This is an optimization exercise on Yosys and OpenROAD, whose aim is small area, a short achievable clock period and few clock cycles per item, not a production implementation.
Where RTL was checked, it was by simulation tests only, not by an equivalence proof against the original.
Some runs may be left out. An edit can pass the tests and still lose a function that they never use.
No functional check of the RTL was part of runs 2 to 5.

==> flow/run.sh <==
#!/bin/bash
# synth_recipe.tcl (not shown) runs the flow's synth.tcl, then flattens the netlist and writes it again
# the make line also repeats each setting of config.mk as NAME=value (left out here)
make -C /OpenROAD-flow-scripts/flow DESIGN_CONFIG=/design/flow/config.mk WORK_HOME=/design/flow/orfs CLKGATE_MAP_FILE= SYNTH_SCRIPT=/design/flow/synth_recipe.tcl finish
==> flow/config.mk <==
export PLATFORM = sky130hd
export DESIGN_NAME = boron_enc
export DESIGN_NICKNAME = boron_enc
export VERILOG_FILES = /design/flow/design.v
export SDC_FILE = /design/flow/constraint.sdc
export NUM_CORES = 4
export LEC_CHECK = 0
export CAP_MARGIN = 20
export CORE_MARGIN = 2
export CORE_UTILIZATION = 40
export SLEW_MARGIN = 20
==> flow/constraint.sdc <==
create_clock -name core_clock -period 5.0 [get_ports {clk}]
set_input_delay 1.0000 -clock core_clock [delete_from_list [all_inputs] [get_ports {clk}]]
set_output_delay 1.0000 -clock core_clock [all_outputs]
set_load 0.01 [all_outputs]
==> flow/design.v <==
module s_box (
    input [3:0] i_sb, output [3:0] o_sb
);
    assign o_sb[0] = (!i_sb[3]&!i_sb[2]&i_sb[1]) | (!i_sb[2]&i_sb[1]&i_sb[0]) 
    | (!i_sb[3]&i_sb[2]&!i_sb[1]) | (i_sb[2]&!i_sb[1]&i_sb[0]) | 
    (i_sb[3]&!i_sb[2]&!i_sb[1]&!i_sb[0]) | (i_sb[3]&i_sb[2]&i_sb[1]&!i_sb[0]);
    assign o_sb[1] = (!i_sb[3]&!i_sb[2]&!i_sb[0]) | (!i_sb[3]&!i_sb[1]&!i_sb[0]) | (i_sb[2]&i_sb[1]&i_sb[0]) 
| (i_sb[3]&!i_sb[2]&i_sb[0]) | (i_sb[3]&i_sb[2]&i_sb[1]);
    assign o_sb[2] = (!i_sb[3]&!i_sb[2]&!i_sb[1]) | (!i_sb[2]&!i_sb[1]&!i_sb[0]) | (!i_sb[3]&i_sb[2]&!i_sb[0]) 
| (i_sb[3]&i_sb[1]&i_sb[0]) | (i_sb[3]&i_sb[2]&i_sb[0]);
    assign o_sb[3] = (!i_sb[3]&!i_sb[2]&!i_sb[0]) | (!i_sb[3]&i_sb[1]&!i_sb[0]) | (!i_sb[3]&i_sb[2]&i_sb[0]) 
| (i_sb[3]&!i_sb[1]&!i_sb[0]) | (i_sb[3]&!i_sb[2]&i_sb[1]&i_sb[0]);
endmodule
module block_shuffle (
    input [15:0] i_bs, output [15:0] o_bs
);
    assign o_bs = {i_bs[7:4], i_bs[3:0], i_bs[15:12], i_bs[11:8]};
endmodule
module round_permutation #(
    parameter [5:0] shift = 5'b0000,
    parameter [7:0] data_length = 8'd16
)(
    input [data_length - 1:0] i_rp,  output [data_length - 1:0] o_rp
); 
assign o_rp = (i_rp << shift) | (i_rp >> (data_length - shift));
endmodule
module XOR_layer (
    input [63:0] i_xor, output [63:0] o_xor
);
    assign o_xor = {(i_xor[63:48]^i_xor[47:32]^i_xor[15:0]), (i_xor[47:32]^i_xor[15:0]),(i_xor[63:48]^i_xor[31:16]), (i_xor[63:48]^i_xor[31:16]^i_xor[15:0])};
endmodule
module permutation_layer (
    input [63:0] i_pl, output [63:0] o_pl
);
    wire [63:0] bs2rp;
    wire [63:0] rp2xor;
    genvar i;
    generate
        for (i = 0; i < 4; i = i +1 ) begin
            block_shuffle bs(.i_bs(i_pl[(16*i + 15):16*i]), .o_bs(bs2rp[(16*i + 15):16*i]));
        end
    endgenerate
            round_permutation #(.shift(1), .data_length(16)) rp0(.i_rp(bs2rp[(16*0 + 15):16*0]), .o_rp(rp2xor[15:0]));
            round_permutation #(.shift(4), .data_length(16)) rp1(.i_rp(bs2rp[(16*1 + 15):16*1]), .o_rp(rp2xor[(16 + 15):16*1]));
            round_permutation #(.shift(7), .data_length(16)) rp2(.i_rp(bs2rp[(16*2 + 15):16*2]), .o_rp(rp2xor[(16*2 + 15):16*2]));
            round_permutation #(.shift(9), .data_length(16)) rp3(.i_rp(bs2rp[(16*3 + 15):16*3]), .o_rp(rp2xor[(16*3 + 15):16*3]));
    XOR_layer xl(.i_xor(rp2xor), .o_xor(o_pl));
endmodule
module add_round_key (
    input [63:0] i_ark_msg, input [63:0] i_ark_key,
    output [63:0] o_ark_cipher
);
    wire [63:0] xor_msg_key;
    wire [63:0] sb2pl;
    assign xor_msg_key = i_ark_key ^ i_ark_msg;
    genvar j;
    generate    
    for(j=0; j < 16; j = j + 1) begin
            s_box sb(.i_sb(xor_msg_key[(4*j + 3):4*j]), .o_sb(sb2pl[(4*j + 3):4*j]));
        end
    endgenerate
    permutation_layer pl(.i_pl(sb2pl), .o_pl(o_ark_cipher));
endmodule
module key_scheduler (
    input clk, rst, input [4:0] round_counter, input [79:0] i_ks_oldkey, output [79:0] o_ks_newkey 
);
    wire [79:0] level_shift;
    wire [79:0] level_sbox;
    wire [4:0] xor_rc;
    round_permutation #(.shift(13), .data_length(80)) rp (.i_rp(i_ks_oldkey), .o_rp(level_shift));
    s_box sb(.i_sb(level_shift[3:0]), .o_sb(level_sbox[3:0]));
    assign level_sbox[79:4] = level_shift[79:4];
    assign xor_rc = level_sbox[63:59]^(round_counter -1);
    assign o_ks_newkey = {level_sbox[79:64], xor_rc, level_sbox[58:0]};
endmodule
module boron_enc (
    input  clk, rst, start, input [63:0] plain_text, input [79:0] master_key,
    output reg done, output reg [63:0] cipher_text
);
    parameter IDLE = 3'b000, ROUND = 3'b001, FINAL = 3'b010;
    reg [2:0] reg_sm_main;
    reg [4:0] reg_round_counter;
    reg [63:0] reg_plaintext;
    wire [63:0] reg_nextplaintext;
    reg [79:0] reg_key;
    wire [79:0] reg_nextkey;
    key_scheduler ks(.clk(clk), .rst(rst), .round_counter(reg_round_counter), .i_ks_oldkey(reg_key), .o_ks_newkey(reg_nextkey));
    add_round_key ark(.i_ark_msg(reg_plaintext), .i_ark_key(reg_key[63:0]), .o_ark_cipher(reg_nextplaintext));
    always @(posedge clk ) begin
        if(!rst) begin
            reg_sm_main <= IDLE;
            done <= 1'b0;
        end
        else begin
            done <= 1'b0;
            case (reg_sm_main)
                IDLE:  
                    if(start) begin
                        reg_plaintext <= plain_text;
                        reg_key <= master_key;
                        reg_sm_main <= ROUND;
                    end
                    else
                        reg_sm_main <= IDLE;
                ROUND:
                    if(reg_round_counter < 25) begin
                        reg_plaintext <= reg_nextplaintext;
                        reg_key <= reg_nextkey;
                        reg_sm_main <= ROUND;
                    end
                    else
                        reg_sm_main <= FINAL;
                FINAL:
                begin
                    cipher_text <=(reg_nextkey[63:0] ^ reg_nextplaintext);
                    done <= 1'b1;
                    reg_sm_main <= IDLE;
                end
                default:
                    reg_sm_main <= IDLE;
            endcase
        end
    end
    always @(posedge clk ) begin
        if(!rst) begin
            reg_round_counter <= 5'd0;
        end
        else if(reg_sm_main == IDLE) begin
            if(start)
                reg_round_counter <= 5'd1;
        end
        else if(reg_sm_main == ROUND && reg_round_counter < 25) begin
            reg_round_counter <= reg_round_counter + 1;
        end
    end
endmodule
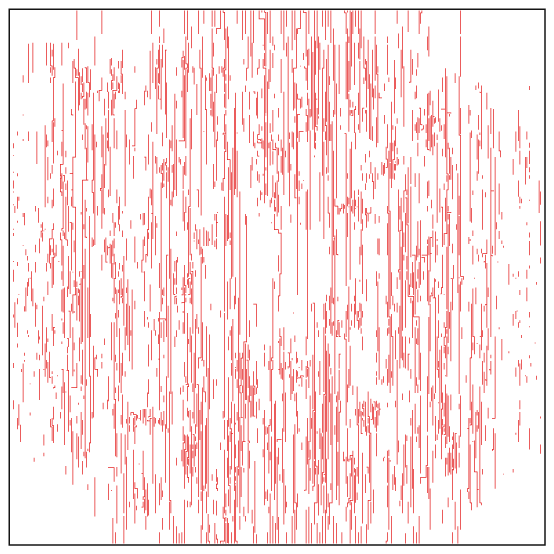
Fig. 1. Met2 routing (run 1).
(3 px per um)
- share of all routed wire: 47%
- wire length on this layer: 14,600 um
- longest straight run: 69.7 um

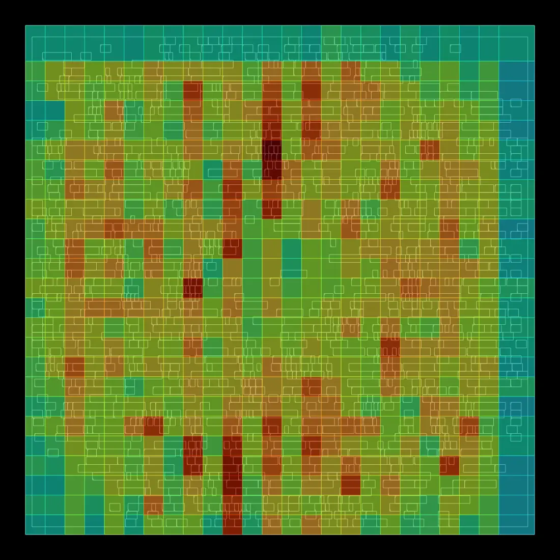
Fig. 2. Congestion heat map (run 1).
met2 Use GR: 32.25%
total track usage: 19.71%

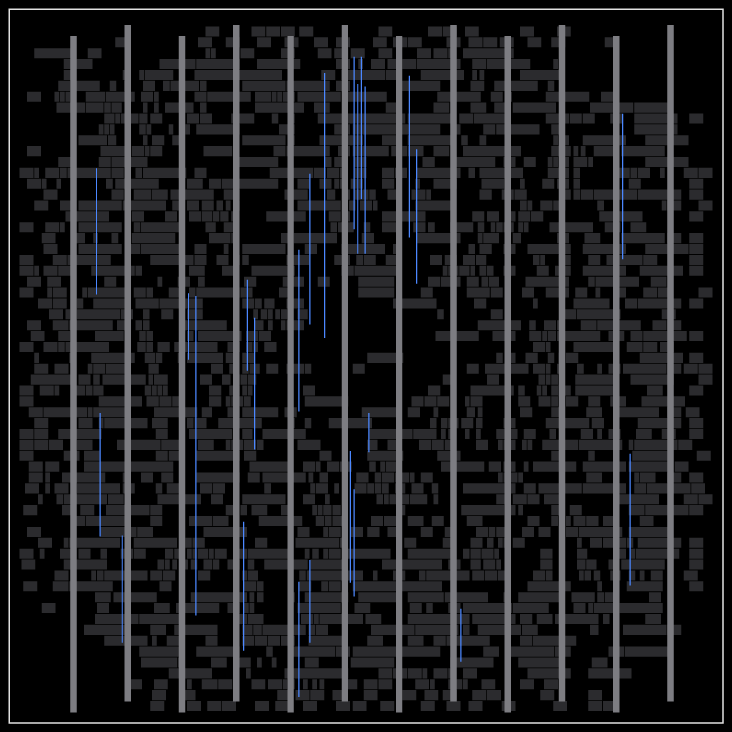
Fig. 3. Signal wires on met4 (run 1).
(4 px per um) Supply wires on this layer in gray. Cells faint in the background.
- longest straight run: 79.6 um
- wire length on this layer: 849 um
- share of all routed wire: 2.7%
- main direction: vertical
- nets with wire on the layer: 17

==> flow_metrics.py, run 1 <==
metrics = {
    "clock_network": {
        "cts_resized": 0,
        "htree_levels": 1,
        "cts_tree": "done",
        "cts_post_setup_buffers_inserted": 0,
        "worstSkewPairLatency_ns": 0.52,
        "cts_sinks": 216,
        "clock_path_buffers": 3,
        "clkTransAtPathRegs_ns": 0.06,
        "hold_buffers": 0,
        "cts_root_buf": "clkbuf_16",
        "numCtsBuffers": 26,
    },
    "finish": {
        "synthToLayoutAreaGrowth_pct": 28.93,
        "seqCellArea_mm2": 0.006406,
        "fillerInstances": 2647,
        "design_area_mm2": 0.01563,
        "drive_gt1_share_pct": 12.18,
        "multi_input_area_mm2": 0.005629,
        "antenna_cells": 0,
        "instances_no_fill": 1646,
        "nets": 1387,
    },
    "global_route": {
        "grt_pass1_vias": 8321,
        "grt_first_pass_wirelength_um": 46930,
        "grt_start_max_net_pins": 145,
        "grt_antenna_before_repair": 0,
        "grt_overflow": 0,
    },
    "sta": {
        "slew_headroom_pct": 43.09,
        "slew_violations": 0,
        "setup-tns-final_ns": 0,
        "rsz0062_at_grt": "no",
        "period_share_pct": 54.82,
        "worst_slack_ns": 2.259,
        "period_needed_ns": 2.741,
        "setup_viol": 0,
        "hold_viol_final": 0,
        "fmax_ghz": 0.3648,
        "fin_worst_skew_ns": 0.008241,
        "worstMarginPinSlew_ns": 0.8499,
    },
    "min_path": {
        "worstHoldPathType": "register to register",
    },
    "place": {
        "dp_cells": 1600,
        "placed_cell_area_mm2": 0.01473,
        "hpwlAfterDp_um": 23320,
        "portBuffers": 211,
        "finalWeightedCongestion": 0.8299,
        "pre_cts_slack_ns": 1.873,
    },
    "routing": {
        "routed_wl_um": 31470,
        "drc": 0,
        "num_vias": 8317,
        "wire_per_inst_um": 19.12,
        "drt_iter0_drc": 590,
        "drt_pass1_iterations": 5,
        "detail-route-antenna-nets": 0,
        "vias_per_cell": 5.053,
    },
    "synth": {
        "synth_seq_area_share_pct": 52.85,
        "syn_nets": 1169,
        "synthCells": 1020,
        "ys_warn_count": 1,
        "yosysTopAreaCell": "edfxtp_1",
        "synthTopCellsByArea": "edfxtp_1 (52%), xnor2_1 (14%), mux2_2 (6.7%)",
        "ys_async_sr_fraction_pct": 0,
        "synth_top_area_share_pct": 51.53,
        "synth_edf_count": 208,
        "postSynthAreaPerCell_um2": 11.88,
        "synthFlopType": "edfxtp_1",
        "ys_ff_latch": 216,
        "netlist_area_mm2": 0.01212,
        "synth.distinct_cells": 50,
    },
    "die": {
        "initial_core_util_pct": 40.79,
        "die_x_um": 178.1,
        "core_area_mm2": 0.02972,
        "row_count": 63,
        "fp.dieH_um": 178.1,
        "dieArea_mm2": 0.03171,
        "io_pins": 212,
    },
    "worst_setup_path": {
        "startpoint_type": "register",
        "cp.arrival_ns": 2.99,
        "path_class": "register to register",
        "worstPathRequired_ns": 5.25,
        "end_kind": "register",
        "cp_max_fo": 9,
    },
    "status": {
        "status": "complete, no violations",
    },
    "flow_run": {
        "cap_violations": 0,
    },
}
Testbench counts for the RTL of run 1, summed over its fixed seeds: cycles 10,376, items 384.
==> run 1: worst paths after layout <==
check                                                        from                           to  slack [ns]  cells after the start
worst max-delay path                        reg_key[56]$_DFFE_PP_  reg_plaintext[10]$_DFFE_PP_        2.26                      7
worst min register to register  reg_round_counter[4]$_SDFFE_PN0P_    reg_sm_main[1]$_SDFF_PN0_        0.51                      2
worst max register to register              reg_key[56]$_DFFE_PP_  reg_plaintext[10]$_DFFE_PP_        2.26                      7
worst min-delay path            reg_round_counter[4]$_SDFFE_PN0P_    reg_sm_main[1]$_SDFF_PN0_        0.51                      2
==> run 1: registers in the layout, indices dropped and copies added, names as in the netlist <==
register	flops
done	1
reg_sm_main	2
cipher_text	64
reg_round_counter	5
reg_key	80
reg_plaintext	64
==> run 1: kinds of logic after synthesis <==
family,Yosys count,share of synthesized area [%]
xor+xnor,287,22.19
simple gates,228,7.845
flops,216,52.85
compound gates,180,8.918
mux,76,7.019
buf+inv,31,0.9702
fa+ha+maj,2,0.2064
==> run 1: worst max-delay path, cell delays in order, from the launching register on <==
cell	delay, ns
edfxtp_1	0.40
xor2_1	0.51
nor2_1	0.11
xnor2_1	0.15
a31oi_1	0.31
xor2_1	0.40
xor2_1	0.44
o21ai_0	0.14
==> run 1: layer usage <==
layer	GRT usage, %	part of all wire, %
met1	26.87	45
met2	32.25	46
met3	3.389	5.6
met4	5.806	2.7
met5	0	0
==> run 1: cell usage after synthesis, types with 2 or more instances <==
cell type / n
o221ai_1: 2
nor2_1: 57
nand2_1: 124
mux2i_1: 4
inv_1: 4
nor3b_1: 3
and3_1: 2
xnor2_1: 191
o21ai_0: 90
a221oi_2: 2
o21ai_1: 11
nand3_1: 12
a221oi_1: 2
or3_1: 3
a311oi_1: 3
ha_1: 2
xnor2_2: 13
o22ai_1: 3
or2_2: 3
o21a_1: 2
a211oi_1: 9
a21oi_1: 20
a2111oi_0: 2
dfxtp_1: 8
xor2_1: 74
mux2_2: 72
xor2_2: 8
a31oi_1: 10
nor3_1: 14
o211ai_1: 14
edfxtp_1: 208
clkbuf_1: 26
nand2b_1: 5
==> run 1: cell usage in the layout (no fill, tap or decap), types with 4 or more instances in the layout <==
cell type,n
a211oi_1,9
a21oi_1,20
a31oi_1,10
bufinv_16,5
clkbuf_16,27
clkdlybuf4s50_1,211
clkinv_1,5
clkinv_2,4
dfxtp_1,8
edfxtp_1,208
inv_1,4
mux2_2,72
mux2i_1,4
nand2_1,124
nand2b_1,4
nand3_1,12
nor2_1,57
nor3_1,14
o211ai_1,14
o21ai_0,90
o21ai_1,11
xnor2_1,191
xnor2_2,13
xor2_1,74
xor2_2,8
==> run 1: final cells by class <==
type	count	share of cell area, %
Sequential cell	216	40.99
Multi-Input combinational cell	773	36.02
Inverter	4	0.09607
Timing Repair Buffer	217	14.04
Tap cell	390	3.122
Clock buffer	29	4.371
Clock inverter	17	1.361
==> run 1: through the flow <==
stage               util (%)  hold slack (ns)
floorplan                  -           0.4644
global placement       49.58           0.5151
detailed placement     49.58           0.5003
CTS                    52.59           0.5130
global route           52.59           0.5504
finish                 52.59           0.5103
Fig. 4: run 1, M1 wires
(3 px per um) Supply wires on this layer in gray.
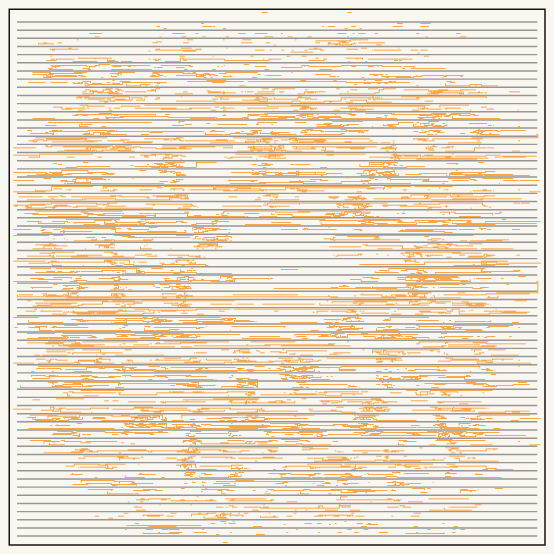

==> inputs of run 2 (changes only) <==
--- a/flow/design.v
+++ b/flow/design.v
@@ -75,62 +75,55 @@
 endmodule
 module boron_enc (
     input  clk, rst, start, input [63:0] plain_text, input [79:0] master_key,
-    output reg done, output reg [63:0] cipher_text
+    output reg done, output [63:0] cipher_text
 );
-    parameter IDLE = 3'b000, ROUND = 3'b001, FINAL = 3'b010;
-    reg [2:0] reg_sm_main;
-    reg [4:0] reg_round_counter;
-    reg [63:0] reg_plaintext;
-    wire [63:0] reg_nextplaintext;
-    reg [79:0] reg_key;
-    wire [79:0] reg_nextkey;
-    key_scheduler ks(.clk(clk), .rst(rst), .round_counter(reg_round_counter), .i_ks_oldkey(reg_key), .o_ks_newkey(reg_nextkey));
-    add_round_key ark(.i_ark_msg(reg_plaintext), .i_ark_key(reg_key[63:0]), .o_ark_cipher(reg_nextplaintext));
-    always @(posedge clk ) begin
-        if(!rst) begin
-            reg_sm_main <= IDLE;
+    localparam R = 3;
+    localparam [4:0] LAST = 25 - R;      
+    reg        busy;
+    reg [4:0]  c;            
+    reg [63:0] x;
+    reg [79:0] k;
+    wire [63:0] y  [0:R];
+    wire [79:0] kk [0:R];
+    wire [63:0] sp [0:R-1];
+    assign y[0]  = x;
+    assign kk[0] = k;
+    genvar t;
+    generate
+        for (t = 0; t < R; t = t + 1) begin : rnd
+            wire [63:0] s_in;
+            wire [79:0] k_in;
+            wire [4:0]  rc;
+            if (t == R - 1) begin : entry
+                assign k_in = busy ? kk[t] : master_key;
+                assign s_in = t == 0 ? (busy ? x : plain_text ^ master_key[63:0])
+                                     : ((busy ? sp[t-1] : plain_text) ^ k_in[63:0]);
+                assign rc   = busy ? c + t : 5'd0;
+            end else begin : mid
+                assign k_in = kk[t];
+                assign s_in = t == 0 ? x : (sp[t-1] ^ k_in[63:0]);
+                assign rc   = c + t;
+            end
+            add_round_key ark(.i_ark_msg(s_in), .i_ark_key(64'd0), .o_ark_cipher(sp[t]));
+            key_scheduler ks(.clk(clk), .rst(rst), .round_counter(rc + 5'd1), .i_ks_oldkey(k_in), .o_ks_newkey(kk[t+1]));
+        end
+    endgenerate
+    always @(posedge clk) begin
+        x <= sp[R-1] ^ kk[R][63:0];
+        k <= kk[R];
+        c <= busy ? c + R : 5'd1;
+    end
+    always @(posedge clk) begin
+        if (!rst) begin
+            busy <= 1'b0;
             done <= 1'b0;
-        end
-        else begin
-            done <= 1'b0;
-            case (reg_sm_main)
-                IDLE:  
-                    if(start) begin
-                        reg_plaintext <= plain_text;
-                        reg_key <= master_key;
-                        reg_sm_main <= ROUND;
-                    end
-                    else
-                        reg_sm_main <= IDLE;
-                ROUND:
-                    if(reg_round_counter < 25) begin
-                        reg_plaintext <= reg_nextplaintext;
-                        reg_key <= reg_nextkey;
-                        reg_sm_main <= ROUND;
-                    end
-                    else
-                        reg_sm_main <= FINAL;
-                FINAL:
-                begin
-                    cipher_text <=(reg_nextkey[63:0] ^ reg_nextplaintext);
-                    done <= 1'b1;
-                    reg_sm_main <= IDLE;
-                end
-                default:
-                    reg_sm_main <= IDLE;
-            endcase
+        end else begin
+            done <= busy && c == LAST;
+            if (!busy)
+                busy <= start;
+            else if (c == LAST)
+                busy <= 1'b0;
         end
     end
-    always @(posedge clk ) begin
-        if(!rst) begin
-            reg_round_counter <= 5'd0;
-        end
-        else if(reg_sm_main == IDLE) begin
-            if(start)
-                reg_round_counter <= 5'd1;
-        end
-        else if(reg_sm_main == ROUND && reg_round_counter < 25) begin
-            reg_round_counter <= reg_round_counter + 1;
-        end
-    end
+    assign cipher_text = x;
 endmodule
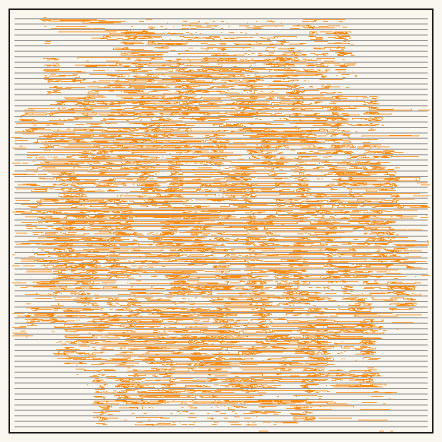
Fig. 5. M1 wires (run 2).
(2 px per um) Supply wires on this layer in gray.
- nets with wire on the layer: 2,181
- longest straight run: 104 um
- wire length on this layer: 28.2 mm

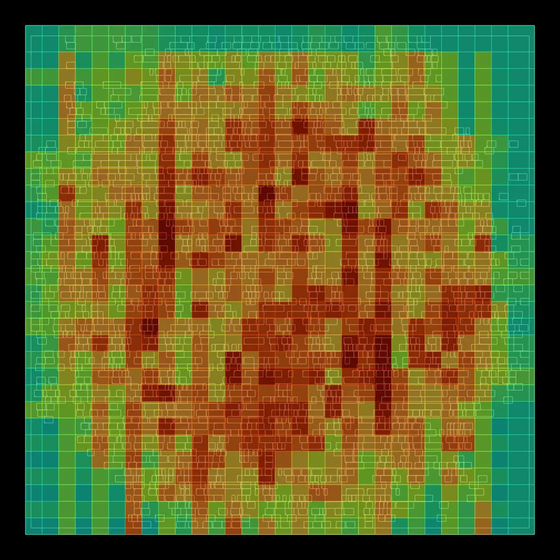
Fig. 6. Congestion heat map (run 2).
met2 Use GR: 47.63%
met1 Usage GRT: 39.18%
total track usage: 29.66%

==> flow_metrics.py, run 2 <==
metrics = {
    "min_path": {
        "hp-start": "k[28]$_DFF_P_",
        "holdPathEnd": "k[67]$_DFF_P_",
        "worstHoldPathType": "register to register",
        "hold_depth": 1,
    },
    "worst_setup_path": {
        "path_class": "register to register",
        "worstPathRequired_ns": 5.33,
        "reg2reg_from": "x[63]$_DFF_P_",
        "startpoint_type": "register",
        "cp.arrival_ns": 5.21,
        "cp_max_fo": 11,
        "ff2ff_path_depth": 16,
        "r2r_end": "x[12]$_DFF_P_",
        "r2r_slack_ns": 0.13,
        "end_kind": "register",
    },
    "die": {
        "initial_core_util_pct": 40.69,
        "row_count": 75,
        "die_x_um": 211.0,
        "fp.dieH_um": 211.0,
        "dieArea_mm2": 0.04454,
        "core_area_mm2": 0.04213,
        "io_pins": 212,
    },
    "synth": {
        "synth_common_cells": "xnor2_1 (347), dfxtp_1 (151), nor2_1 (148)",
        "yosysTopAreaCell": "xnor2_1",
        "synthTopCellsByArea": "xnor2_1 (18%), dfxtp_1 (18%), xor2_1 (6.8%)",
        "netlist_area_mm2": 0.01715,
        "synth.distinct_cells": 102,
        "synthCells": 1976,
        "synth_top_area_share_pct": 17.72,
        "synth_edf_count": 0,
        "synth_seq_area_share_pct": 17.63,
        "postSynthAreaPerCell_um2": 8.677,
        "synthFlopType": "dfxtp_1",
        "ys_ff_latch": 151,
        "ys_warn_count": 1,
        "syn_nets": 2128,
        "yosysMostFrequentCell": "xnor2_1",
        "ys_async_sr_fraction_pct": 0,
    },
    "place": {
        "finalWeightedCongestion": 1.030,
        "hpwlAfterDp_um": 56340,
        "portBuffers": 211,
    },
    "routing": {
        "num_vias": 15707,
        "wire_per_inst_um": 24.41,
        "routed_wl_um": 67160,
        "drt_iter0_drc": 1421,
        "drt_pass1_iterations": 6,
        "vias_per_cell": 5.710,
        "detail-route-antenna-nets": 0,
        "drc": 0,
    },
    "flow_run": {
        "cap_violations": 0,
    },
    "finish": {
        "final_common_cell": "xnor2_1",
        "final_cell_mix": "xnor2_1 (340), clkdlybuf4s50_1 (211), nor2_1 (147)",
        "nets": 2352,
        "synthToLayoutAreaGrowth_pct": 21.99,
        "top_register": "k",
        "antenna_cells": 0,
        "fin_util_pct": 49.65,
        "drive_gt1_share_pct": 13.65,
        "largest_reg_flops": 80,
    },
    "global_route": {
        "grt_pass1_vias": 14579,
        "grt_antenna_before_repair": 1,
        "grt_start_max_net_pins": 74,
        "grt_overflow": 0,
        "grt_first_pass_wirelength_um": 95190,
    },
    "clock_network": {
        "cts_tree": "done",
        "clkTransAtPathRegs_ns": 0.07,
        "cts_sinks": 151,
        "htree_levels": 4,
        "cts_root_buf": "clkbuf_16",
        "clock_path_buffers": 2,
        "worstSkewPairLatency_ns": 0.46,
        "numCtsBuffers": 17,
        "hold_buffers": 0,
    },
    "sta": {
        "fin_worst_skew_ns": 0.009967,
        "slew_headroom_pct": 32.28,
        "whs_ns": 0.5130,
        "period_needed_ns": 4.873,
        "slew_violations": 0,
        "worstMarginPinSlew_ns": 1.007,
        "hold_viol_final": 0,
        "period_share_pct": 97.47,
        "fmax_ghz": 0.2052,
        "setup_viol": 0,
    },
    "status": {
        "status": "complete, no violations",
    },
}
[run 2: cell types whose count changed in the layout (fill, tap and decap cells not counted), sizes merged, moves of 35 or more]
cell	previous run	this run
nand3	12	53
a21oi	21	95
nor2	57	149
inv	4	62
xnor2	205	375
mux2i	4	81
buf	6	85
dfxtp	8	151
nor3	15	50
edfxtp	208	0
o21ai	101	50
a211oi	9	51
xnor3	0	37
xor2	82	146
[run 2: final cells by class]
type	instances	area, um2
fillers	3962	21220
well taps	539	674.4
multi-input cells	1672	13590
clock inverters	11	122.6
repair buffers	296	2788
flip-flops and latches	151	3032
clock buffers	20	478.0
inverters	62	232.7
[run 2: how the worst max path moves through the flow]
stage / startpoint / to / cells past startpoint
6_report: x[63]$_DFF_P_ / x[12]$_DFF_P_ / 16
5_1_grt: x[7]$_DFF_P_ / x[44]$_DFF_P_ / 13
2_1_floorplan: x[30]$_DFF_P_ / x[63]$_DFF_P_ / 14
3_3_place_gp: x[7]$_DFF_P_ / x[4]$_DFF_P_ / 13
3_5_place_dp: x[7]$_DFF_P_ / x[4]$_DFF_P_ / 13
4_1_cts: x[13]$_DFF_P_ / x[62]$_DFF_P_ / 12
[run 2: timing repair]
item / CTS / global route
resized for setup: 1 / 28
endpoints found under the hold margin: 0 / 0
endpoints found under the setup margin: 5 / 30
pin swaps: 0 / 3
buffers inserted: 0 / 4
[run 2: worst max-delay path, stage by stage, from the launching register on]
cell and delay, ns:
dfxtp_1 0.45, nor4b_2 0.43, a211oi_4 0.09, buf_12 0.16, xnor2_2 0.30, xnor3_1 0.32, xnor3_1 0.24, a221oi_2 0.47
buf_4 0.22, xnor2_1 0.25, xor2_1 0.27, mux2i_4 0.13, xor2_2 0.21, a311oi_1 0.32, a21oi_2 0.11, xnor2_1 0.37
xor3_1 0.39
[run 2: metal layers]
| metal | up-vias | routed length, um | track usage (%) |
|---|---|---|---|
| li1 | 7393 | - | - |
| met1 | 7503 | 28240 | 39.18 |
| met2 | 687 | 30450 | 47.63 |
| met3 | 124 | 5295 | 4.460 |
| met4 | 0 | 3172 | 13.72 |
| met5 | - | 0 | 0 |
[run 2: metrics by stage]
| step | worst slack (ns) | area, um2 | TNS, ns | std cells |
|---|---|---|---|---|
| after detailed placement | -0.08407 | 20130 | -0.2100 | 2716 |
| after global routing | -0.02403 | 20920 | -0.03575 | 2751 |
| after floorplan | 0.9428 | 17150 | 0 | 1976 |
| after global placement | -0.04873 | 20130 | -0.04873 | 2716 |
| after CTS | 0.007158 | 20730 | 0 | 2747 |
| final | 0.1266 | 20920 | 0 | 2751 |
[run 2: kinds of logic after synthesis]
logic type,synth area share (%)
compound gates,18.18
simple gates,16.60
mux,8.421
buf+inv,3.933
fa+ha+maj,0.3649
flops,17.63
xor+xnor,34.87
Fig. 7: run 2, met2 routing
(2 px per um)
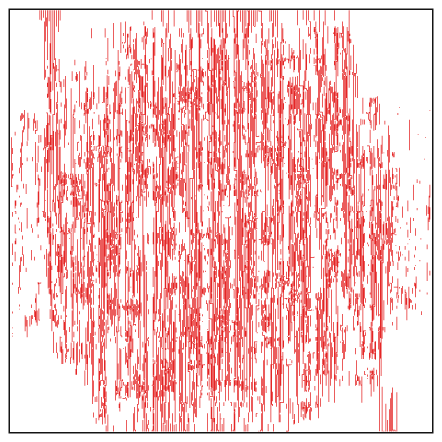

==> inputs of run 3 (changes only) <==
--- a/flow/design.v
+++ b/flow/design.v
@@ -77,7 +77,7 @@
     input  clk, rst, start, input [63:0] plain_text, input [79:0] master_key,
     output reg done, output [63:0] cipher_text
 );
-    localparam R = 3;
+    localparam R = 2;
     localparam [4:0] LAST = 25 - R;      
     reg        busy;
     reg [4:0]  c;            
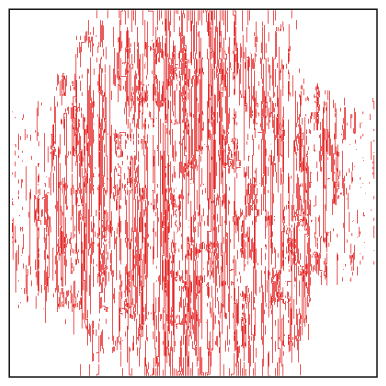
Fig. 8. Met2 routing (run 3).
(2 px per um)
- share of all routed wire: 45%
- main direction: vertical
- longest straight run: 91.8 um

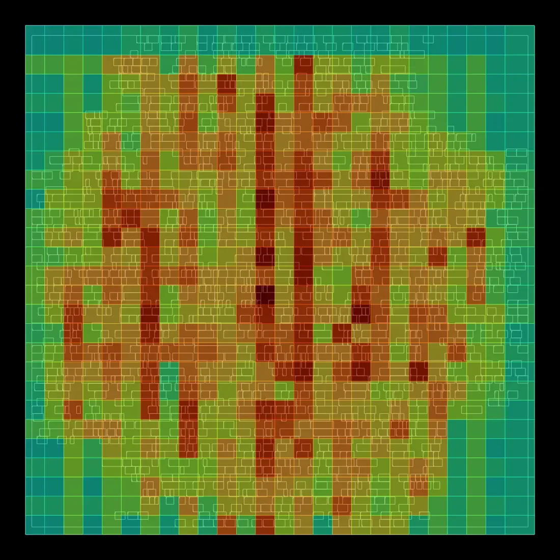
Fig. 9. Congestion heat map (run 3).
met1 Usage GRT: 34.90%
met3 Resource Use GR: 4.051%
GR peak layer: met2
post-DR wirelength/cell: 22.46 um

==> flow_metrics.py, run 3 <==
metrics = {
    "status": {
        "status": "complete, no violations",
    },
    "worst_setup_path": {
        "end_kind": "register",
        "cpPeakStageDelay_ns": 0.54,
        "crit_path_top_delay_cell": "dfxtp_1",
        "worstPathRequired_ns": 5.30,
        "path_class": "register to register",
        "r2r_slack_ns": 1.07,
    },
    "clock_network": {
        "numCtsBuffers": 17,
        "cts_sinks": 150,
        "cts_tree": "done",
        "clock_path_buffers": 2,
        "cts_resized": 0,
        "clkTransAtPathRegs_ns": 0.07,
        "htree_levels": 4,
    },
    "global_route": {
        "grt_overflow": 0,
        "grt_antenna_before_repair": 0,
        "grt_start_max_net_pins": 67,
    },
    "synth": {
        "ys_warn_count": 1,
        "ys_ff_latch": 150,
        "synth_xor_area_share_pct": 29.85,
        "synth_seq_area_share_pct": 23.40,
        "ys_async_sr_fraction_pct": 0,
        "netlist_area_mm2": 0.01283,
        "synth_simple_gate_area_share_pct": 13.37,
        "synth_edf_count": 0,
        "synth_mux_area_share_pct": 10.55,
        "synth_top_area_share_pct": 23.40,
        "synth_top_family_by_area": "XOR/XNOR gates",
        "synth-adder-area-share_pct": 0.09749,
        "yosysTopAreaCell": "dfxtp_1",
        "synth_compound_area_share_pct": 17.96,
        "synthTopCellsByArea": "dfxtp_1 (23%), xnor2_1 (16%), xnor3_1 (6.7%)",
        "synth_common_cells": "xnor2_1 (233), dfxtp_1 (150), xor2_1 (74)",
        "synthFlopType": "dfxtp_1",
        "yosysMostFrequentCell": "xnor2_1",
    },
    "finish": {
        "largest_reg_flops": 80,
        "fillerInstances": 2972,
        "instances_no_fill": 1955,
        "nets": 1688,
        "final_common_cell": "xnor2_1",
        "final_cell_mix": "xnor2_1 (233), clkdlybuf4s50_1 (211), dfxtp_1 (149)",
        "antenna_cells": 0,
        "drive_gt1_share_pct": 8.693,
    },
    "routing": {
        "detail-route-antenna-nets": 0,
        "drt_pass1_iterations": 5,
        "drc": 0,
        "top_layer": "met4",
        "drt_iter0_drc": 893,
        "num_vias": 10915,
        "routed_wl_um": 43910,
        "wl_met3_um": 2701,
        "vias_per_cell": 5.583,
        "wl_met1_um": 19960,
    },
    "die": {
        "die_x_um": 183.1,
        "core_area_mm2": 0.03156,
        "io_pins": 212,
        "initial_core_util_pct": 40.67,
    },
    "place": {
        "pre_cts_slack_ns": 1.094,
        "portBuffers": 211,
        "finalWeightedCongestion": 0.9072,
    },
    "sta": {
        "setup_viol": 0,
        "period_share_pct": 78.57,
        "slew_headroom_pct": 38.50,
        "slew_violations": 0,
        "period_needed_ns": 3.928,
        "fmax_ghz": 0.2546,
        "fin_worst_skew_ns": 0.01035,
        "worstMarginPinSlew_ns": 0.9226,
        "whs_ns": 0.4618,
        "hold_viol_final": 0,
    },
}
## run 3: cell types whose count changed in the layout (fill, tap and decap cells not counted), sizes merged, moves of 48 or more
cell / delta
buf: -74
xnor2: -139
a21oi: -56
nor2: -78
xor2: -72
nand2: -48
## run 3: through the flow
stage               area [um2]  utilization [%]
detailed placement       15130            47.95
floorplan                12830                -
finish                   15720            49.80
CTS                      15720            49.80
global placement         15130            47.95
global route             15720            49.80
## run 3: area by class of cell
type | instances | area [um2] | area share, %
Clock buffer | 19 | 452.9 | 2.882
Clock inverter | 13 | 132.6 | 0.8439
Sequential cell | 150 | 3007 | 19.13
Multi-Input combinational cell | 1097 | 9218 | 58.65
Timing Repair Buffer | 222 | 2207 | 14.04
Tap cell | 402 | 503.0 | 3.201
Inverter | 52 | 195.2 | 1.242
## run 3: path summary, 6_finish.rpt
kind	end	start	cells past startpoint
worst min-delay path	k[77]$_DFF_P_	k[51]$_DFF_P_	1
worst min register to register	k[77]$_DFF_P_	k[51]$_DFF_P_	1
worst max register to register	x[11]$_DFF_P_	x[22]$_DFF_P_	9
worst max-delay path	x[11]$_DFF_P_	x[22]$_DFF_P_	9
## run 3: routing by layer
metal	global-route usage [%]	up-vias
met5	0	-
met4	10.94	0
met3	4.051	70
met2	40.35	359
met1	34.90	5223
li1	-	5263
## run 3: kinds of logic after synthesis
family,count (synthesis)
compound gates,297
xor+xnor,358
fa+ha+maj,1
buf+inv,137
flops,150
mux,126
simple gates,315
## run 3: critical path, delay by kind of cell, from the launching register on
family | cells | cell delay [ns]
xor gates and xnor gates | 3 | 1.35
muxes | 1 | 0.38
and+or+nand+nor | 1 | 0.18
DFF | 1 | 0.54
AOI/OAI and AO/OA | 4 | 1.34
Fig. 10: run 3, M1 wires
(2 px per um) Supply wires on this layer in gray.
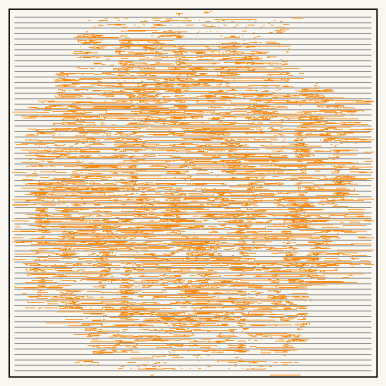

==> inputs of run 4 (changes only) <==
--- a/flow/design.v
+++ b/flow/design.v
@@ -1,15 +1,13 @@
 module s_box (
-    input [3:0] i_sb, output [3:0] o_sb
+    input [3:0] i_sb, output reg [3:0] o_sb
 );
-    assign o_sb[0] = (!i_sb[3]&!i_sb[2]&i_sb[1]) | (!i_sb[2]&i_sb[1]&i_sb[0]) 
-    | (!i_sb[3]&i_sb[2]&!i_sb[1]) | (i_sb[2]&!i_sb[1]&i_sb[0]) | 
-    (i_sb[3]&!i_sb[2]&!i_sb[1]&!i_sb[0]) | (i_sb[3]&i_sb[2]&i_sb[1]&!i_sb[0]);
-    assign o_sb[1] = (!i_sb[3]&!i_sb[2]&!i_sb[0]) | (!i_sb[3]&!i_sb[1]&!i_sb[0]) | (i_sb[2]&i_sb[1]&i_sb[0]) 
-| (i_sb[3]&!i_sb[2]&i_sb[0]) | (i_sb[3]&i_sb[2]&i_sb[1]);
-    assign o_sb[2] = (!i_sb[3]&!i_sb[2]&!i_sb[1]) | (!i_sb[2]&!i_sb[1]&!i_sb[0]) | (!i_sb[3]&i_sb[2]&!i_sb[0]) 
-| (i_sb[3]&i_sb[1]&i_sb[0]) | (i_sb[3]&i_sb[2]&i_sb[0]);
-    assign o_sb[3] = (!i_sb[3]&!i_sb[2]&!i_sb[0]) | (!i_sb[3]&i_sb[1]&!i_sb[0]) | (!i_sb[3]&i_sb[2]&i_sb[0]) 
-| (i_sb[3]&!i_sb[1]&!i_sb[0]) | (i_sb[3]&!i_sb[2]&i_sb[1]&i_sb[0]);
+    always @(*)
+        case (i_sb)
+            4'h0: o_sb = 4'hE; 4'h1: o_sb = 4'h4; 4'h2: o_sb = 4'hB; 4'h3: o_sb = 4'h1;
+            4'h4: o_sb = 4'h7; 4'h5: o_sb = 4'h9; 4'h6: o_sb = 4'hC; 4'h7: o_sb = 4'hA;
+            4'h8: o_sb = 4'hD; 4'h9: o_sb = 4'h2; 4'hA: o_sb = 4'h0; 4'hB: o_sb = 4'hF;
+            4'hC: o_sb = 4'h8; 4'hD: o_sb = 4'h5; 4'hE: o_sb = 4'h3; default: o_sb = 4'h6;
+        endcase
 endmodule
 module block_shuffle (
     input [15:0] i_bs, output [15:0] o_bs
@@ -77,7 +75,7 @@
     input  clk, rst, start, input [63:0] plain_text, input [79:0] master_key,
     output reg done, output [63:0] cipher_text
 );
-    localparam R = 2;
+    localparam R = 3;
     localparam [4:0] LAST = 25 - R;      
     reg        busy;
     reg [4:0]  c;            
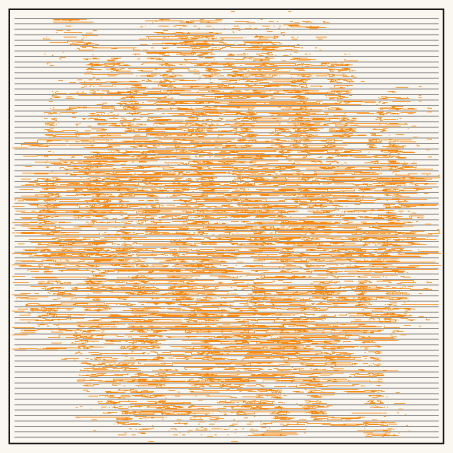
Fig. 11. M1 wires (run 4).
(2 px per um) Supply wires on this layer in gray.
- nets with wire on the layer: 2,424
- share of all routed wire: 43%
- longest straight run: 93.1 um

==> flow_metrics.py, run 4 <==
metrics = {
    "synth": {
        "netlist_area_mm2": 0.01804,
        "synth_seq_area_share_pct": 23.86,
        "synth-adder-area-share_pct": 3.746,
        "ys_warn_count": 2,
        "yosysTopAreaCell": "dfxtp_1",
        "synthFlopType": "dfxtp_1",
        "ys_ff_latch": 215,
        "synthTopCellsByArea": "dfxtp_1 (24%), xnor2_1 (16%), mux2i_1 (10%)",
        "synth_compound_area_share_pct": 11.63,
        "syn_nets": 2115,
        "synthCells": 1914,
        "synth_xor_area_share_pct": 30.51,
        "postSynthAreaPerCell_um2": 9.425,
        "synth.distinct_cells": 75,
        "synth_common_cells": "xnor2_1 (330), dfxtp_1 (215), mux2i_1 (184)",
        "synth_mux_area_share_pct": 17.18,
        "synth_simple_gate_area_share_pct": 9.496,
        "synth_top_area_share_pct": 23.86,
        "synth_top_family_by_area": "XOR/XNOR gates",
        "yosysMostFrequentCell": "xnor2_1",
        "synth_edf_count": 0,
        "ys_async_sr_fraction_pct": 0,
    },
    "clock_network": {
        "cts_sinks": 215,
        "cts_tree": "done",
        "htree_levels": 1,
        "cts_root_buf": "clkbuf_16",
        "clkTransAtPathRegs_ns": 0.06,
        "worstSkewPairLatency_ns": 0.58,
        "numCtsBuffers": 28,
        "clock_path_buffers": 3,
        "hold_buffers": 0,
    },
    "place": {
        "hpwlAfterDp_um": 56210,
        "portBuffers": 211,
        "finalWeightedCongestion": 0.9844,
    },
    "routing": {
        "drt_pass1_iterations": 7,
        "wire_per_inst_um": 22.27,
        "drt_iter0_drc": 1280,
        "num_vias": 15926,
        "drc": 0,
        "detail-route-antenna-nets": 0,
        "vias_per_cell": 5.267,
        "routed_wl_um": 67360,
    },
    "die": {
        "dieArea_mm2": 0.04681,
        "fp.dieH_um": 216.4,
        "row_count": 77,
        "initial_core_util_pct": 40.61,
        "core_area_mm2": 0.04441,
        "die_x_um": 216.4,
        "io_pins": 212,
    },
    "worst_setup_path": {
        "path_class": "register to register",
        "ff2ff_path_depth": 18,
        "crit_chain": "xor2_2, xnor2_2, inv_1, ha_1, mux4_2, xor2_2, xnor2_1, xor2_1, a21oi_1, ha_1, or4_1, o21ai_1, nor4_2, mux2_2, xnor3_1, and2_1, mux2_2, mux2i_1",
        "reg2reg_from": "rnd[0].ark.genblk1[3].sb.o_sb[3]$_DFF_P_",
        "startpoint": "rnd[0].ark.genblk1[3].sb.o_sb[3]$_DFF_P_",
        "crit_end": "rnd[0].ark.genblk1[14].sb.o_sb[3]$_DFF_P_",
        "r2r_end": "rnd[0].ark.genblk1[14].sb.o_sb[3]$_DFF_P_",
        "crit_path_top_delay_cell": "mux4_2",
        "cp.arrival_ns": 5.42,
        "cpPeakStageDelay_ns": 0.56,
        "worstPathRequired_ns": 5.51,
        "r2r_slack_ns": 0.08,
        "end_kind": "register",
        "startpoint_type": "register",
        "cp_max_fo": 4,
    },
    "finish": {
        "fin_util_pct": 54.87,
        "final_cell_mix": "xnor2_1 (303), buf_4 (297), clkdlybuf4s50_1 (211)",
        "antenna_cells": 0,
        "final_common_cell": "xnor2_1",
        "nets": 2611,
        "synthToLayoutAreaGrowth_pct": 35.10,
        "drive_gt1_share_pct": 23.07,
        "largest_reg_flops": 80,
        "fillerInstances": 3948,
        "top_register": "k",
    },
    "sta": {
        "hold_viol_final": 0,
        "fmax_ghz": 0.2034,
        "setup_viol": 0,
        "slew_headroom_pct": 45.96,
        "worstMarginPinSlew_ns": 0.7880,
        "period_share_pct": 98.33,
        "slew_violations": 0,
        "fin_worst_skew_ns": 0.01716,
        "period_needed_ns": 4.916,
        "setup-tns-final_ns": 0,
        "rsz0062_at_grt": "yes",
    },
    "flow_run": {
        "cap_violations": 0,
    },
    "global_route": {
        "grt_pass1_vias": 15321,
        "grt_first_pass_wirelength_um": 95920,
        "track_usage_pct": 27.92,
        "grt_antenna_before_repair": 0,
        "grt_start_max_net_pins": 62,
        "grt_overflow": 0,
    },
    "min_path": {
        "worstHoldPathType": "register to register",
    },
    "status": {
        "status": "complete, no violations",
    },
}
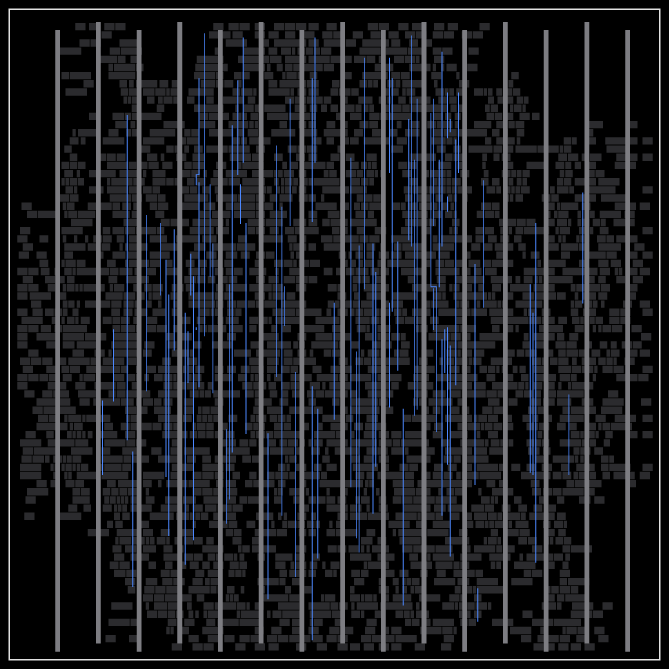
Fig. 12. Signal wires on met4 (run 4).
(3 px per um) Supply wires on this layer in gray. Cells faint in the background.
- main direction: vertical
- share of all routed wire: 6.0%

## run 4: cell count changes after synthesis, moves of 42 or more
cell,before,now
dfxtp_1,150,215
inv_1,52,117
xnor2_1,233,330
buf_2,51,9
mux2i_1,67,184
xor2_1,74,122
ha_1,1,54
nor2_1,71,117
## run 4: layout make-up
| type | count | area (um2) | share of cell area (%) |
|---|---|---|---|
| Tap cell | 592 | 740.7 | 3.039 |
| Clock inverter | 13 | 135.1 | 0.5545 |
| Sequential cell | 215 | 4322 | 17.73 |
| Inverter | 120 | 450.4 | 1.848 |
| Multi-Input combinational cell | 1534 | 13500 | 55.38 |
| Timing Repair Buffer | 511 | 4402 | 18.06 |
| Clock buffer | 39 | 823.3 | 3.378 |
## run 4: worst min-delay path by stage
stage          slack [ns]  depth (start not counted)             to          start
4_1_cts              0.54                          2  k[23]$_DFF_P_  k[64]$_DFF_P_
2_1_floorplan        0.45                          2  k[10]$_DFF_P_  k[51]$_DFF_P_
5_1_grt              0.57                          1  k[11]$_DFF_P_  k[52]$_DFF_P_
6_report             0.54                          2  k[23]$_DFF_P_  k[64]$_DFF_P_
3_5_place_dp         0.52                          2  k[23]$_DFF_P_  k[64]$_DFF_P_
3_3_place_gp         0.50                          2  k[23]$_DFF_P_  k[64]$_DFF_P_
## run 4: worst max-delay path: cells and delay by family (launching register included)
family	cells	cell delay (ns)
XOR/XNOR	6	1.46
multiplexers	4	1.25
AND/OR/NAND/NOR	3	0.77
adder cells (fa/ha/maj)	2	0.57
flip-flops	1	0.40
AO/OA/AOI/OAI	2	0.26
buffers and inverters	1	0.11
## run 4: kinds of logic (layout without fill, tap and decap cells)
logic type	after synthesis	count (layout)
xor+xnor	523	523
compound gates	314	314
buf+inv	165	683
flops	215	215
simple gates	360	360
mux	283	283
fa+ha+maj	54	54
## run 4: repair_timing
action / 4_1_cts / 5_1_grt
pin swaps: 1 / 7
buffers inserted: 0 / 8
endpoints found under the setup margin: 16 / 58
gates resized for setup: 11 / 72
## run 4: routing by layer
metal	vias to the layer above	global-route usage, %	part of all wire (%)
met4	0	14.66	6.0
met2	566	43.76	44
li1	7646	-	-
met1	7554	37.06	43
met3	160	4.379	7.2
met5	-	0	0
## run 4: through the flow
step / setup slack, ns / std cells / area, um2 / hold slack, ns
final: 0.08373 / 3024 / 24370 / 0.5371
after global routing: -0.07404 / 3024 / 24370 / 0.5710
after CTS: 0.002105 / 3016 / 23960 / 0.5446
after detailed placement: -0.1613 / 2964 / 22930 / 0.5196
after global placement: 0.006111 / 2964 / 22930 / 0.5015
after floorplan: 0.1108 / 1914 / 18040 / 0.4485
Fig. 13: run 4, congestion heat map
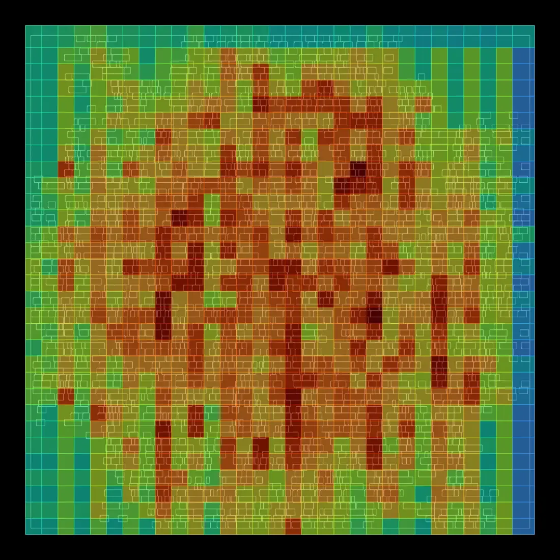

==> inputs of run 5 (changes only) <==
--- a/flow/design.v
+++ b/flow/design.v
@@ -75,7 +75,7 @@
     input  clk, rst, start, input [63:0] plain_text, input [79:0] master_key,
     output reg done, output [63:0] cipher_text
 );
-    localparam R = 3;
+    localparam R = 2;
     localparam [4:0] LAST = 25 - R;      
     reg        busy;
     reg [4:0]  c;            
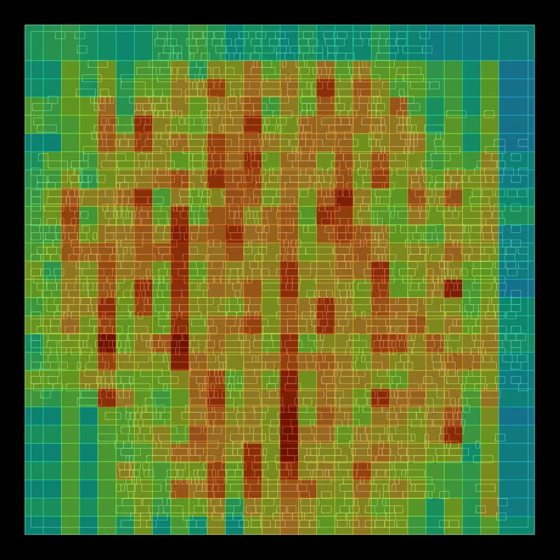
Fig. 14. Congestion heat map (run 5).
met1 Usage GRT: 32.16%
Final Util: 50.17%
post-DR wirelength/cell: 20.49 um
met2 Use GR: 38.10%

==> flow_metrics.py, run 5 <==
metrics = {
    "clock_network": {
        "hold_buffers": 0,
        "cts_root_buf": "clkbuf_16",
        "cts_post_setup_buffers_inserted": 0,
        "htree_levels": 1,
        "worstSkewPairLatency_ns": 0.54,
        "cts_sinks": 214,
        "numCtsBuffers": 26,
        "cts_resized": 0,
    },
    "synth": {
        "ys_async_sr_fraction_pct": 0,
        "synth.distinct_cells": 78,
        "synthTopCellsByArea": "dfxtp_1 (30%), xnor2_1 (11%), mux2i_1 (7.6%)",
        "netlist_area_mm2": 0.01427,
        "syn_nets": 1579,
        "synth_top_family_by_area": "XOR/XNOR gates",
        "yosysMostFrequentCell": "dfxtp_1",
        "ys_ff_latch": 214,
        "ys_warn_count": 2,
        "synthCells": 1408,
        "yosysTopAreaCell": "dfxtp_1",
        "synth_mux_area_share_pct": 15.55,
        "synth-adder-area-share_pct": 2.104,
        "postSynthAreaPerCell_um2": 10.13,
        "synth_xor_area_share_pct": 28.19,
        "synthFlopType": "dfxtp_1",
        "synth_edf_count": 0,
        "synth_seq_area_share_pct": 30.02,
        "synth_common_cells": "dfxtp_1 (214), xnor2_1 (187), nor2_1 (110)",
        "synth_compound_area_share_pct": 10.92,
    },
    "finish": {
        "top_register": "k",
        "fillerInstances": 3244,
        "final_common_cell": "dfxtp_1",
        "seqCellArea_mm2": 0.004288,
        "design_area_mm2": 0.01772,
        "nets": 1811,
        "multi_input_area_mm2": 0.009407,
        "drive_gt1_share_pct": 14.88,
        "largest_reg_flops": 80,
    },
    "flow_run": {
        "cap_violations": 0,
    },
    "sta": {
        "hold_viol_final": 0,
        "whs_ns": 0.4537,
        "slew_violations": 0,
        "setup-tns-final_ns": 0,
        "fin_worst_skew_ns": 0.01108,
        "slew_headroom_pct": 38.29,
        "setup_viol": 0,
        "period_needed_ns": 4.555,
        "fmax_ghz": 0.2195,
        "worstMarginPinSlew_ns": 0.9191,
    },
    "worst_setup_path": {
        "cp_max_fo": 58,
        "r2r_slack_ns": 0.44,
        "path_class": "register to register",
        "cp.arrival_ns": 4.98,
        "ff2ff_path_depth": 13,
        "end_kind": "register",
        "r2r_end": "rnd[0].ark.genblk1[11].sb.o_sb[2]$_DFF_P_",
        "worstPathRequired_ns": 5.42,
    },
    "die": {
        "io_pins": 212,
        "fp.dieH_um": 192.9,
        "dieArea_mm2": 0.03720,
        "initial_core_util_pct": 40.41,
        "die_x_um": 192.9,
    },
    "global_route": {
        "grt_first_pass_wirelength_um": 63220,
        "track_usage_pct": 23.32,
        "grt_pass1_vias": 10202,
        "grt_antenna_before_repair": 1,
        "grt_overflow": 0,
        "grt_start_max_net_pins": 59,
    },
    "place": {
        "hpwlAfterDp_um": 35350,
        "finalWeightedCongestion": 0.9038,
        "portBuffers": 211,
    },
    "status": {
        "status": "complete, no violations",
    },
    "routing": {
        "drt_iter0_drc": 666,
        "drc": 0,
        "vias_per_cell": 5.058,
        "drt_pass1_iterations": 7,
        "detail-route-antenna-nets": 0,
        "num_vias": 10733,
        "routed_wl_um": 43480,
    },
    "min_path": {
        "holdPathEnd": "k[78]$_DFF_P_",
        "hp-start": "k[52]$_DFF_P_",
        "worstHoldPathType": "register to register",
        "hold_depth": 1,
    },
}
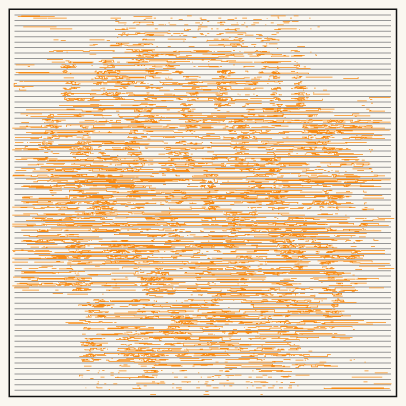
Fig. 15. M1 wires (run 5).
(2 px per um) Supply wires on this layer in gray.
- main direction: horizontal
- longest straight run: 86.9 um

==> run 5: kinds of logic after synthesis <==
kind of cell	after synthesis
XOR/XNOR	359
AND/OR/NAND/NOR	285
AO/OA/AOI/OAI	215
flip-flops	214
multiplexers	194
buffers and inverters	117
adder cells (fa/ha/maj)	24
==> run 5: layout make-up <==
class / count / area share (%)
Clock buffer: 39 / 4.351
Tap cell: 461 / 3.256
Inverter: 88 / 1.865
Sequential cell: 214 / 24.20
Multi-Input combinational cell: 1077 / 53.10
Antenna cell: 1 / 0.01413
Timing Repair Buffer: 233 / 12.92
Clock inverter: 9 / 0.2896
==> run 5: critical path, cell delays in order (launching register included) <==
cell and delay (ns):
dfxtp_4 0.69, buf_12 0.35, mux2i_1 0.49, inv_1 0.17, xnor2_2 0.29, inv_1 0.07, ha_1 0.31, inv_1 0.06
mux4_2 0.51, xnor2_2 0.23, xnor2_2 0.56, nand2b_1 0.23, nor2_1 0.05, a311o_1 0.31
==> run 5: per-layer routing <==
layer / track usage (%) / wire length (um)
met3: 3.728 / 2896
met2: 38.10 / 19920
met1: 32.16 / 19770
met4: 5.461 / 895
met5: 0 / 0
==> run 5: worst max path at each step <==
stage	startpoint	to	slack, ns
after global placement	master_key[44]	rnd[0].ark.genblk1[11].sb.o_sb[2]$_DFF_P_	0.33
after floorplan	busy$_SDFF_PN0_	rnd[0].ark.genblk1[12].sb.o_sb[3]$_DFF_P_	0.72
after CTS	busy$_SDFF_PN0_	rnd[0].ark.genblk1[11].sb.o_sb[2]$_DFF_P_	0.50
final	busy$_SDFF_PN0_	rnd[0].ark.genblk1[11].sb.o_sb[2]$_DFF_P_	0.44
after detailed placement	master_key[44]	rnd[0].ark.genblk1[11].sb.o_sb[2]$_DFF_P_	0.33
after global routing	busy$_SDFF_PN0_	rnd[0].ark.genblk1[11].sb.o_sb[2]$_DFF_P_	0.32
==> run 5: per-stage QoR <==
step / worst slack [ns] / util (%) / instances
2_1_floorplan: 0.7196 / - / 1408
3_3_place_gp: 0.3349 / 47.84 / 2073
3_5_place_dp: 0.3284 / 47.84 / 2073
4_1_cts: 0.4974 / 50.16 / 2121
5_1_grt: 0.3244 / 50.16 / 2121
6_report: 0.4449 / 50.17 / 2122
Fig. 16: run 5, cell outlines without signal wires
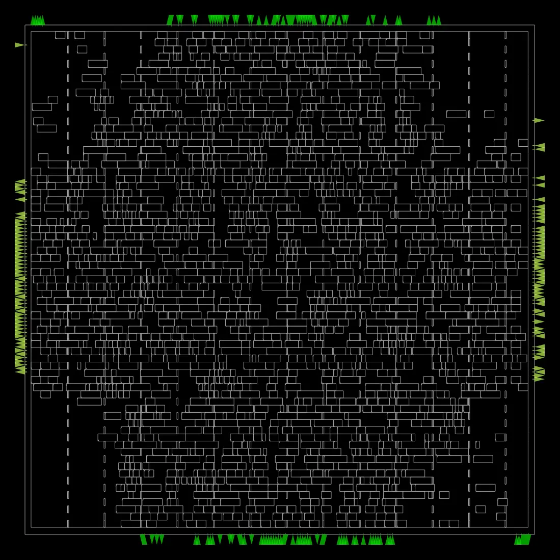

==> inputs of run 6 (changes only) <==
--- a/flow/design.v
+++ b/flow/design.v
@@ -1,13 +1,15 @@
 module s_box (
-    input [3:0] i_sb, output reg [3:0] o_sb
+    input [3:0] i_sb, output [3:0] o_sb
 );
-    always @(*)
-        case (i_sb)
-            4'h0: o_sb = 4'hE; 4'h1: o_sb = 4'h4; 4'h2: o_sb = 4'hB; 4'h3: o_sb = 4'h1;
-            4'h4: o_sb = 4'h7; 4'h5: o_sb = 4'h9; 4'h6: o_sb = 4'hC; 4'h7: o_sb = 4'hA;
-            4'h8: o_sb = 4'hD; 4'h9: o_sb = 4'h2; 4'hA: o_sb = 4'h0; 4'hB: o_sb = 4'hF;
-            4'hC: o_sb = 4'h8; 4'hD: o_sb = 4'h5; 4'hE: o_sb = 4'h3; default: o_sb = 4'h6;
-        endcase
+    assign o_sb[0] = (!i_sb[3]&!i_sb[2]&i_sb[1]) | (!i_sb[2]&i_sb[1]&i_sb[0]) 
+    | (!i_sb[3]&i_sb[2]&!i_sb[1]) | (i_sb[2]&!i_sb[1]&i_sb[0]) | 
+    (i_sb[3]&!i_sb[2]&!i_sb[1]&!i_sb[0]) | (i_sb[3]&i_sb[2]&i_sb[1]&!i_sb[0]);
+    assign o_sb[1] = (!i_sb[3]&!i_sb[2]&!i_sb[0]) | (!i_sb[3]&!i_sb[1]&!i_sb[0]) | (i_sb[2]&i_sb[1]&i_sb[0]) 
+| (i_sb[3]&!i_sb[2]&i_sb[0]) | (i_sb[3]&i_sb[2]&i_sb[1]);
+    assign o_sb[2] = (!i_sb[3]&!i_sb[2]&!i_sb[1]) | (!i_sb[2]&!i_sb[1]&!i_sb[0]) | (!i_sb[3]&i_sb[2]&!i_sb[0]) 
+| (i_sb[3]&i_sb[1]&i_sb[0]) | (i_sb[3]&i_sb[2]&i_sb[0]);
+    assign o_sb[3] = (!i_sb[3]&!i_sb[2]&!i_sb[0]) | (!i_sb[3]&i_sb[1]&!i_sb[0]) | (!i_sb[3]&i_sb[2]&i_sb[0]) 
+| (i_sb[3]&!i_sb[1]&!i_sb[0]) | (i_sb[3]&!i_sb[2]&i_sb[1]&i_sb[0]);
 endmodule
 module block_shuffle (
     input [15:0] i_bs, output [15:0] o_bs
@@ -75,51 +77,30 @@
     input  clk, rst, start, input [63:0] plain_text, input [79:0] master_key,
     output reg done, output [63:0] cipher_text
 );
-    localparam R = 2;
-    localparam [4:0] LAST = 25 - R;      
     reg        busy;
-    reg [4:0]  c;            
+    reg [4:0]  rc;           
     reg [63:0] x;
     reg [79:0] k;
-    wire [63:0] y  [0:R];
-    wire [79:0] kk [0:R];
-    wire [63:0] sp [0:R-1];
-    assign y[0]  = x;
-    assign kk[0] = k;
-    genvar t;
-    generate
-        for (t = 0; t < R; t = t + 1) begin : rnd
-            wire [63:0] s_in;
-            wire [79:0] k_in;
-            wire [4:0]  rc;
-            if (t == R - 1) begin : entry
-                assign k_in = busy ? kk[t] : master_key;
-                assign s_in = t == 0 ? (busy ? x : plain_text ^ master_key[63:0])
-                                     : ((busy ? sp[t-1] : plain_text) ^ k_in[63:0]);
-                assign rc   = busy ? c + t : 5'd0;
-            end else begin : mid
-                assign k_in = kk[t];
-                assign s_in = t == 0 ? x : (sp[t-1] ^ k_in[63:0]);
-                assign rc   = c + t;
-            end
-            add_round_key ark(.i_ark_msg(s_in), .i_ark_key(64'd0), .o_ark_cipher(sp[t]));
-            key_scheduler ks(.clk(clk), .rst(rst), .round_counter(rc + 5'd1), .i_ks_oldkey(k_in), .o_ks_newkey(kk[t+1]));
-        end
-    endgenerate
+    wire [63:0] sp;
+    wire [79:0] k_upd;
+    add_round_key ark(.i_ark_msg(x), .i_ark_key(64'd0), .o_ark_cipher(sp));
+    key_scheduler ks(.clk(clk), .rst(rst), .round_counter(rc + 5'd1), .i_ks_oldkey(k), .o_ks_newkey(k_upd));
+    wire [79:0] k_next = busy ? k_upd : master_key;
+    wire [63:0] x_next = (busy ? sp : plain_text) ^ k_next[63:0];
     always @(posedge clk) begin
-        x <= sp[R-1] ^ kk[R][63:0];
-        k <= kk[R];
-        c <= busy ? c + R : 5'd1;
+        x <= x_next;
+        k <= k_next;
+        rc <= busy ? rc + 5'd1 : 5'd0;
     end
     always @(posedge clk) begin
         if (!rst) begin
             busy <= 1'b0;
             done <= 1'b0;
         end else begin
-            done <= busy && c == LAST;
+            done <= busy && rc == 5'd24;
             if (!busy)
                 busy <= start;
-            else if (c == LAST)
+            else if (rc == 5'd24)
                 busy <= 1'b0;
         end
     end
--- a/flow/config.mk
+++ b/flow/config.mk
@@ -8,4 +8,5 @@
 export CAP_MARGIN = 20
 export CORE_MARGIN = 2
 export CORE_UTILIZATION = 40
+export SETUP_SLACK_MARGIN = 3.2
 export SLEW_MARGIN = 20
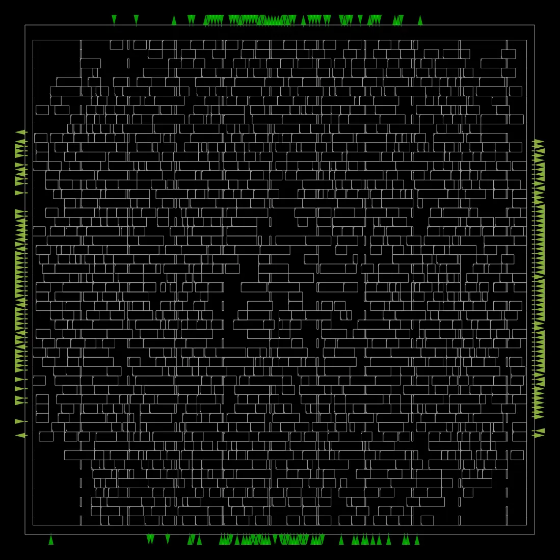
Fig. 17. Cell outlines without signal wires (run 6).
Core Rows: 52
Core ar.: 0.02036 mm2
Non-Filler Instances: 1,453

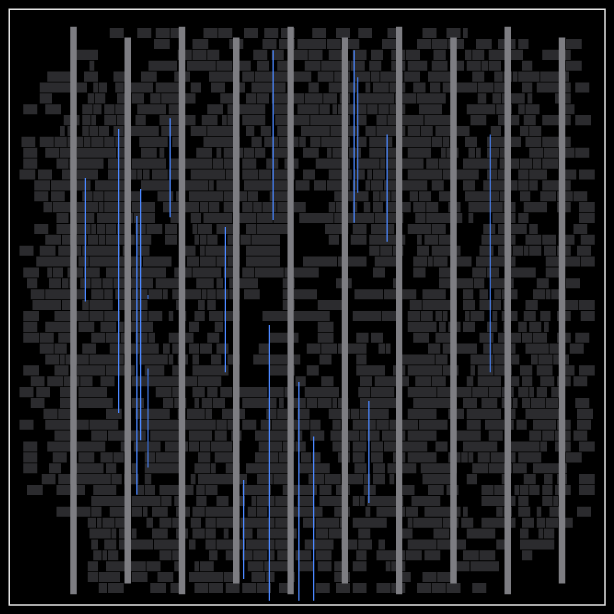
Fig. 18. Signal wires on met4 (run 6).
(4 px per um) Supply wires on this layer in gray. Cells faint in the background.
- share of all routed wire: 2.6%
- nets with wire on the layer: 14
- longest straight run: 70.7 um
- main direction: vertical

==> flow_metrics.py, run 6 <==
metrics = {
    "status": {
        "status": "complete, no violations",
    },
    "global_route": {
        "grt_first_pass_wirelength_um": 40890,
        "grt_antenna_before_repair": 3,
        "grt_pass1_vias": 7152,
        "track_usage_pct": 24.76,
        "grt_start_max_net_pins": 65,
        "grt_overflow": 0,
    },
    "worst_setup_path": {
        "crit_chain": "buf_12, o211ai_1, o221ai_4, or3_4, and2_4, a221o_1, xor2_1",
        "startpoint_type": "register",
        "end_kind": "register",
        "r2r_end": "x[62]$_DFF_P_",
        "reg2reg_from": "x[7]$_DFF_P_",
        "path_class": "register to register",
        "cp_max_fo": 5,
        "ff2ff_path_depth": 7,
        "worstPathRequired_ns": 5.31,
        "cpPeakStageDelay_ns": 0.36,
        "cp.arrival_ns": 2.27,
        "crit_path_top_delay_cell": "dfxtp_4",
        "r2r_slack_ns": 3.04,
    },
    "sta": {
        "rsz0062_at_grt": "yes",
        "slew_headroom_pct": 62.89,
        "period_share_pct": 39.25,
        "setup_viol": 0,
        "slew_violations": 0,
        "worst_slack_ns": 3.038,
        "hold_viol_final": 0,
        "worstMarginPinSlew_ns": 0.5557,
        "fmax_ghz": 0.5096,
        "fin_worst_skew_ns": 0.008488,
        "setup-tns-final_ns": 0,
        "period_needed_ns": 1.963,
    },
    "finish": {
        "top_register": "k",
        "final_common_cell": "clkdlybuf4s50_1",
        "fin_util_pct": 66.77,
        "final_cell_mix": "clkdlybuf4s50_1 (146), buf_4 (100), buf_6 (85)",
        "largest_reg_flops": 80,
        "fillerInstances": 1583,
        "synthToLayoutAreaGrowth_pct": 62.65,
        "nets": 1318,
        "drive_gt1_share_pct": 43.35,
    },
    "synth": {
        "synth.distinct_cells": 57,
        "yosysMostFrequentCell": "dfxtp_1",
        "postSynthAreaPerCell_um2": 9.490,
        "synth_seq_area_share_pct": 36.16,
        "ys_ff_latch": 151,
        "synth_top_area_share_pct": 36.16,
        "yosysTopAreaCell": "dfxtp_1",
        "synthCells": 881,
        "syn_nets": 1031,
        "synth_edf_count": 0,
        "synthFlopType": "dfxtp_1",
        "ys_async_sr_fraction_pct": 0,
        "netlist_area_mm2": 0.008361,
        "synth_common_cells": "dfxtp_1 (151), xnor2_1 (118), mux2_2 (74)",
        "ys_warn_count": 1,
        "synthTopCellsByArea": "dfxtp_1 (36%), xnor2_1 (12%), mux2_2 (10%)",
    },
    "clock_network": {
        "numCtsBuffers": 17,
        "htree_levels": 4,
        "clkTransAtPathRegs_ns": 0.07,
        "worstSkewPairLatency_ns": 0.43,
        "cts_root_buf": "clkbuf_16",
        "cts_sinks": 151,
        "cts_tree": "done",
        "clock_path_buffers": 2,
    },
    "routing": {
        "wire_per_inst_um": 19.34,
        "drt_pass1_iterations": 5,
        "num_vias": 7275,
        "detail-route-antenna-nets": 0,
        "routed_wl_um": 28100,
        "vias_per_cell": 5.007,
        "drt_iter0_drc": 322,
        "drc": 0,
    },
    "place": {
        "pre_cts_slack_ns": 2.711,
        "hpwlAfterDp_um": 18870,
        "portBuffers": 211,
        "finalWeightedCongestion": 0.8198,
    },
    "flow_run": {
        "cap_violations": 0,
    },
    "die": {
        "dieArea_mm2": 0.02207,
        "io_pins": 212,
        "fp.dieH_um": 148.6,
        "die_x_um": 148.6,
        "initial_core_util_pct": 41.05,
    },
    "min_path": {
        "hp-start": "k[62]$_DFF_P_",
        "holdPathEnd": "k[75]$_DFF_P_",
        "hold_depth": 1,
        "worstHoldPathType": "register to register",
    },
}
Testbench counts for the RTL of run 6, summed over its fixed seeds: cycles 9,992, items 384.
-- run 6: critical path: cells and delay by family, from the launching register on --
family	cells	cell delay, ns
buf+inv	1	0.14
simple gates	2	0.50
flops	1	0.36
compound gates	3	0.71
xor+xnor	1	0.14
-- run 6: stage by stage --
step,instances,area (um2),hold WS (ns)
floorplan,881,8386,0.4329
global placement,1287,10500,0.4406
detailed placement,1287,10500,0.4405
CTS,1419,12710,0.4547
global route,1452,13600,0.4684
finish,1453,13600,0.4524
-- run 6: per-layer routing --
| metal | wire (um) | track usage [%] | vias up |
|---|---|---|---|
| li1 | - | - | 3600 |
| met1 | 12620 | 32.98 | 3433 |
| met2 | 13250 | 40.69 | 198 |
| met3 | 1484 | 5.613 | 42 |
| met4 | 731 | 6.381 | 2 |
| met5 | 11 | 0 | - |
-- run 6: area by class of cell --
cell class	instances	area, um2	area share (%)
sequential	151	3269	24.04
tap	270	337.8	2.484
multi-input combinational	634	5842	42.96
clock inverter	13	196.4	1.445
timing repair buffer	346	3447	25.35
inverter	18	67.56	0.4969
antenna	2	5.005	0.03681
clock buffer	19	432.9	3.184
-- run 6: how the worst max path moves through the flow --
stage                     from         endpoint  slack (ns)  depth (start not counted)
3_3_place_gp   busy$_SDFF_PN0_    x[60]$_DFF_P_        2.71                          6
4_1_cts          x[59]$_DFF_P_  cipher_text[59]        2.96                          1
6_report          x[7]$_DFF_P_    x[62]$_DFF_P_        3.04                          7
3_5_place_dp   busy$_SDFF_PN0_    x[60]$_DFF_P_        2.71                          6
2_1_floorplan    x[46]$_DFF_P_    x[62]$_DFF_P_        3.17                          7
5_1_grt           x[7]$_DFF_P_    x[62]$_DFF_P_        3.00                          7
-- run 6: logic make-up (layout without fill, tap and decap cells) --
kind of cell               Yosys count  in the layout  share of synthesized area (%)
DFF                                151            151                          36.16
and+or+nand+nor                    160            160                          9.997
other                                0              2                              0
muxes                              112            112                          14.52
adders and majority gates            3              3                         0.4490
xor gates and xnor gates           191            191                          20.10
buffers and inverters               96            396                          5.073
AOI/OAI and AO/OA                  168            168                          13.71
-- run 6: timing repair --
action                                  4_1_cts  5_1_grt
cloned                                        0        1
gates resized for setup                     547      125
endpoints found under the setup margin      173      118
setup buffers                               100       31
pin swaps                                    37       74
hold buffers                                  0        0
Fig. 19: run 6, the metal 3 layer
(4 px per um) Cells faint in the background.
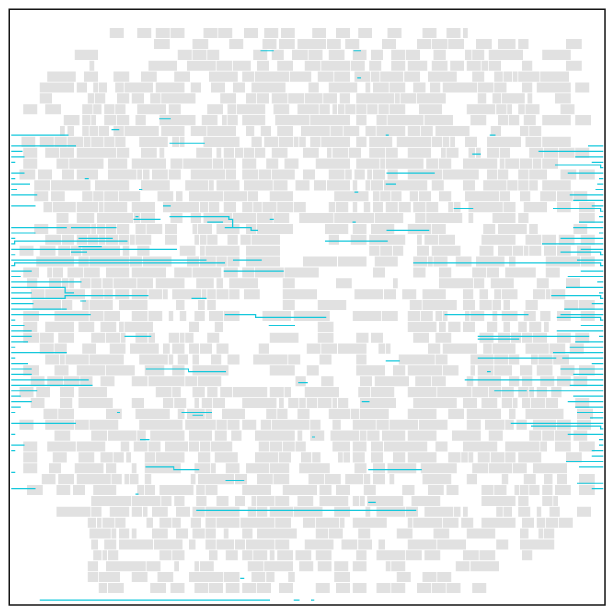

==> inputs of run 7 (changes only) <==
--- a/flow/config.mk
+++ b/flow/config.mk
@@ -8,5 +8,4 @@
 export CAP_MARGIN = 20
 export CORE_MARGIN = 2
 export CORE_UTILIZATION = 40
-export SETUP_SLACK_MARGIN = 3.2
 export SLEW_MARGIN = 20
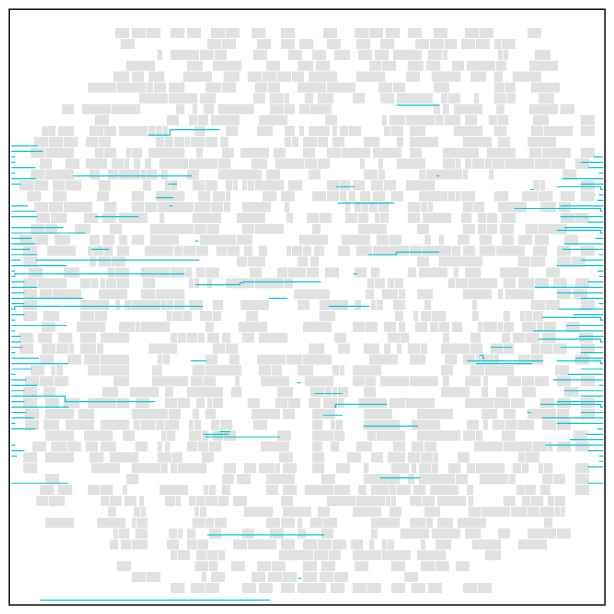
Fig. 20. The metal 3 layer (run 7).
(4 px per um) Cells faint in the background.
- main direction: horizontal
- longest straight run: 57.3 um

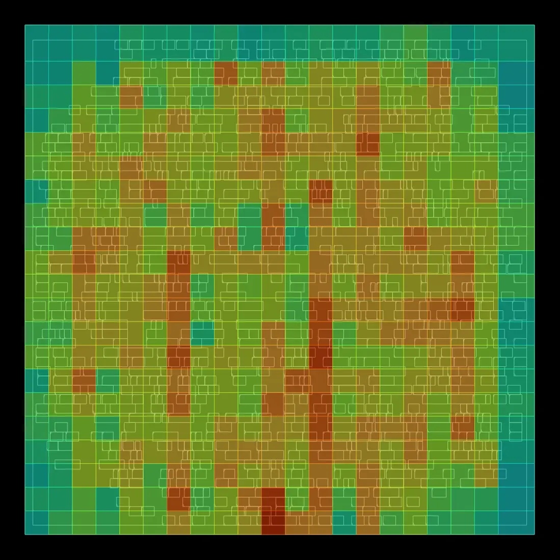
Fig. 21. Congestion heat map (run 7).
Final Util: 54.50%
met2 Use GR: 33.70%
met3 Resource Use GR: 4.479%

==> flow_metrics.py, run 7 <==
metrics = {
    "status": {
        "status": "complete, no violations",
    },
    "min_path": {
        "hold_depth": 1,
        "hp-start": "k[66]$_DFF_P_",
        "holdPathEnd": "k[79]$_DFF_P_",
        "worstHoldPathType": "register to register",
    },
    "sta": {
        "fin_worst_skew_ns": 0.009658,
        "setup-tns-final_ns": 0,
        "setup_viol": 0,
        "worstMarginPinSlew_ns": 0.9087,
        "hold_viol_final": 0,
        "slew_headroom_pct": 38.65,
        "period_needed_ns": 2.640,
        "period_share_pct": 52.81,
        "slew_violations": 0,
        "fmax_ghz": 0.3787,
        "rsz0062_at_grt": "no",
    },
    "clock_network": {
        "worstSkewPairLatency_ns": 0.42,
        "numCtsBuffers": 17,
        "hold_buffers": 0,
        "cts_sinks": 151,
        "clkTransAtPathRegs_ns": 0.06,
        "htree_levels": 4,
        "cts_root_buf": "clkbuf_16",
        "clock_path_buffers": 2,
        "cts_tree": "done",
        "cts_post_setup_buffers_inserted": 0,
        "cts_resized": 0,
    },
    "global_route": {
        "track_usage_pct": 21.74,
        "grt_antenna_before_repair": 1,
        "grt_first_pass_wirelength_um": 35800,
        "grt_overflow": 0,
        "grt_start_max_net_pins": 75,
        "grt_pass1_vias": 6173,
    },
    "synth": {
        "yosysMostFrequentCell": "dfxtp_1",
        "synth_seq_area_share_pct": 36.16,
        "postSynthAreaPerCell_um2": 9.490,
        "synthCells": 881,
        "synth_edf_count": 0,
        "ys_ff_latch": 151,
        "ys_warn_count": 1,
        "syn_nets": 1031,
        "synth_common_cells": "dfxtp_1 (151), xnor2_1 (118), mux2_2 (74)",
        "ys_async_sr_fraction_pct": 0,
        "netlist_area_mm2": 0.008361,
        "synth.distinct_cells": 57,
        "synthFlopType": "dfxtp_1",
        "yosysTopAreaCell": "dfxtp_1",
        "synthTopCellsByArea": "dfxtp_1 (36%), xnor2_1 (12%), mux2_2 (10%)",
        "synth_top_area_share_pct": 36.16,
    },
    "die": {
        "initial_core_util_pct": 41.05,
        "core_area_mm2": 0.02036,
        "io_pins": 212,
        "fp.dieH_um": 148.6,
        "row_count": 52,
        "die_x_um": 148.6,
        "dieArea_mm2": 0.02207,
    },
    "finish": {
        "synthToLayoutAreaGrowth_pct": 32.74,
        "final_cell_mix": "clkdlybuf4s50_1 (211), dfxtp_1 (150), xnor2_1 (118)",
        "top_register": "k",
        "multi_input_area_mm2": 0.004913,
        "largest_reg_flops": 80,
        "fillerInstances": 1877,
        "seqCellArea_mm2": 0.003027,
        "nets": 1187,
        "drive_gt1_share_pct": 12.50,
        "instances_no_fill": 1319,
        "final_common_cell": "clkdlybuf4s50_1",
    },
    "worst_setup_path": {
        "worst-path-buf-inv": 1,
        "r2r_end": "x[18]$_DFF_P_",
        "cpLargestDelayFamily": "buffers and inverters",
        "startpoint_type": "register",
        "cp_max_fo": 9,
        "r2r_slack_ns": 2.61,
        "reg2reg_from": "busy$_SDFF_PN0_",
        "crit_chain": "clkdlybuf4s50_1",
        "end_kind": "output pin",
        "ff2ff_path_depth": 4,
        "path_class": "register to output pin",
        "cp.arrival_ns": 1.64,
        "crit_path_top_delay_cell": "clkdlybuf4s50_1",
        "cpPeakStageDelay_ns": 0.63,
        "worstPathRequired_ns": 4.00,
    },
    "place": {
        "dp_cells": 1288,
        "hpwlAfterDp_um": 18930,
        "finalWeightedCongestion": 0.8066,
        "portBuffers": 211,
    },
    "routing": {
        "wire_per_inst_um": 18.32,
        "vias_per_cell": 4.950,
        "drc": 0,
        "drt_iter0_drc": 484,
        "drt_pass1_iterations": 5,
        "num_vias": 6529,
        "routed_wl_um": 24170,
        "detail-route-antenna-nets": 0,
    },
    "flow_run": {
        "cap_violations": 0,
    },
}
==> run 7: cell counts after synthesis <==
Identical to the previous run, type by type.
==> run 7: cells by family after synthesis <==
group,Yosys count,share of synthesized area [%]
buffers and inverters,96,5.073
AOI/OAI and AO/OA,168,13.71
and+or+nand+nor,160,9.997
DFF,151,36.16
xor gates and xnor gates,191,20.10
adders and majority gates,3,0.4490
muxes,112,14.52
==> run 7: cell type report <==
type                            instances  share of cell area (%)
Sequential cell                       151                   27.27
Clock buffer                           18                   3.867
Timing Repair Buffer                  215                   19.30
Tap cell                              270                   3.044
Multi-Input combinational cell        634                   44.27
Antenna cell                            1                 0.02255
Inverter                               18                  0.6088
Clock inverter                         12                   1.612
==> run 7: worst max-delay path by stage <==
stage                          startpoint              end  slack, ns  cells past startpoint
after detailed placement  busy$_SDFF_PN0_    x[57]$_DFF_P_       2.61                      4
after floorplan              x[4]$_DFF_P_    x[62]$_DFF_P_       3.09                      7
after global placement    busy$_SDFF_PN0_    x[53]$_DFF_P_       2.65                      4
after global routing        x[52]$_DFF_P_  cipher_text[52]       2.30                      1
after CTS                    x[7]$_DFF_P_   cipher_text[7]       2.35                      1
final                        x[7]$_DFF_P_   cipher_text[7]       2.36                      1
==> run 7: through the flow <==
stage | hold WS [ns] | setup slack, ns | utilization [%] | cell area [um2]
6_report | 0.4532 | 2.360 | 54.50 | 11100
4_1_cts | 0.4545 | 2.355 | 54.49 | 11100
3_3_place_gp | 0.4372 | 2.648 | 51.50 | 10490
2_1_floorplan | 0.4329 | 3.092 | - | 8361
3_5_place_dp | 0.4400 | 2.610 | 51.50 | 10490
5_1_grt | 0.4673 | 2.299 | 54.50 | 11100
==> run 7: routing by layer <==
metal	vias to the layer above	GRT usage [%]	share of wire, %
met1	3015	30.51	48
met3	19	4.479	5.1
met4	0	6.524	1.4
met5	-	0	0
met2	172	33.70	45
li1	3323	-	-
Fig. 22: run 7, cell outlines without signal wires
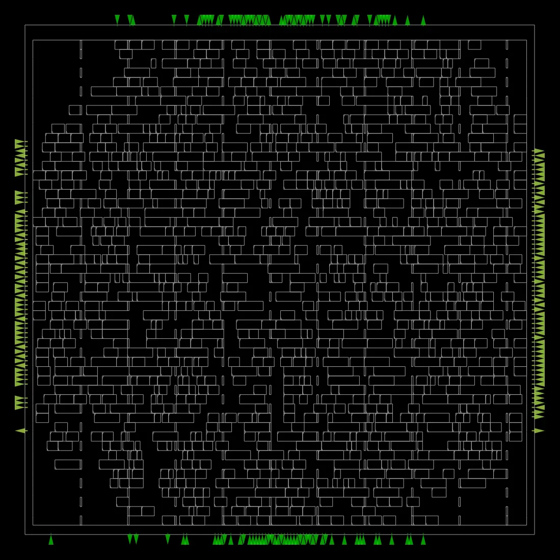

==> inputs of run 8 (changes only) <==
==> flow/flow/run.sh (new file) <==
#!/bin/bash
# Standard layout, with the port buffers made from buf_2 cells instead of the
# cell buffer_ports picks by default.
set -euo pipefail
bash standard.sh "BUFFER_PORTS_ARGS=-buffer_cell sky130_fd_sc_hd__buf_2" finish > standard.log 2>&1
==> flow/standard.sh (new file) <==
#!/bin/bash
# synth_recipe.tcl (not shown) runs the flow's synth.tcl, then flattens the netlist and writes it again
# the make line also repeats each setting of config.mk as NAME=value (left out here)
make -C /OpenROAD-flow-scripts/flow DESIGN_CONFIG=/design/flow/config.mk WORK_HOME=/design/flow/orfs CLKGATE_MAP_FILE= SYNTH_SCRIPT=/design/flow/synth_recipe.tcl "${@:-finish}"
removed: flow/run.sh
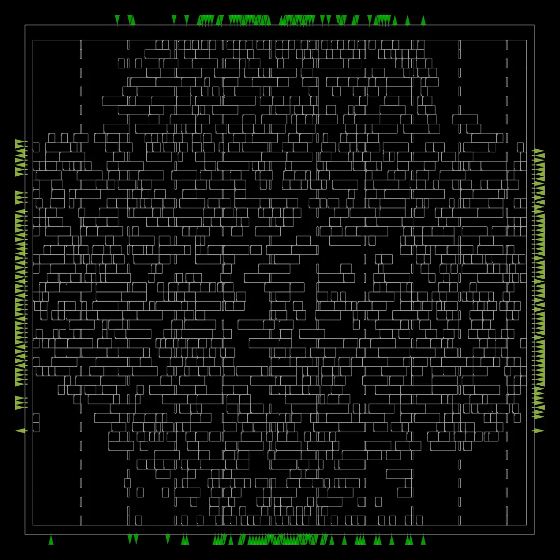
Fig. 23. Cell outlines without signal wires (run 8).
fill cell count: 1,933
Tap Count: 270
Final Util: 48.99%
Seq/total area: 30.34%
FFs & Latches: 151

==> flow_metrics.py, run 8 <==
metrics = {
    "status": {
        "status": "complete, no violations",
    },
    "synth": {
        "yosysMostFrequentCell": "dfxtp_1",
        "synth_edf_count": 0,
        "syn_nets": 1031,
        "synthTopCellsByArea": "dfxtp_1 (36%), xnor2_1 (12%), mux2_2 (10%)",
        "synth_top_area_share_pct": 36.16,
        "synthFlopType": "dfxtp_1",
        "yosysTopAreaCell": "dfxtp_1",
        "netlist_area_mm2": 0.008361,
        "ys_warn_count": 1,
        "postSynthAreaPerCell_um2": 9.490,
    },
    "clock_network": {
        "htree_levels": 4,
        "numCtsBuffers": 17,
        "worstSkewPairLatency_ns": 0.42,
        "cts_post_setup_buffers_inserted": 0,
        "cts_resized": 0,
        "clkTransAtPathRegs_ns": 0.06,
        "cts_sinks": 151,
        "cts_root_buf": "clkbuf_16",
        "clock_path_buffers": 2,
        "cts_tree": "done",
    },
    "routing": {
        "drt_pass1_iterations": 5,
        "num_vias": 6600,
        "detail-route-antenna-nets": 0,
        "drt_iter0_drc": 408,
    },
    "finish": {
        "multi_input_area_mm2": 0.004913,
        "largest_reg_flops": 80,
        "final_common_cell": "buf_2",
        "synthToLayoutAreaGrowth_pct": 19.34,
        "top_register": "k",
        "final_cell_mix": "buf_2 (211), dfxtp_1 (150), xnor2_1 (118)",
        "seqCellArea_mm2": 0.003027,
    },
    "worst_setup_path": {
        "r2r_slack_ns": 2.89,
        "startpoint": "x[2]$_DFF_P_",
        "cp_max_fo": 8,
        "worst-path-buf-inv": 1,
        "path_class": "register to output pin",
        "worstPathRequired_ns": 4.00,
        "end_kind": "output pin",
        "cpPeakStageDelay_ns": 0.55,
        "reg2reg_from": "x[51]$_DFF_P_",
        "crit_path_top_delay_cell": "dfxtp_1",
        "crit_chain": "buf_2",
        "cpLargestDelayFamily": "flip-flops",
    },
    "global_route": {
        "grt_antenna_before_repair": 0,
        "grt_pass1_vias": 6121,
        "grt_start_max_net_pins": 80,
    },
    "min_path": {
        "worstHoldPathType": "register to register",
        "hp-start": "k[59]$_DFF_P_",
    },
    "sta": {
        "period_share_pct": 44.09,
        "worstMarginPinSlew_ns": 0.9661,
        "period_needed_ns": 2.205,
        "fin_worst_skew_ns": 0.007616,
        "setup-tns-final_ns": 0,
        "slew_headroom_pct": 35.59,
        "slew_violations": 0,
    },
    "place": {
        "finalWeightedCongestion": 0.8239,
        "hpwlAfterDp_um": 18710,
    },
    "die": {
        "io_pins": 212,
        "die_x_um": 148.6,
        "fp.dieH_um": 148.6,
        "initial_core_util_pct": 41.05,
        "core_area_mm2": 0.02036,
    },
    "flow_run": {
        "cap_violations": 0,
    },
}
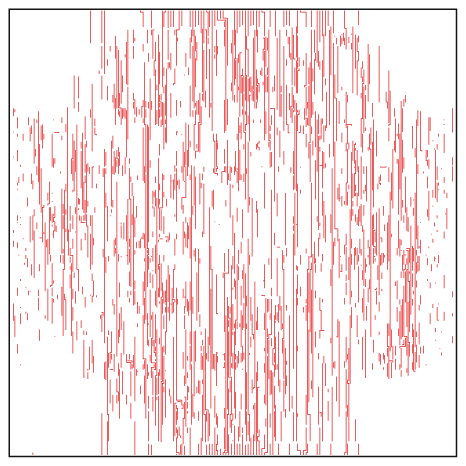
Fig. 24. Met2 routing (run 8).
(3 px per um)
- longest straight run: 69.0 um
- nets with wire on the layer: 987

[run 8: cell counts after synthesis]
Identical to the previous run, type by type.
[run 8: path summary, 6_finish.rpt]
kind / to / cells past startpoint
worst min register to register: k[72]$_DFF_P_ / 1
worst max register to register: x[3]$_DFF_P_ / 6
worst max-delay path: cipher_text[2] / 1
worst min-delay path: k[72]$_DFF_P_ / 1
[run 8: cell type report]
| type | count | share of cell area, % |
|---|---|---|
| clock buffer | 21 | 4.515 |
| clock inverter | 9 | 1.028 |
| multi-input combinational | 634 | 49.25 |
| sequential | 151 | 30.34 |
| tap | 270 | 3.386 |
| inverter | 18 | 0.6772 |
| timing repair buffer | 214 | 10.81 |
[run 8: kinds of logic (layout without fill, tap and decap cells)]
group	Yosys count	after routing	synth area share [%]
buffers and inverters	96	262	5.073
AND/OR/NAND/NOR	160	160	9.997
multiplexers	112	112	14.52
flip-flops	151	151	36.16
adder cells (fa/ha/maj)	3	3	0.4490
XOR/XNOR	191	191	20.10
AO/OA/AOI/OAI	168	168	13.71
[run 8: stage by stage]
step	hold slack (ns)	instance area [um2]	std cells	setup slack, ns	util [%]
6_report	0.4509	9977	1317	2.795	48.99
5_1_grt	0.4573	9977	1317	2.731	48.99
4_1_cts	0.4540	9977	1317	2.784	48.99
3_5_place_dp	0.4384	9424	1287	2.876	46.28
3_3_place_gp	0.4381	9424	1287	2.896	46.28
2_1_floorplan	0.4329	8361	881	3.092	-
[run 8: layer usage]
| metal | track usage, % | wire [um] |
|---|---|---|
| met5 | 0 | 0 |
| met4 | 6.095 | 371 |
| met3 | 4.233 | 1453 |
| met2 | 33.68 | 10640 |
| met1 | 30.23 | 11230 |
Fig. 25: run 8, signal wires on met4
(4 px per um) Supply wires on this layer in gray. Cells faint in the background.
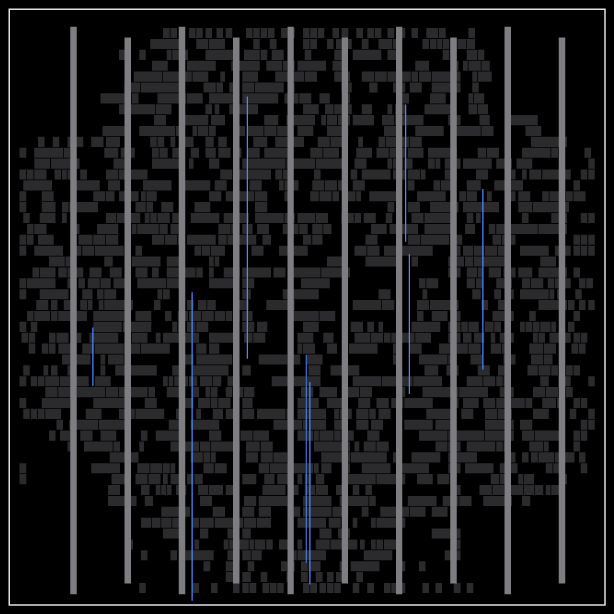

==> inputs of run 9 (changes only) <==
==> flow/flow/run.sh (replaced) <==
#!/bin/bash
set -euo pipefail
here=$(pwd)
args=("PRE_GLOBAL_PLACE_TCL=$here/flow/ports.tcl")
if [[ -f flow/cts_args.txt ]]; then args+=("CTS_ARGS=$(cat flow/cts_args.txt)"); fi
if [[ -f flow/extra.txt ]]; then while read -r l; do [[ -n "$l" ]] && args+=("$l"); done < flow/extra.txt; fi
bash standard.sh "${args[@]}" finish > standard.log 2>&1
==> flow/flow/ports.tcl (new file) <==
# Port buffers: buf_1 on the inputs, buf_2 on the outputs (which drive the
# output load), in place of the single buffer_ports call global placement makes.
rename buffer_ports std_buffer_ports
proc buffer_ports {args} {
  std_buffer_ports -inputs -buffer_cell sky130_fd_sc_hd__buf_1
  std_buffer_ports -outputs -buffer_cell sky130_fd_sc_hd__buf_2
}
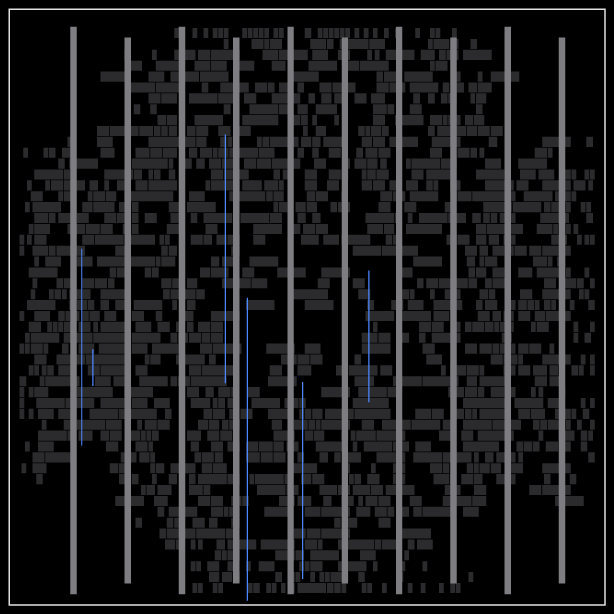
Fig. 26. Signal wires on met4 (run 9).
(4 px per um) Supply wires on this layer in gray. Cells faint in the background.
- share of all routed wire: 1.2%
- wire length on this layer: 277 um

==> flow_metrics.py, run 9 <==
metrics = {
    "clock_network": {
        "cts_root_buf": "clkbuf_16",
        "clock_path_buffers": 2,
        "numCtsBuffers": 17,
        "clkTransAtPathRegs_ns": 0.07,
        "cts_post_setup_buffers_inserted": 0,
        "worstSkewPairLatency_ns": 0.42,
        "hold_buffers": 0,
        "cts_sinks": 151,
        "htree_levels": 4,
        "cts_tree": "done",
        "cts_resized": 0,
    },
    "sta": {
        "slew_violations": 0,
        "fin_worst_skew_ns": 0.01242,
        "fmax_ghz": 0.4430,
        "worstMarginPinSlew_ns": 0.8925,
        "rsz0062_at_grt": "no",
        "period_needed_ns": 2.257,
        "setup-tns-final_ns": 0,
        "hold_viol_final": 0,
        "slew_headroom_pct": 39.75,
        "period_share_pct": 45.14,
        "setup_viol": 0,
    },
    "worst_setup_path": {
        "crit_path_top_delay_cell": "dfxtp_4",
        "cp_max_fo": 54,
        "crit_chain": "buf_4, nor2b_1, a31oi_1, xnor2_1",
        "startpoint": "busy$_SDFF_PN0_",
        "cp.arrival_ns": 2.60,
        "ff2ff_path_depth": 4,
        "cpLargestDelayFamily": "flip-flops",
        "worstPathRequired_ns": 5.35,
        "reg2reg_from": "busy$_SDFF_PN0_",
        "path_class": "register to register",
        "startpoint_type": "register",
        "worst-path-buf-inv": 1,
        "worstSetupPathDepth": 4,
        "end_kind": "register",
        "cpPeakStageDelay_ns": 0.81,
    },
    "die": {
        "die_x_um": 148.6,
        "fp.dieH_um": 148.6,
        "core_area_mm2": 0.02036,
        "io_pins": 212,
        "row_count": 52,
        "initial_core_util_pct": 41.05,
        "dieArea_mm2": 0.02207,
    },
    "min_path": {
        "hold_depth": 1,
        "hp-start": "k[59]$_DFF_P_",
        "worstHoldPathType": "register to register",
    },
    "finish": {
        "largest_reg_flops": 80,
        "top_register": "k",
        "design_area_mm2": 0.009876,
        "synthToLayoutAreaGrowth_pct": 18.12,
        "final_common_cell": "dfxtp_1",
        "antenna_cells": 0,
        "drive_gt1_share_pct": 18.86,
        "nets": 1187,
        "final_cell_mix": "dfxtp_1 (150), buf_1 (146), xnor2_1 (118)",
    },
    "global_route": {
        "track_usage_pct": 21.21,
        "grt_antenna_before_repair": 0,
        "grt_start_max_net_pins": 55,
        "grt_overflow": 0,
        "grt_first_pass_wirelength_um": 35000,
        "grt_pass1_vias": 6108,
    },
    "routing": {
        "vias_per_cell": 4.982,
        "drc": 0,
        "drt_pass1_iterations": 5,
        "drt_iter0_drc": 320,
        "wire_per_inst_um": 17.76,
        "routed_wl_um": 23450,
        "detail-route-antenna-nets": 0,
        "num_vias": 6576,
    },
    "synth": {
        "synth_common_cells": "dfxtp_1 (151), xnor2_1 (118), mux2_2 (74)",
        "synth_seq_area_share_pct": 36.16,
        "yosysMostFrequentCell": "dfxtp_1",
        "synth.distinct_cells": 57,
        "postSynthAreaPerCell_um2": 9.490,
        "netlist_area_mm2": 0.008361,
        "synthCells": 881,
        "ys_warn_count": 1,
        "synthTopCellsByArea": "dfxtp_1 (36%), xnor2_1 (12%), mux2_2 (10%)",
        "ys_ff_latch": 151,
        "ys_async_sr_fraction_pct": 0,
        "yosysTopAreaCell": "dfxtp_1",
        "syn_nets": 1031,
        "synth_edf_count": 0,
        "synth_top_area_share_pct": 36.16,
        "synthFlopType": "dfxtp_1",
    },
    "place": {
        "hpwlAfterDp_um": 18360,
        "portBuffers": 211,
        "placed_cell_area_mm2": 0.009249,
        "finalWeightedCongestion": 0.8256,
    },
    "flow_run": {
        "cap_violations": 0,
    },
    "status": {
        "status": "complete, no violations",
    },
}
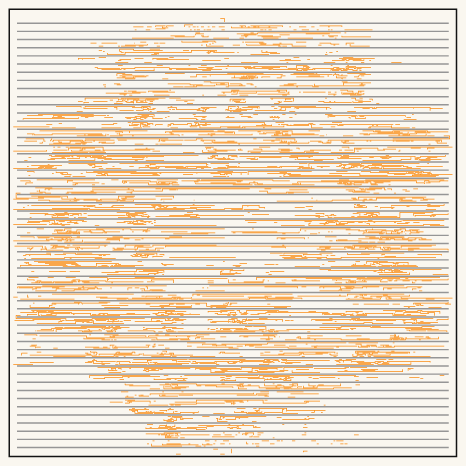
Fig. 27. M1 wires (run 9).
(3 px per um) Supply wires on this layer in gray.
- main direction: horizontal
- share of all routed wire: 48%

-- run 9: worst reg2reg max path, delay by kind of cell (launching register included) --
kind,cells,cell delay [ns]
AOI/OAI and AO/OA,1,0.47
buffers and inverters,1,0.59
xor gates and xnor gates,1,0.18
DFF,1,0.81
and+or+nand+nor,1,0.13
-- run 9: logic make-up after synthesis --
logic type                 share of synthesized area (%)
xor gates and xnor gates                           20.10
AOI/OAI and AO/OA                                  13.71
and+or+nand+nor                                    9.997
DFF                                                36.16
muxes                                              14.52
buffers and inverters                              5.073
adders and majority gates                         0.4490
-- run 9: worst paths after layout --
path | end | slack [ns]
hold / removal | k[72]$_DFF_P_ | 0.46
setup / recovery | x[3]$_DFF_P_ | 2.74
hold reg to reg | k[72]$_DFF_P_ | 0.46
setup reg to reg | x[3]$_DFF_P_ | 2.74
-- run 9: metal layers --
layer / up-vias / GRT usage, % / part of all wire, %
li1: 3336 / - / -
met2: 198 / 33.19 / 45
met1: 3027 / 29.86 / 48
met3: 15 / 4.387 / 5.9
met5: - / 0 / 0
met4: 0 / 5.524 / 1.2
-- run 9: cell type report --
| type | count | area, um2 |
|---|---|---|
| fill | 1969 | 10490 |
| multi-input combinational | 634 | 4913 |
| sequential | 151 | 3027 |
| timing repair buffer | 215 | 903.4 |
| clock buffer | 22 | 484.2 |
| tap | 270 | 337.8 |
| clock inverter | 10 | 142.6 |
| inverter | 18 | 67.56 |
-- run 9: metrics by stage --
stage	setup slack [ns]	util, %	hold slack, ns	cells
final	2.743	48.49	0.4562	1320
after CTS	2.723	48.49	0.4562	1320
after detailed placement	2.837	45.42	0.4409	1288
after global routing	2.645	48.49	0.4684	1320
after global placement	2.872	45.42	0.4342	1288
after floorplan	3.092	-	0.4329	881
Fig. 28: run 9, met2 routing
(3 px per um)
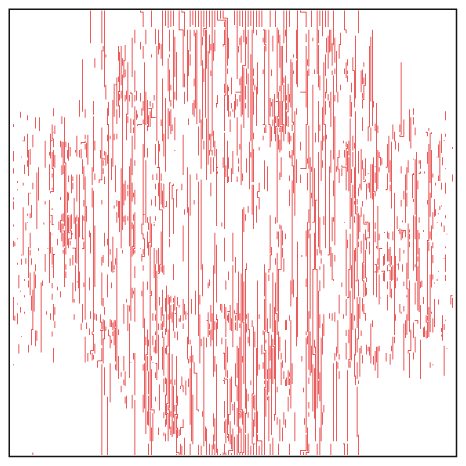

==> inputs of run 10 (changes only) <==
==> flow/flow/cts_args.txt (new file) <==
-sink_clustering_enable -repair_clock_nets -sink_clustering_size 40 -sink_clustering_max_diameter 200 -dont_use_dummy_load
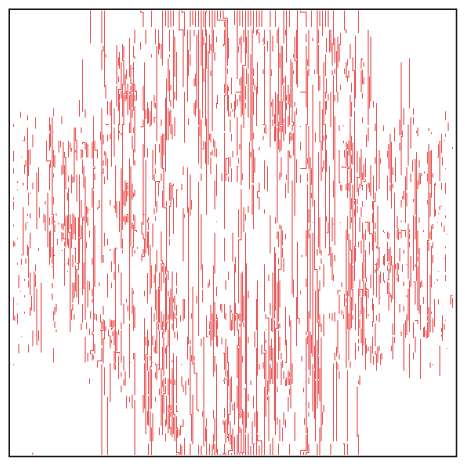
Fig. 29. Met2 routing (run 10).
(3 px per um)
- longest straight run: 54.7 um
- share of all routed wire: 46%
- wire length on this layer: 10,800 um

==> flow_metrics.py, run 10 <==
metrics = {
    "status": {
        "status": "complete, no violations",
    },
    "worst_setup_path": {
        "cp.arrival_ns": 2.62,
        "cp_max_fo": 54,
        "worstPathRequired_ns": 5.34,
        "reg2reg_from": "busy$_SDFF_PN0_",
        "path_class": "register to register",
        "r2r_end": "x[3]$_DFF_P_",
    },
    "finish": {
        "synthToLayoutAreaGrowth_pct": 15.71,
        "nets": 1187,
        "top_register": "k",
        "final_common_cell": "dfxtp_1",
        "largest_reg_flops": 80,
    },
    "global_route": {
        "grt_first_pass_wirelength_um": 35010,
        "track_usage_pct": 21.22,
        "grt_antenna_before_repair": 0,
        "grt_start_max_net_pins": 55,
    },
    "synth": {
        "yosysTopAreaCell": "dfxtp_1",
        "synth.distinct_cells": 57,
        "synthCells": 881,
        "syn_nets": 1031,
        "ys_async_sr_fraction_pct": 0,
        "yosysMostFrequentCell": "dfxtp_1",
        "ys_warn_count": 1,
        "synth_seq_area_share_pct": 36.16,
        "synthFlopType": "dfxtp_1",
        "netlist_area_mm2": 0.008361,
        "synth_common_cells": "dfxtp_1 (151), xnor2_1 (118), mux2_2 (74)",
        "synthTopCellsByArea": "dfxtp_1 (36%), xnor2_1 (12%), mux2_2 (10%)",
        "postSynthAreaPerCell_um2": 9.490,
        "ys_ff_latch": 151,
    },
    "routing": {
        "detail-route-antenna-nets": 0,
        "vias_per_cell": 5.040,
        "wire_per_inst_um": 17.96,
        "routed_wl_um": 23440,
        "drc": 0,
    },
    "min_path": {
        "hp-start": "k[56]$_DFF_P_",
        "hold_depth": 1,
        "holdPathEnd": "k[69]$_DFF_P_",
        "worstHoldPathType": "register to register",
    },
    "sta": {
        "hold_viol_final": 0,
        "slew_headroom_pct": 35.63,
        "period_needed_ns": 2.277,
        "fin_worst_skew_ns": 0.01857,
        "setup_viol": 0,
        "slew_violations": 0,
        "rsz0062_at_grt": "no",
    },
    "die": {
        "row_count": 52,
        "io_pins": 212,
        "initial_core_util_pct": 41.05,
        "dieArea_mm2": 0.02207,
        "die_x_um": 148.6,
        "core_area_mm2": 0.02036,
    },
    "clock_network": {
        "cts_sinks": 151,
        "worstSkewPairLatency_ns": 0.41,
        "cts_tree": "done",
        "clkTransAtPathRegs_ns": 0.06,
        "cts_post_setup_buffers_inserted": 0,
    },
    "flow_run": {
        "cap_violations": 0,
    },
    "place": {
        "portBuffers": 211,
        "hpwlAfterDp_um": 18360,
    },
}
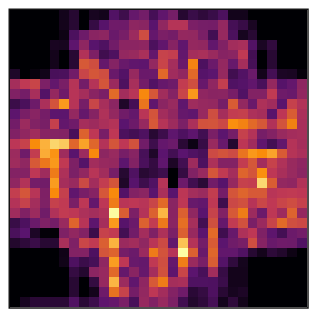
Fig. 30. Wire density map (run 10).
(2 px per um) The die is cut into 30 by 30 equal tiles; black is low, pale yellow is high, scaled to the fullest tile. Values are wire area over tile area, all layers added.
- mean over tiles: 0.17
- fullest tile: 0.51
- tiles over half the peak: 20%

## run 10: cell counts after synthesis
Identical to the previous run, type by type.
## run 10: final cells by class
type / instances / area, um2
inverters: 18 / 67.56
multi-input cells: 634 / 4913
fillers: 1987 / 10690
flip-flops and latches: 151 / 3027
well taps: 270 / 337.8
clock buffers: 17 / 425.4
repair buffers: 215 / 903.4
## run 10: logic make-up after synthesis
kind of cell | after synthesis | share of synthesized area (%)
DFF | 151 | 36.16
xor gates and xnor gates | 191 | 20.10
and+or+nand+nor | 160 | 9.997
AOI/OAI and AO/OA | 168 | 13.71
muxes | 112 | 14.52
adders and majority gates | 3 | 0.4490
buffers and inverters | 96 | 5.073
## run 10: through the flow
step | util [%] | instances | hold WS, ns | setup slack, ns
after floorplan | - | 881 | 0.4329 | 3.092
after global placement | 45.42 | 1288 | 0.4342 | 2.872
after detailed placement | 45.42 | 1288 | 0.4409 | 2.837
after CTS | 47.51 | 1305 | 0.4525 | 2.735
after global routing | 47.51 | 1305 | 0.4628 | 2.651
final | 47.51 | 1305 | 0.4517 | 2.723
## run 10: worst max path at each step
stage | slack (ns) | startpoint | cells after the start | to
after floorplan | 3.09 | x[4]$_DFF_P_ | 7 | x[62]$_DFF_P_
after global placement | 2.87 | busy$_SDFF_PN0_ | 4 | x[3]$_DFF_P_
after detailed placement | 2.84 | busy$_SDFF_PN0_ | 4 | x[3]$_DFF_P_
after CTS | 2.74 | x[7]$_DFF_P_ | 1 | cipher_text[7]
after global routing | 2.65 | busy$_SDFF_PN0_ | 4 | x[3]$_DFF_P_
final | 2.72 | busy$_SDFF_PN0_ | 4 | x[3]$_DFF_P_
## run 10: per-layer routing
metal,GRT usage (%),vias to the layer above,part of all wire [%]
met5,0,-,0
met3,4.448,8,5.3
li1,-,3320,-
met2,33.63,198,46
met1,29.81,3051,48
met4,4.762,0,0.75
## run 10: critical path: stages (launching register included)
cell and delay [ns]:
dfxtp_4 0.82, buf_4 0.56, nor2b_1 0.13, a31oi_1 0.48
xnor2_1 0.18
==> inputs of run 11 (changes only) <==
--- a/flow/config.mk
+++ b/flow/config.mk
@@ -8,4 +8,5 @@
 export CAP_MARGIN = 20
 export CORE_MARGIN = 2
 export CORE_UTILIZATION = 40
+export SETUP_SLACK_MARGIN = 2.6
 export SLEW_MARGIN = 20
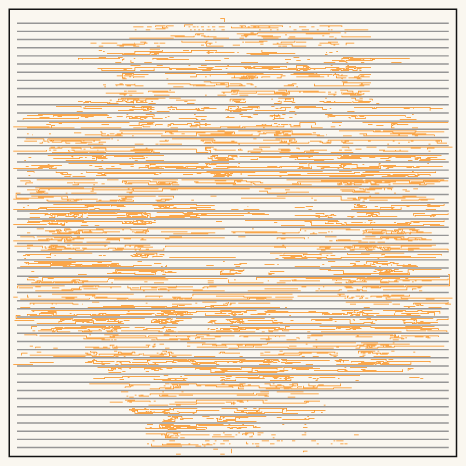
Fig. 31. M1 wires (run 11).
(3 px per um) Supply wires on this layer in gray.
- nets with wire on the layer: 1,044
- main direction: horizontal
- share of all routed wire: 48%
- longest straight run: 88.8 um
- wire length on this layer: 11,300 um

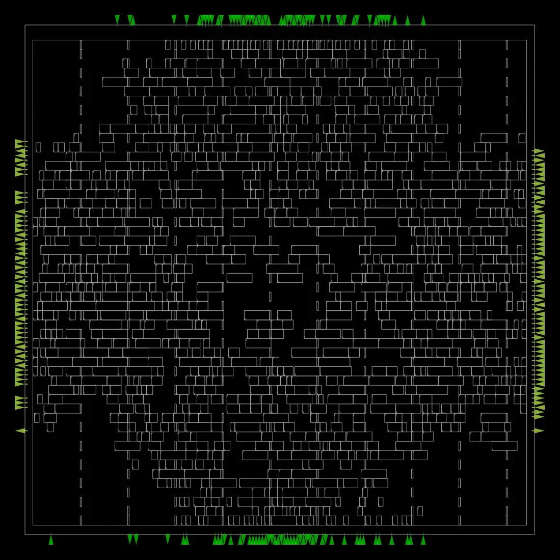
Fig. 32. Cell outlines without signal wires (run 11).
fill cell count: 1,987
Final Util: 47.51%
Seq/total area: 31.29%
Non-Filler Instances: 1,305

==> flow_metrics.py, run 11 <==
metrics = {
    "status": {
        "status": "complete, no violations",
    },
    "routing": {
        "routed_wl_um": 23440,
        "drc": 0,
        "drt_pass1_iterations": 5,
        "num_vias": 6577,
        "detail-route-antenna-nets": 0,
        "vias_per_cell": 5.040,
        "wire_per_inst_um": 17.96,
    },
    "worst_setup_path": {
        "path_class": "register to register",
        "cp.arrival_ns": 2.62,
        "cp_max_fo": 54,
        "startpoint_type": "register",
        "worstPathRequired_ns": 5.34,
        "end_kind": "register",
    },
    "sta": {
        "period_needed_ns": 2.277,
        "setup_viol": 0,
        "slew_violations": 0,
        "setup-tns-final_ns": 0,
        "fin_worst_skew_ns": 0.01857,
        "whs_ns": 0.4517,
        "fmax_ghz": 0.4391,
        "hold_viol_final": 0,
        "slew_headroom_pct": 35.63,
        "period_share_pct": 45.55,
        "rsz0062_at_grt": "no",
    },
    "synth": {
        "netlist_area_mm2": 0.008361,
        "synthTopCellsByArea": "dfxtp_1 (36%), xnor2_1 (12%), mux2_2 (10%)",
        "synthFlopType": "dfxtp_1",
        "ys_warn_count": 1,
        "ys_ff_latch": 151,
        "synthCells": 881,
        "syn_nets": 1031,
        "synth_seq_area_share_pct": 36.16,
        "yosysMostFrequentCell": "dfxtp_1",
        "synth.distinct_cells": 57,
        "synth_edf_count": 0,
        "synth_common_cells": "dfxtp_1 (151), xnor2_1 (118), mux2_2 (74)",
        "yosysTopAreaCell": "dfxtp_1",
        "synth_top_area_share_pct": 36.16,
        "postSynthAreaPerCell_um2": 9.490,
        "ys_async_sr_fraction_pct": 0,
    },
    "clock_network": {
        "clkTransAtPathRegs_ns": 0.06,
        "numCtsBuffers": 17,
        "cts_tree": "done",
        "worstSkewPairLatency_ns": 0.41,
        "hold_buffers": 0,
        "cts_post_setup_buffers_inserted": 0,
        "cts_sinks": 151,
        "clock_path_buffers": 2,
    },
    "finish": {
        "nets": 1187,
        "synthToLayoutAreaGrowth_pct": 15.71,
        "drive_gt1_share_pct": 17.78,
        "top_register": "k",
        "antenna_cells": 0,
        "largest_reg_flops": 80,
        "final_common_cell": "dfxtp_1",
    },
    "die": {
        "dieArea_mm2": 0.02207,
        "row_count": 52,
        "initial_core_util_pct": 41.05,
        "die_x_um": 148.6,
        "io_pins": 212,
        "core_area_mm2": 0.02036,
    },
    "global_route": {
        "grt_first_pass_wirelength_um": 35010,
        "grt_start_max_net_pins": 55,
        "track_usage_pct": 21.22,
        "grt_antenna_before_repair": 0,
    },
    "min_path": {
        "worstHoldPathType": "register to register",
    },
    "place": {
        "hpwlAfterDp_um": 18360,
        "finalWeightedCongestion": 0.8256,
        "portBuffers": 211,
    },
    "flow_run": {
        "cap_violations": 0,
    },
}
==> run 11: cell type report <==
| class | count | area (um2) |
|---|---|---|
| fillers | 1987 | 10690 |
| multi-input cells | 634 | 4913 |
| flip-flops and latches | 151 | 3027 |
| repair buffers | 215 | 903.4 |
| clock buffers | 17 | 425.4 |
| well taps | 270 | 337.8 |
| inverters | 18 | 67.56 |
==> run 11: critical path, stage by stage (launching register included) <==
cell     delay, ns
dfxtp_4       0.82
buf_4         0.56
nor2b_1       0.13
a31oi_1       0.48
xnor2_1       0.18
==> run 11: logic make-up (layout without fill, tap and decap cells) <==
| logic type | count (synthesis) | count (layout) | synth area share (%) |
|---|---|---|---|
| AO/OA/AOI/OAI | 168 | 168 | 13.71 |
| XOR/XNOR | 191 | 191 | 20.10 |
| adder cells (fa/ha/maj) | 3 | 3 | 0.4490 |
| buffers and inverters | 96 | 250 | 5.073 |
| flip-flops | 151 | 151 | 36.16 |
| multiplexers | 112 | 112 | 14.52 |
| AND/OR/NAND/NOR | 160 | 160 | 9.997 |
==> run 11: path summary, 6_finish.rpt <==
path                    from       endpoint  cells past startpoint
max reg2reg  busy$_SDFF_PN0_   x[3]$_DFF_P_                      4
min            k[56]$_DFF_P_  k[69]$_DFF_P_                      1
min reg2reg    k[56]$_DFF_P_  k[69]$_DFF_P_                      1
max          busy$_SDFF_PN0_   x[3]$_DFF_P_                      4
==> run 11: metal layers <==
metal / track usage [%] / wire length [um] / vias up
li1: - / - / 3320
met1: 29.81 / 11260 / 3051
met2: 33.63 / 10770 / 198
met3: 4.448 / 1237 / 8
met4: 4.762 / 176 / 0
met5: 0 / 0 / -
==> run 11: through the flow <==
| stage | util, % | instance area (um2) | std cells | setup WS [ns] |
|---|---|---|---|---|
| final | 47.51 | 9674 | 1305 | 2.723 |
| after floorplan | - | 8361 | 881 | 3.092 |
| after CTS | 47.51 | 9674 | 1305 | 2.735 |
| after global routing | 47.51 | 9674 | 1305 | 2.651 |
| after detailed placement | 45.42 | 9249 | 1288 | 2.837 |
| after global placement | 45.42 | 9249 | 1288 | 2.872 |
Fig. 33: run 11, the metal 3 layer
(4 px per um) Cells faint in the background.
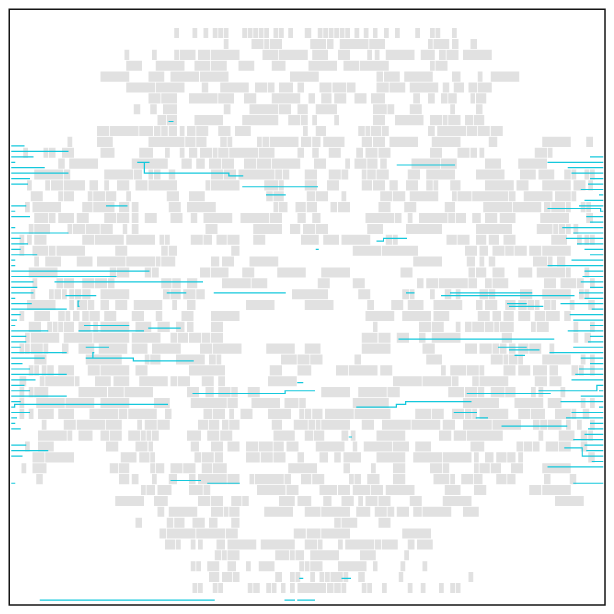

==> inputs of run 12 (changes only) <==
--- a/flow/config.mk
+++ b/flow/config.mk
@@ -8,5 +8,5 @@
 export CAP_MARGIN = 20
 export CORE_MARGIN = 2
 export CORE_UTILIZATION = 40
-export SETUP_SLACK_MARGIN = 2.6
+export SETUP_SLACK_MARGIN = 3.0
 export SLEW_MARGIN = 20
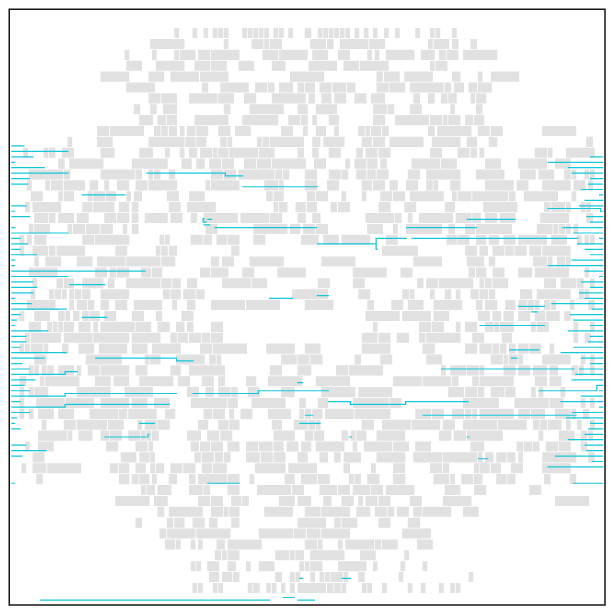
Fig. 34. The metal 3 layer (run 12).
(4 px per um) Cells faint in the background.
- longest straight run: 57.3 um
- share of all routed wire: 5.1%

==> flow_metrics.py, run 12 <==
metrics = {
    "status": {
        "status": "complete, no violations",
    },
    "clock_network": {
        "clock_path_buffers": 2,
        "cts_sinks": 151,
        "clkTransAtPathRegs_ns": 0.06,
        "cts_tree": "done",
        "numCtsBuffers": 17,
    },
    "routing": {
        "detail-route-antenna-nets": 0,
        "drc": 0,
        "wire_per_inst_um": 18.27,
        "drt_pass1_iterations": 5,
        "vias_per_cell": 5.053,
        "num_vias": 6660,
    },
    "worst_setup_path": {
        "cp_max_fo": 8,
        "startpoint_type": "register",
        "cpLargestDelayFamily": "flip-flops",
        "crit_path_top_delay_cell": "dfxtp_2",
        "path_class": "register to output pin",
        "ff2ff_path_depth": 7,
        "end_kind": "output pin",
        "crit_chain": "buf_2",
        "worst-path-buf-inv": 1,
        "r2r_end": "x[10]$_DFF_P_",
    },
    "synth": {
        "synthFlopType": "dfxtp_1",
        "netlist_area_mm2": 0.008361,
        "syn_nets": 1031,
        "synth_top_area_share_pct": 36.16,
        "postSynthAreaPerCell_um2": 9.490,
        "ys_warn_count": 1,
        "synth_seq_area_share_pct": 36.16,
        "synth_common_cells": "dfxtp_1 (151), xnor2_1 (118), mux2_2 (74)",
        "ys_async_sr_fraction_pct": 0,
        "synthTopCellsByArea": "dfxtp_1 (36%), xnor2_1 (12%), mux2_2 (10%)",
        "synthCells": 881,
    },
    "finish": {
        "top_register": "k",
        "synthToLayoutAreaGrowth_pct": 20.62,
        "drive_gt1_share_pct": 25.57,
        "nets": 1200,
        "antenna_cells": 0,
        "largest_reg_flops": 80,
    },
    "sta": {
        "setup_viol": 0,
        "rsz0062_at_grt": "yes",
        "hold_viol_final": 0,
        "period_needed_ns": 1.990,
        "whs_ns": 0.4539,
        "setup-tns-final_ns": 0,
        "slew_headroom_pct": 40.37,
        "fin_worst_skew_ns": 0.01904,
    },
    "die": {
        "core_area_mm2": 0.02036,
        "io_pins": 212,
        "die_x_um": 148.6,
        "dieArea_mm2": 0.02207,
    },
    "min_path": {
        "worstHoldPathType": "register to register",
        "hold_depth": 1,
        "holdPathEnd": "k[69]$_DFF_P_",
    },
    "place": {
        "portBuffers": 211,
        "finalWeightedCongestion": 0.8256,
        "pre_cts_slack_ns": 2.837,
    },
    "global_route": {
        "grt_start_max_net_pins": 42,
        "grt_antenna_before_repair": 0,
    },
}
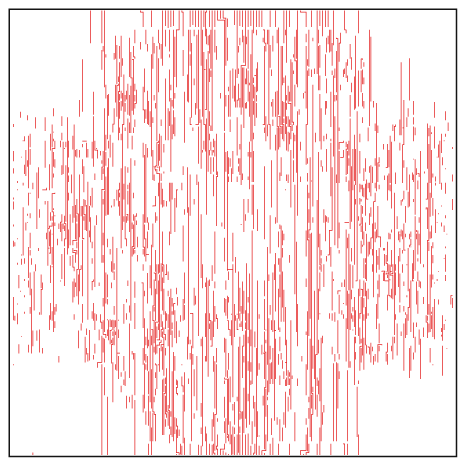
Fig. 35. Met2 routing (run 12).
(3 px per um)
- wire length on this layer: 11,200 um
- main direction: vertical
- longest straight run: 69.9 um
- nets with wire on the layer: 1,002
- share of all routed wire: 46%

[run 12: cell counts after synthesis]
No cell type changed its count.
[run 12: cell families (layout without fill, tap and decap cells)]
| logic type | after synthesis | after routing | share of synthesized area [%] |
|---|---|---|---|
| buf+inv | 96 | 263 | 5.073 |
| flops | 151 | 151 | 36.16 |
| xor+xnor | 191 | 191 | 20.10 |
| mux | 112 | 112 | 14.52 |
| fa+ha+maj | 3 | 3 | 0.4490 |
| compound gates | 168 | 168 | 13.71 |
| simple gates | 160 | 160 | 9.997 |
[run 12: metal layers]
metal,GRT usage [%],vias up,share of wire [%]
met3,4.540,14,5.1
met4,4.667,0,0.92
met5,0,-,0
met1,30.06,3108,48
met2,34.75,187,46
li1,-,3351,-
[run 12: timing repair]
item | 4_1_cts | 5_1_grt
resized for setup | 105 | 39
endpoints found under the setup margin | 104 | 50
buffers inserted | 2 | 11
[run 12: area by class of cell]
class	instances	share of cell area [%]
Tap cell	270	3.350
Multi-Input combinational cell	634	49.03
Inverter	18	0.6700
Clock buffer	17	4.218
Timing Repair Buffer	228	10.37
Sequential cell	151	32.36
[run 12: worst max-delay path by stage]
stage	startpoint	end	slack, ns	cells past startpoint
final	x[30]$_DFF_P_	cipher_text[30]	3.01	1
after CTS	x[7]$_DFF_P_	cipher_text[7]	2.91	1
after detailed placement	busy$_SDFF_PN0_	x[3]$_DFF_P_	2.84	4
after global routing	x[51]$_DFF_P_	x[3]$_DFF_P_	2.96	6
after global placement	busy$_SDFF_PN0_	x[3]$_DFF_P_	2.87	4
after floorplan	x[4]$_DFF_P_	x[62]$_DFF_P_	3.09	7
[run 12: through the flow]
stage	instances	utilization, %	instance area, um2
after floorplan	881	-	8361
after global placement	1288	45.42	9249
after detailed placement	1288	45.42	9249
after CTS	1307	48.56	9888
after global routing	1318	49.52	10080
final	1318	49.52	10080

==> layout pictures side by side <==
Signal wires on met4.
Plate I
(3 px per um) Supply wires on this layer in gray. Cells faint in the background.
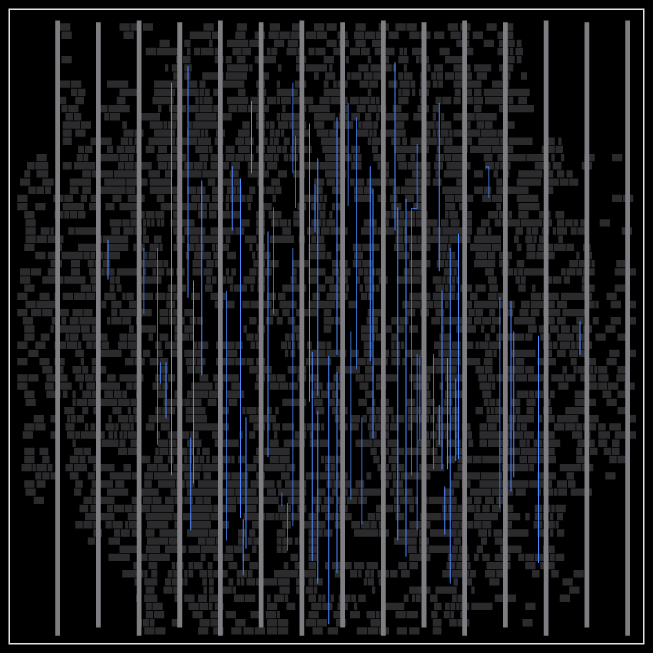
Plate II
(4 px per um) Supply wires on this layer in gray. Cells faint in the background.
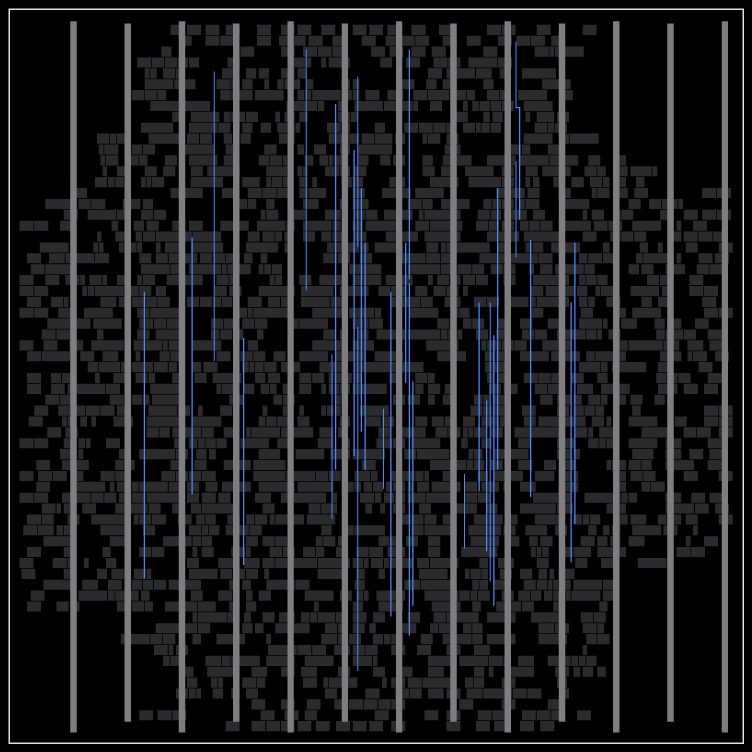
Plate III
(3 px per um) Supply wires on this layer in gray. Cells faint in the background.
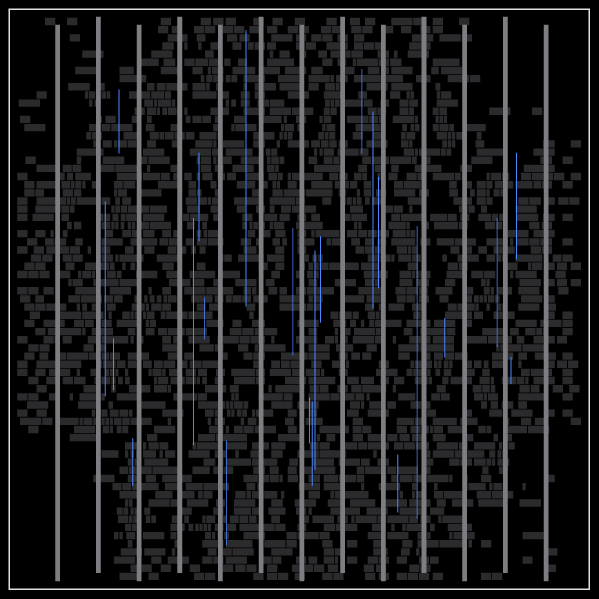
Plate IV
(4 px per um) Supply wires on this layer in gray. Cells faint in the background.
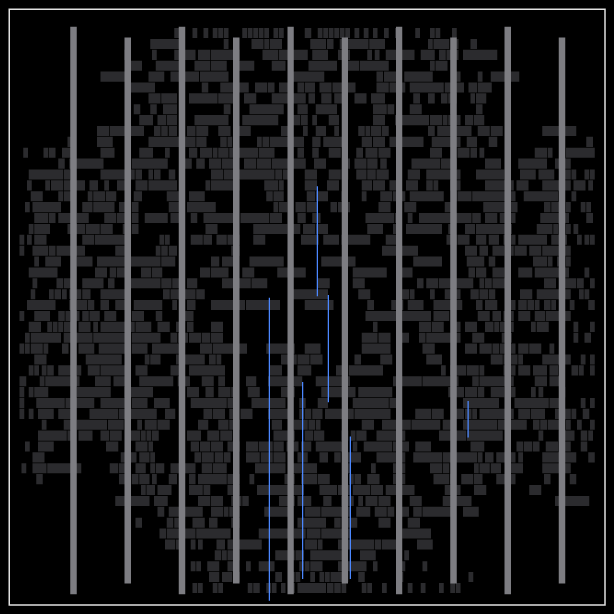
Plate V
(4 px per um) Supply wires on this layer in gray. Cells faint in the background.
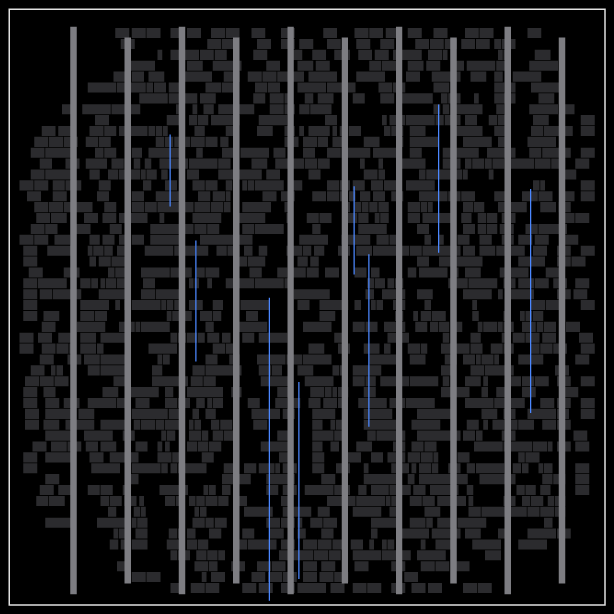
- largest die: Plate I
- Plate II = run 3
- Plate V = run 7
- Plate III = run 5
- Plate IV = run 12
- Plate I = run 2

Key to Plate II:
- wire length on this layer: 1,690 um
- longest straight run: 91.1 um
- share of all routed wire: 3.9%

## afterwards: timing with drivers on the ports
Ports are ideal in the flow. The routed layouts listed here were re-timed in OpenROAD.
Step 1 assumes that a clkbuf_16 drives the clock port and a buf_2 every other input.
Step 2, shift: input delay + t, output delay - t, t = (earliest + latest rising clock arrival at the registers) / 2. This alone moves slack from input paths to output paths.
Slacks: no drivers / after step 1 / after step 2; pairs: no drivers / after step 1.
run	t (ns)	setup slack, ns	hold slack, ns	worst setup path after step 2	clock arrival spread, ns
run 1	0.567	2.259 / 2.259 / 1.878	0.510 / 0.510 / 0.510	input to register	0.008 / 0.008
run 2	0.507	0.127 / 0.127 / 0.127	0.513 / 0.513 / 0.513	register to register	0.010 / 0.010
run 3	0.489	1.072 / 1.072 / 0.984	0.462 / 0.462 / 0.462	input to register	0.010 / 0.010
run 4	0.631	0.084 / 0.084 / 0.084	0.537 / 0.537 / 0.537	register to register	0.017 / 0.017
run 5	0.587	0.445 / 0.445 / 0.273	0.454 / 0.454 / 0.454	input to register	0.011 / 0.011
run 6	0.470	3.038 / 3.023 / 2.908	0.452 / 0.452 / 0.452	input to register	0.009 / 0.009
run 7	0.461	2.360 / 2.316 / 2.615	0.453 / 0.453 / 0.453	register to register	0.010 / 0.010
run 8	0.466	2.795 / 2.749 / 2.887	0.451 / 0.451 / 0.451	register to register	0.009 / 0.009
run 9	0.463	2.743 / 2.705 / 2.743	0.456 / 0.456 / 0.456	register to register	0.013 / 0.013
run 10	0.451	2.723 / 2.721 / 2.723	0.452 / 0.452 / 0.452	register to register	0.018 / 0.018
run 11	0.451	2.723 / 2.721 / 2.723	0.452 / 0.452 / 0.452	register to register	0.018 / 0.018
run 12	0.453	3.010 / 2.966 / 3.027	0.454 / 0.454 / 0.454	register to register	0.019 / 0.019
After both steps every run listed still meets setup and hold. The setup slack of run 1, which loses most, moves by 0.000 ns with the drivers and by -0.381 ns with both steps.
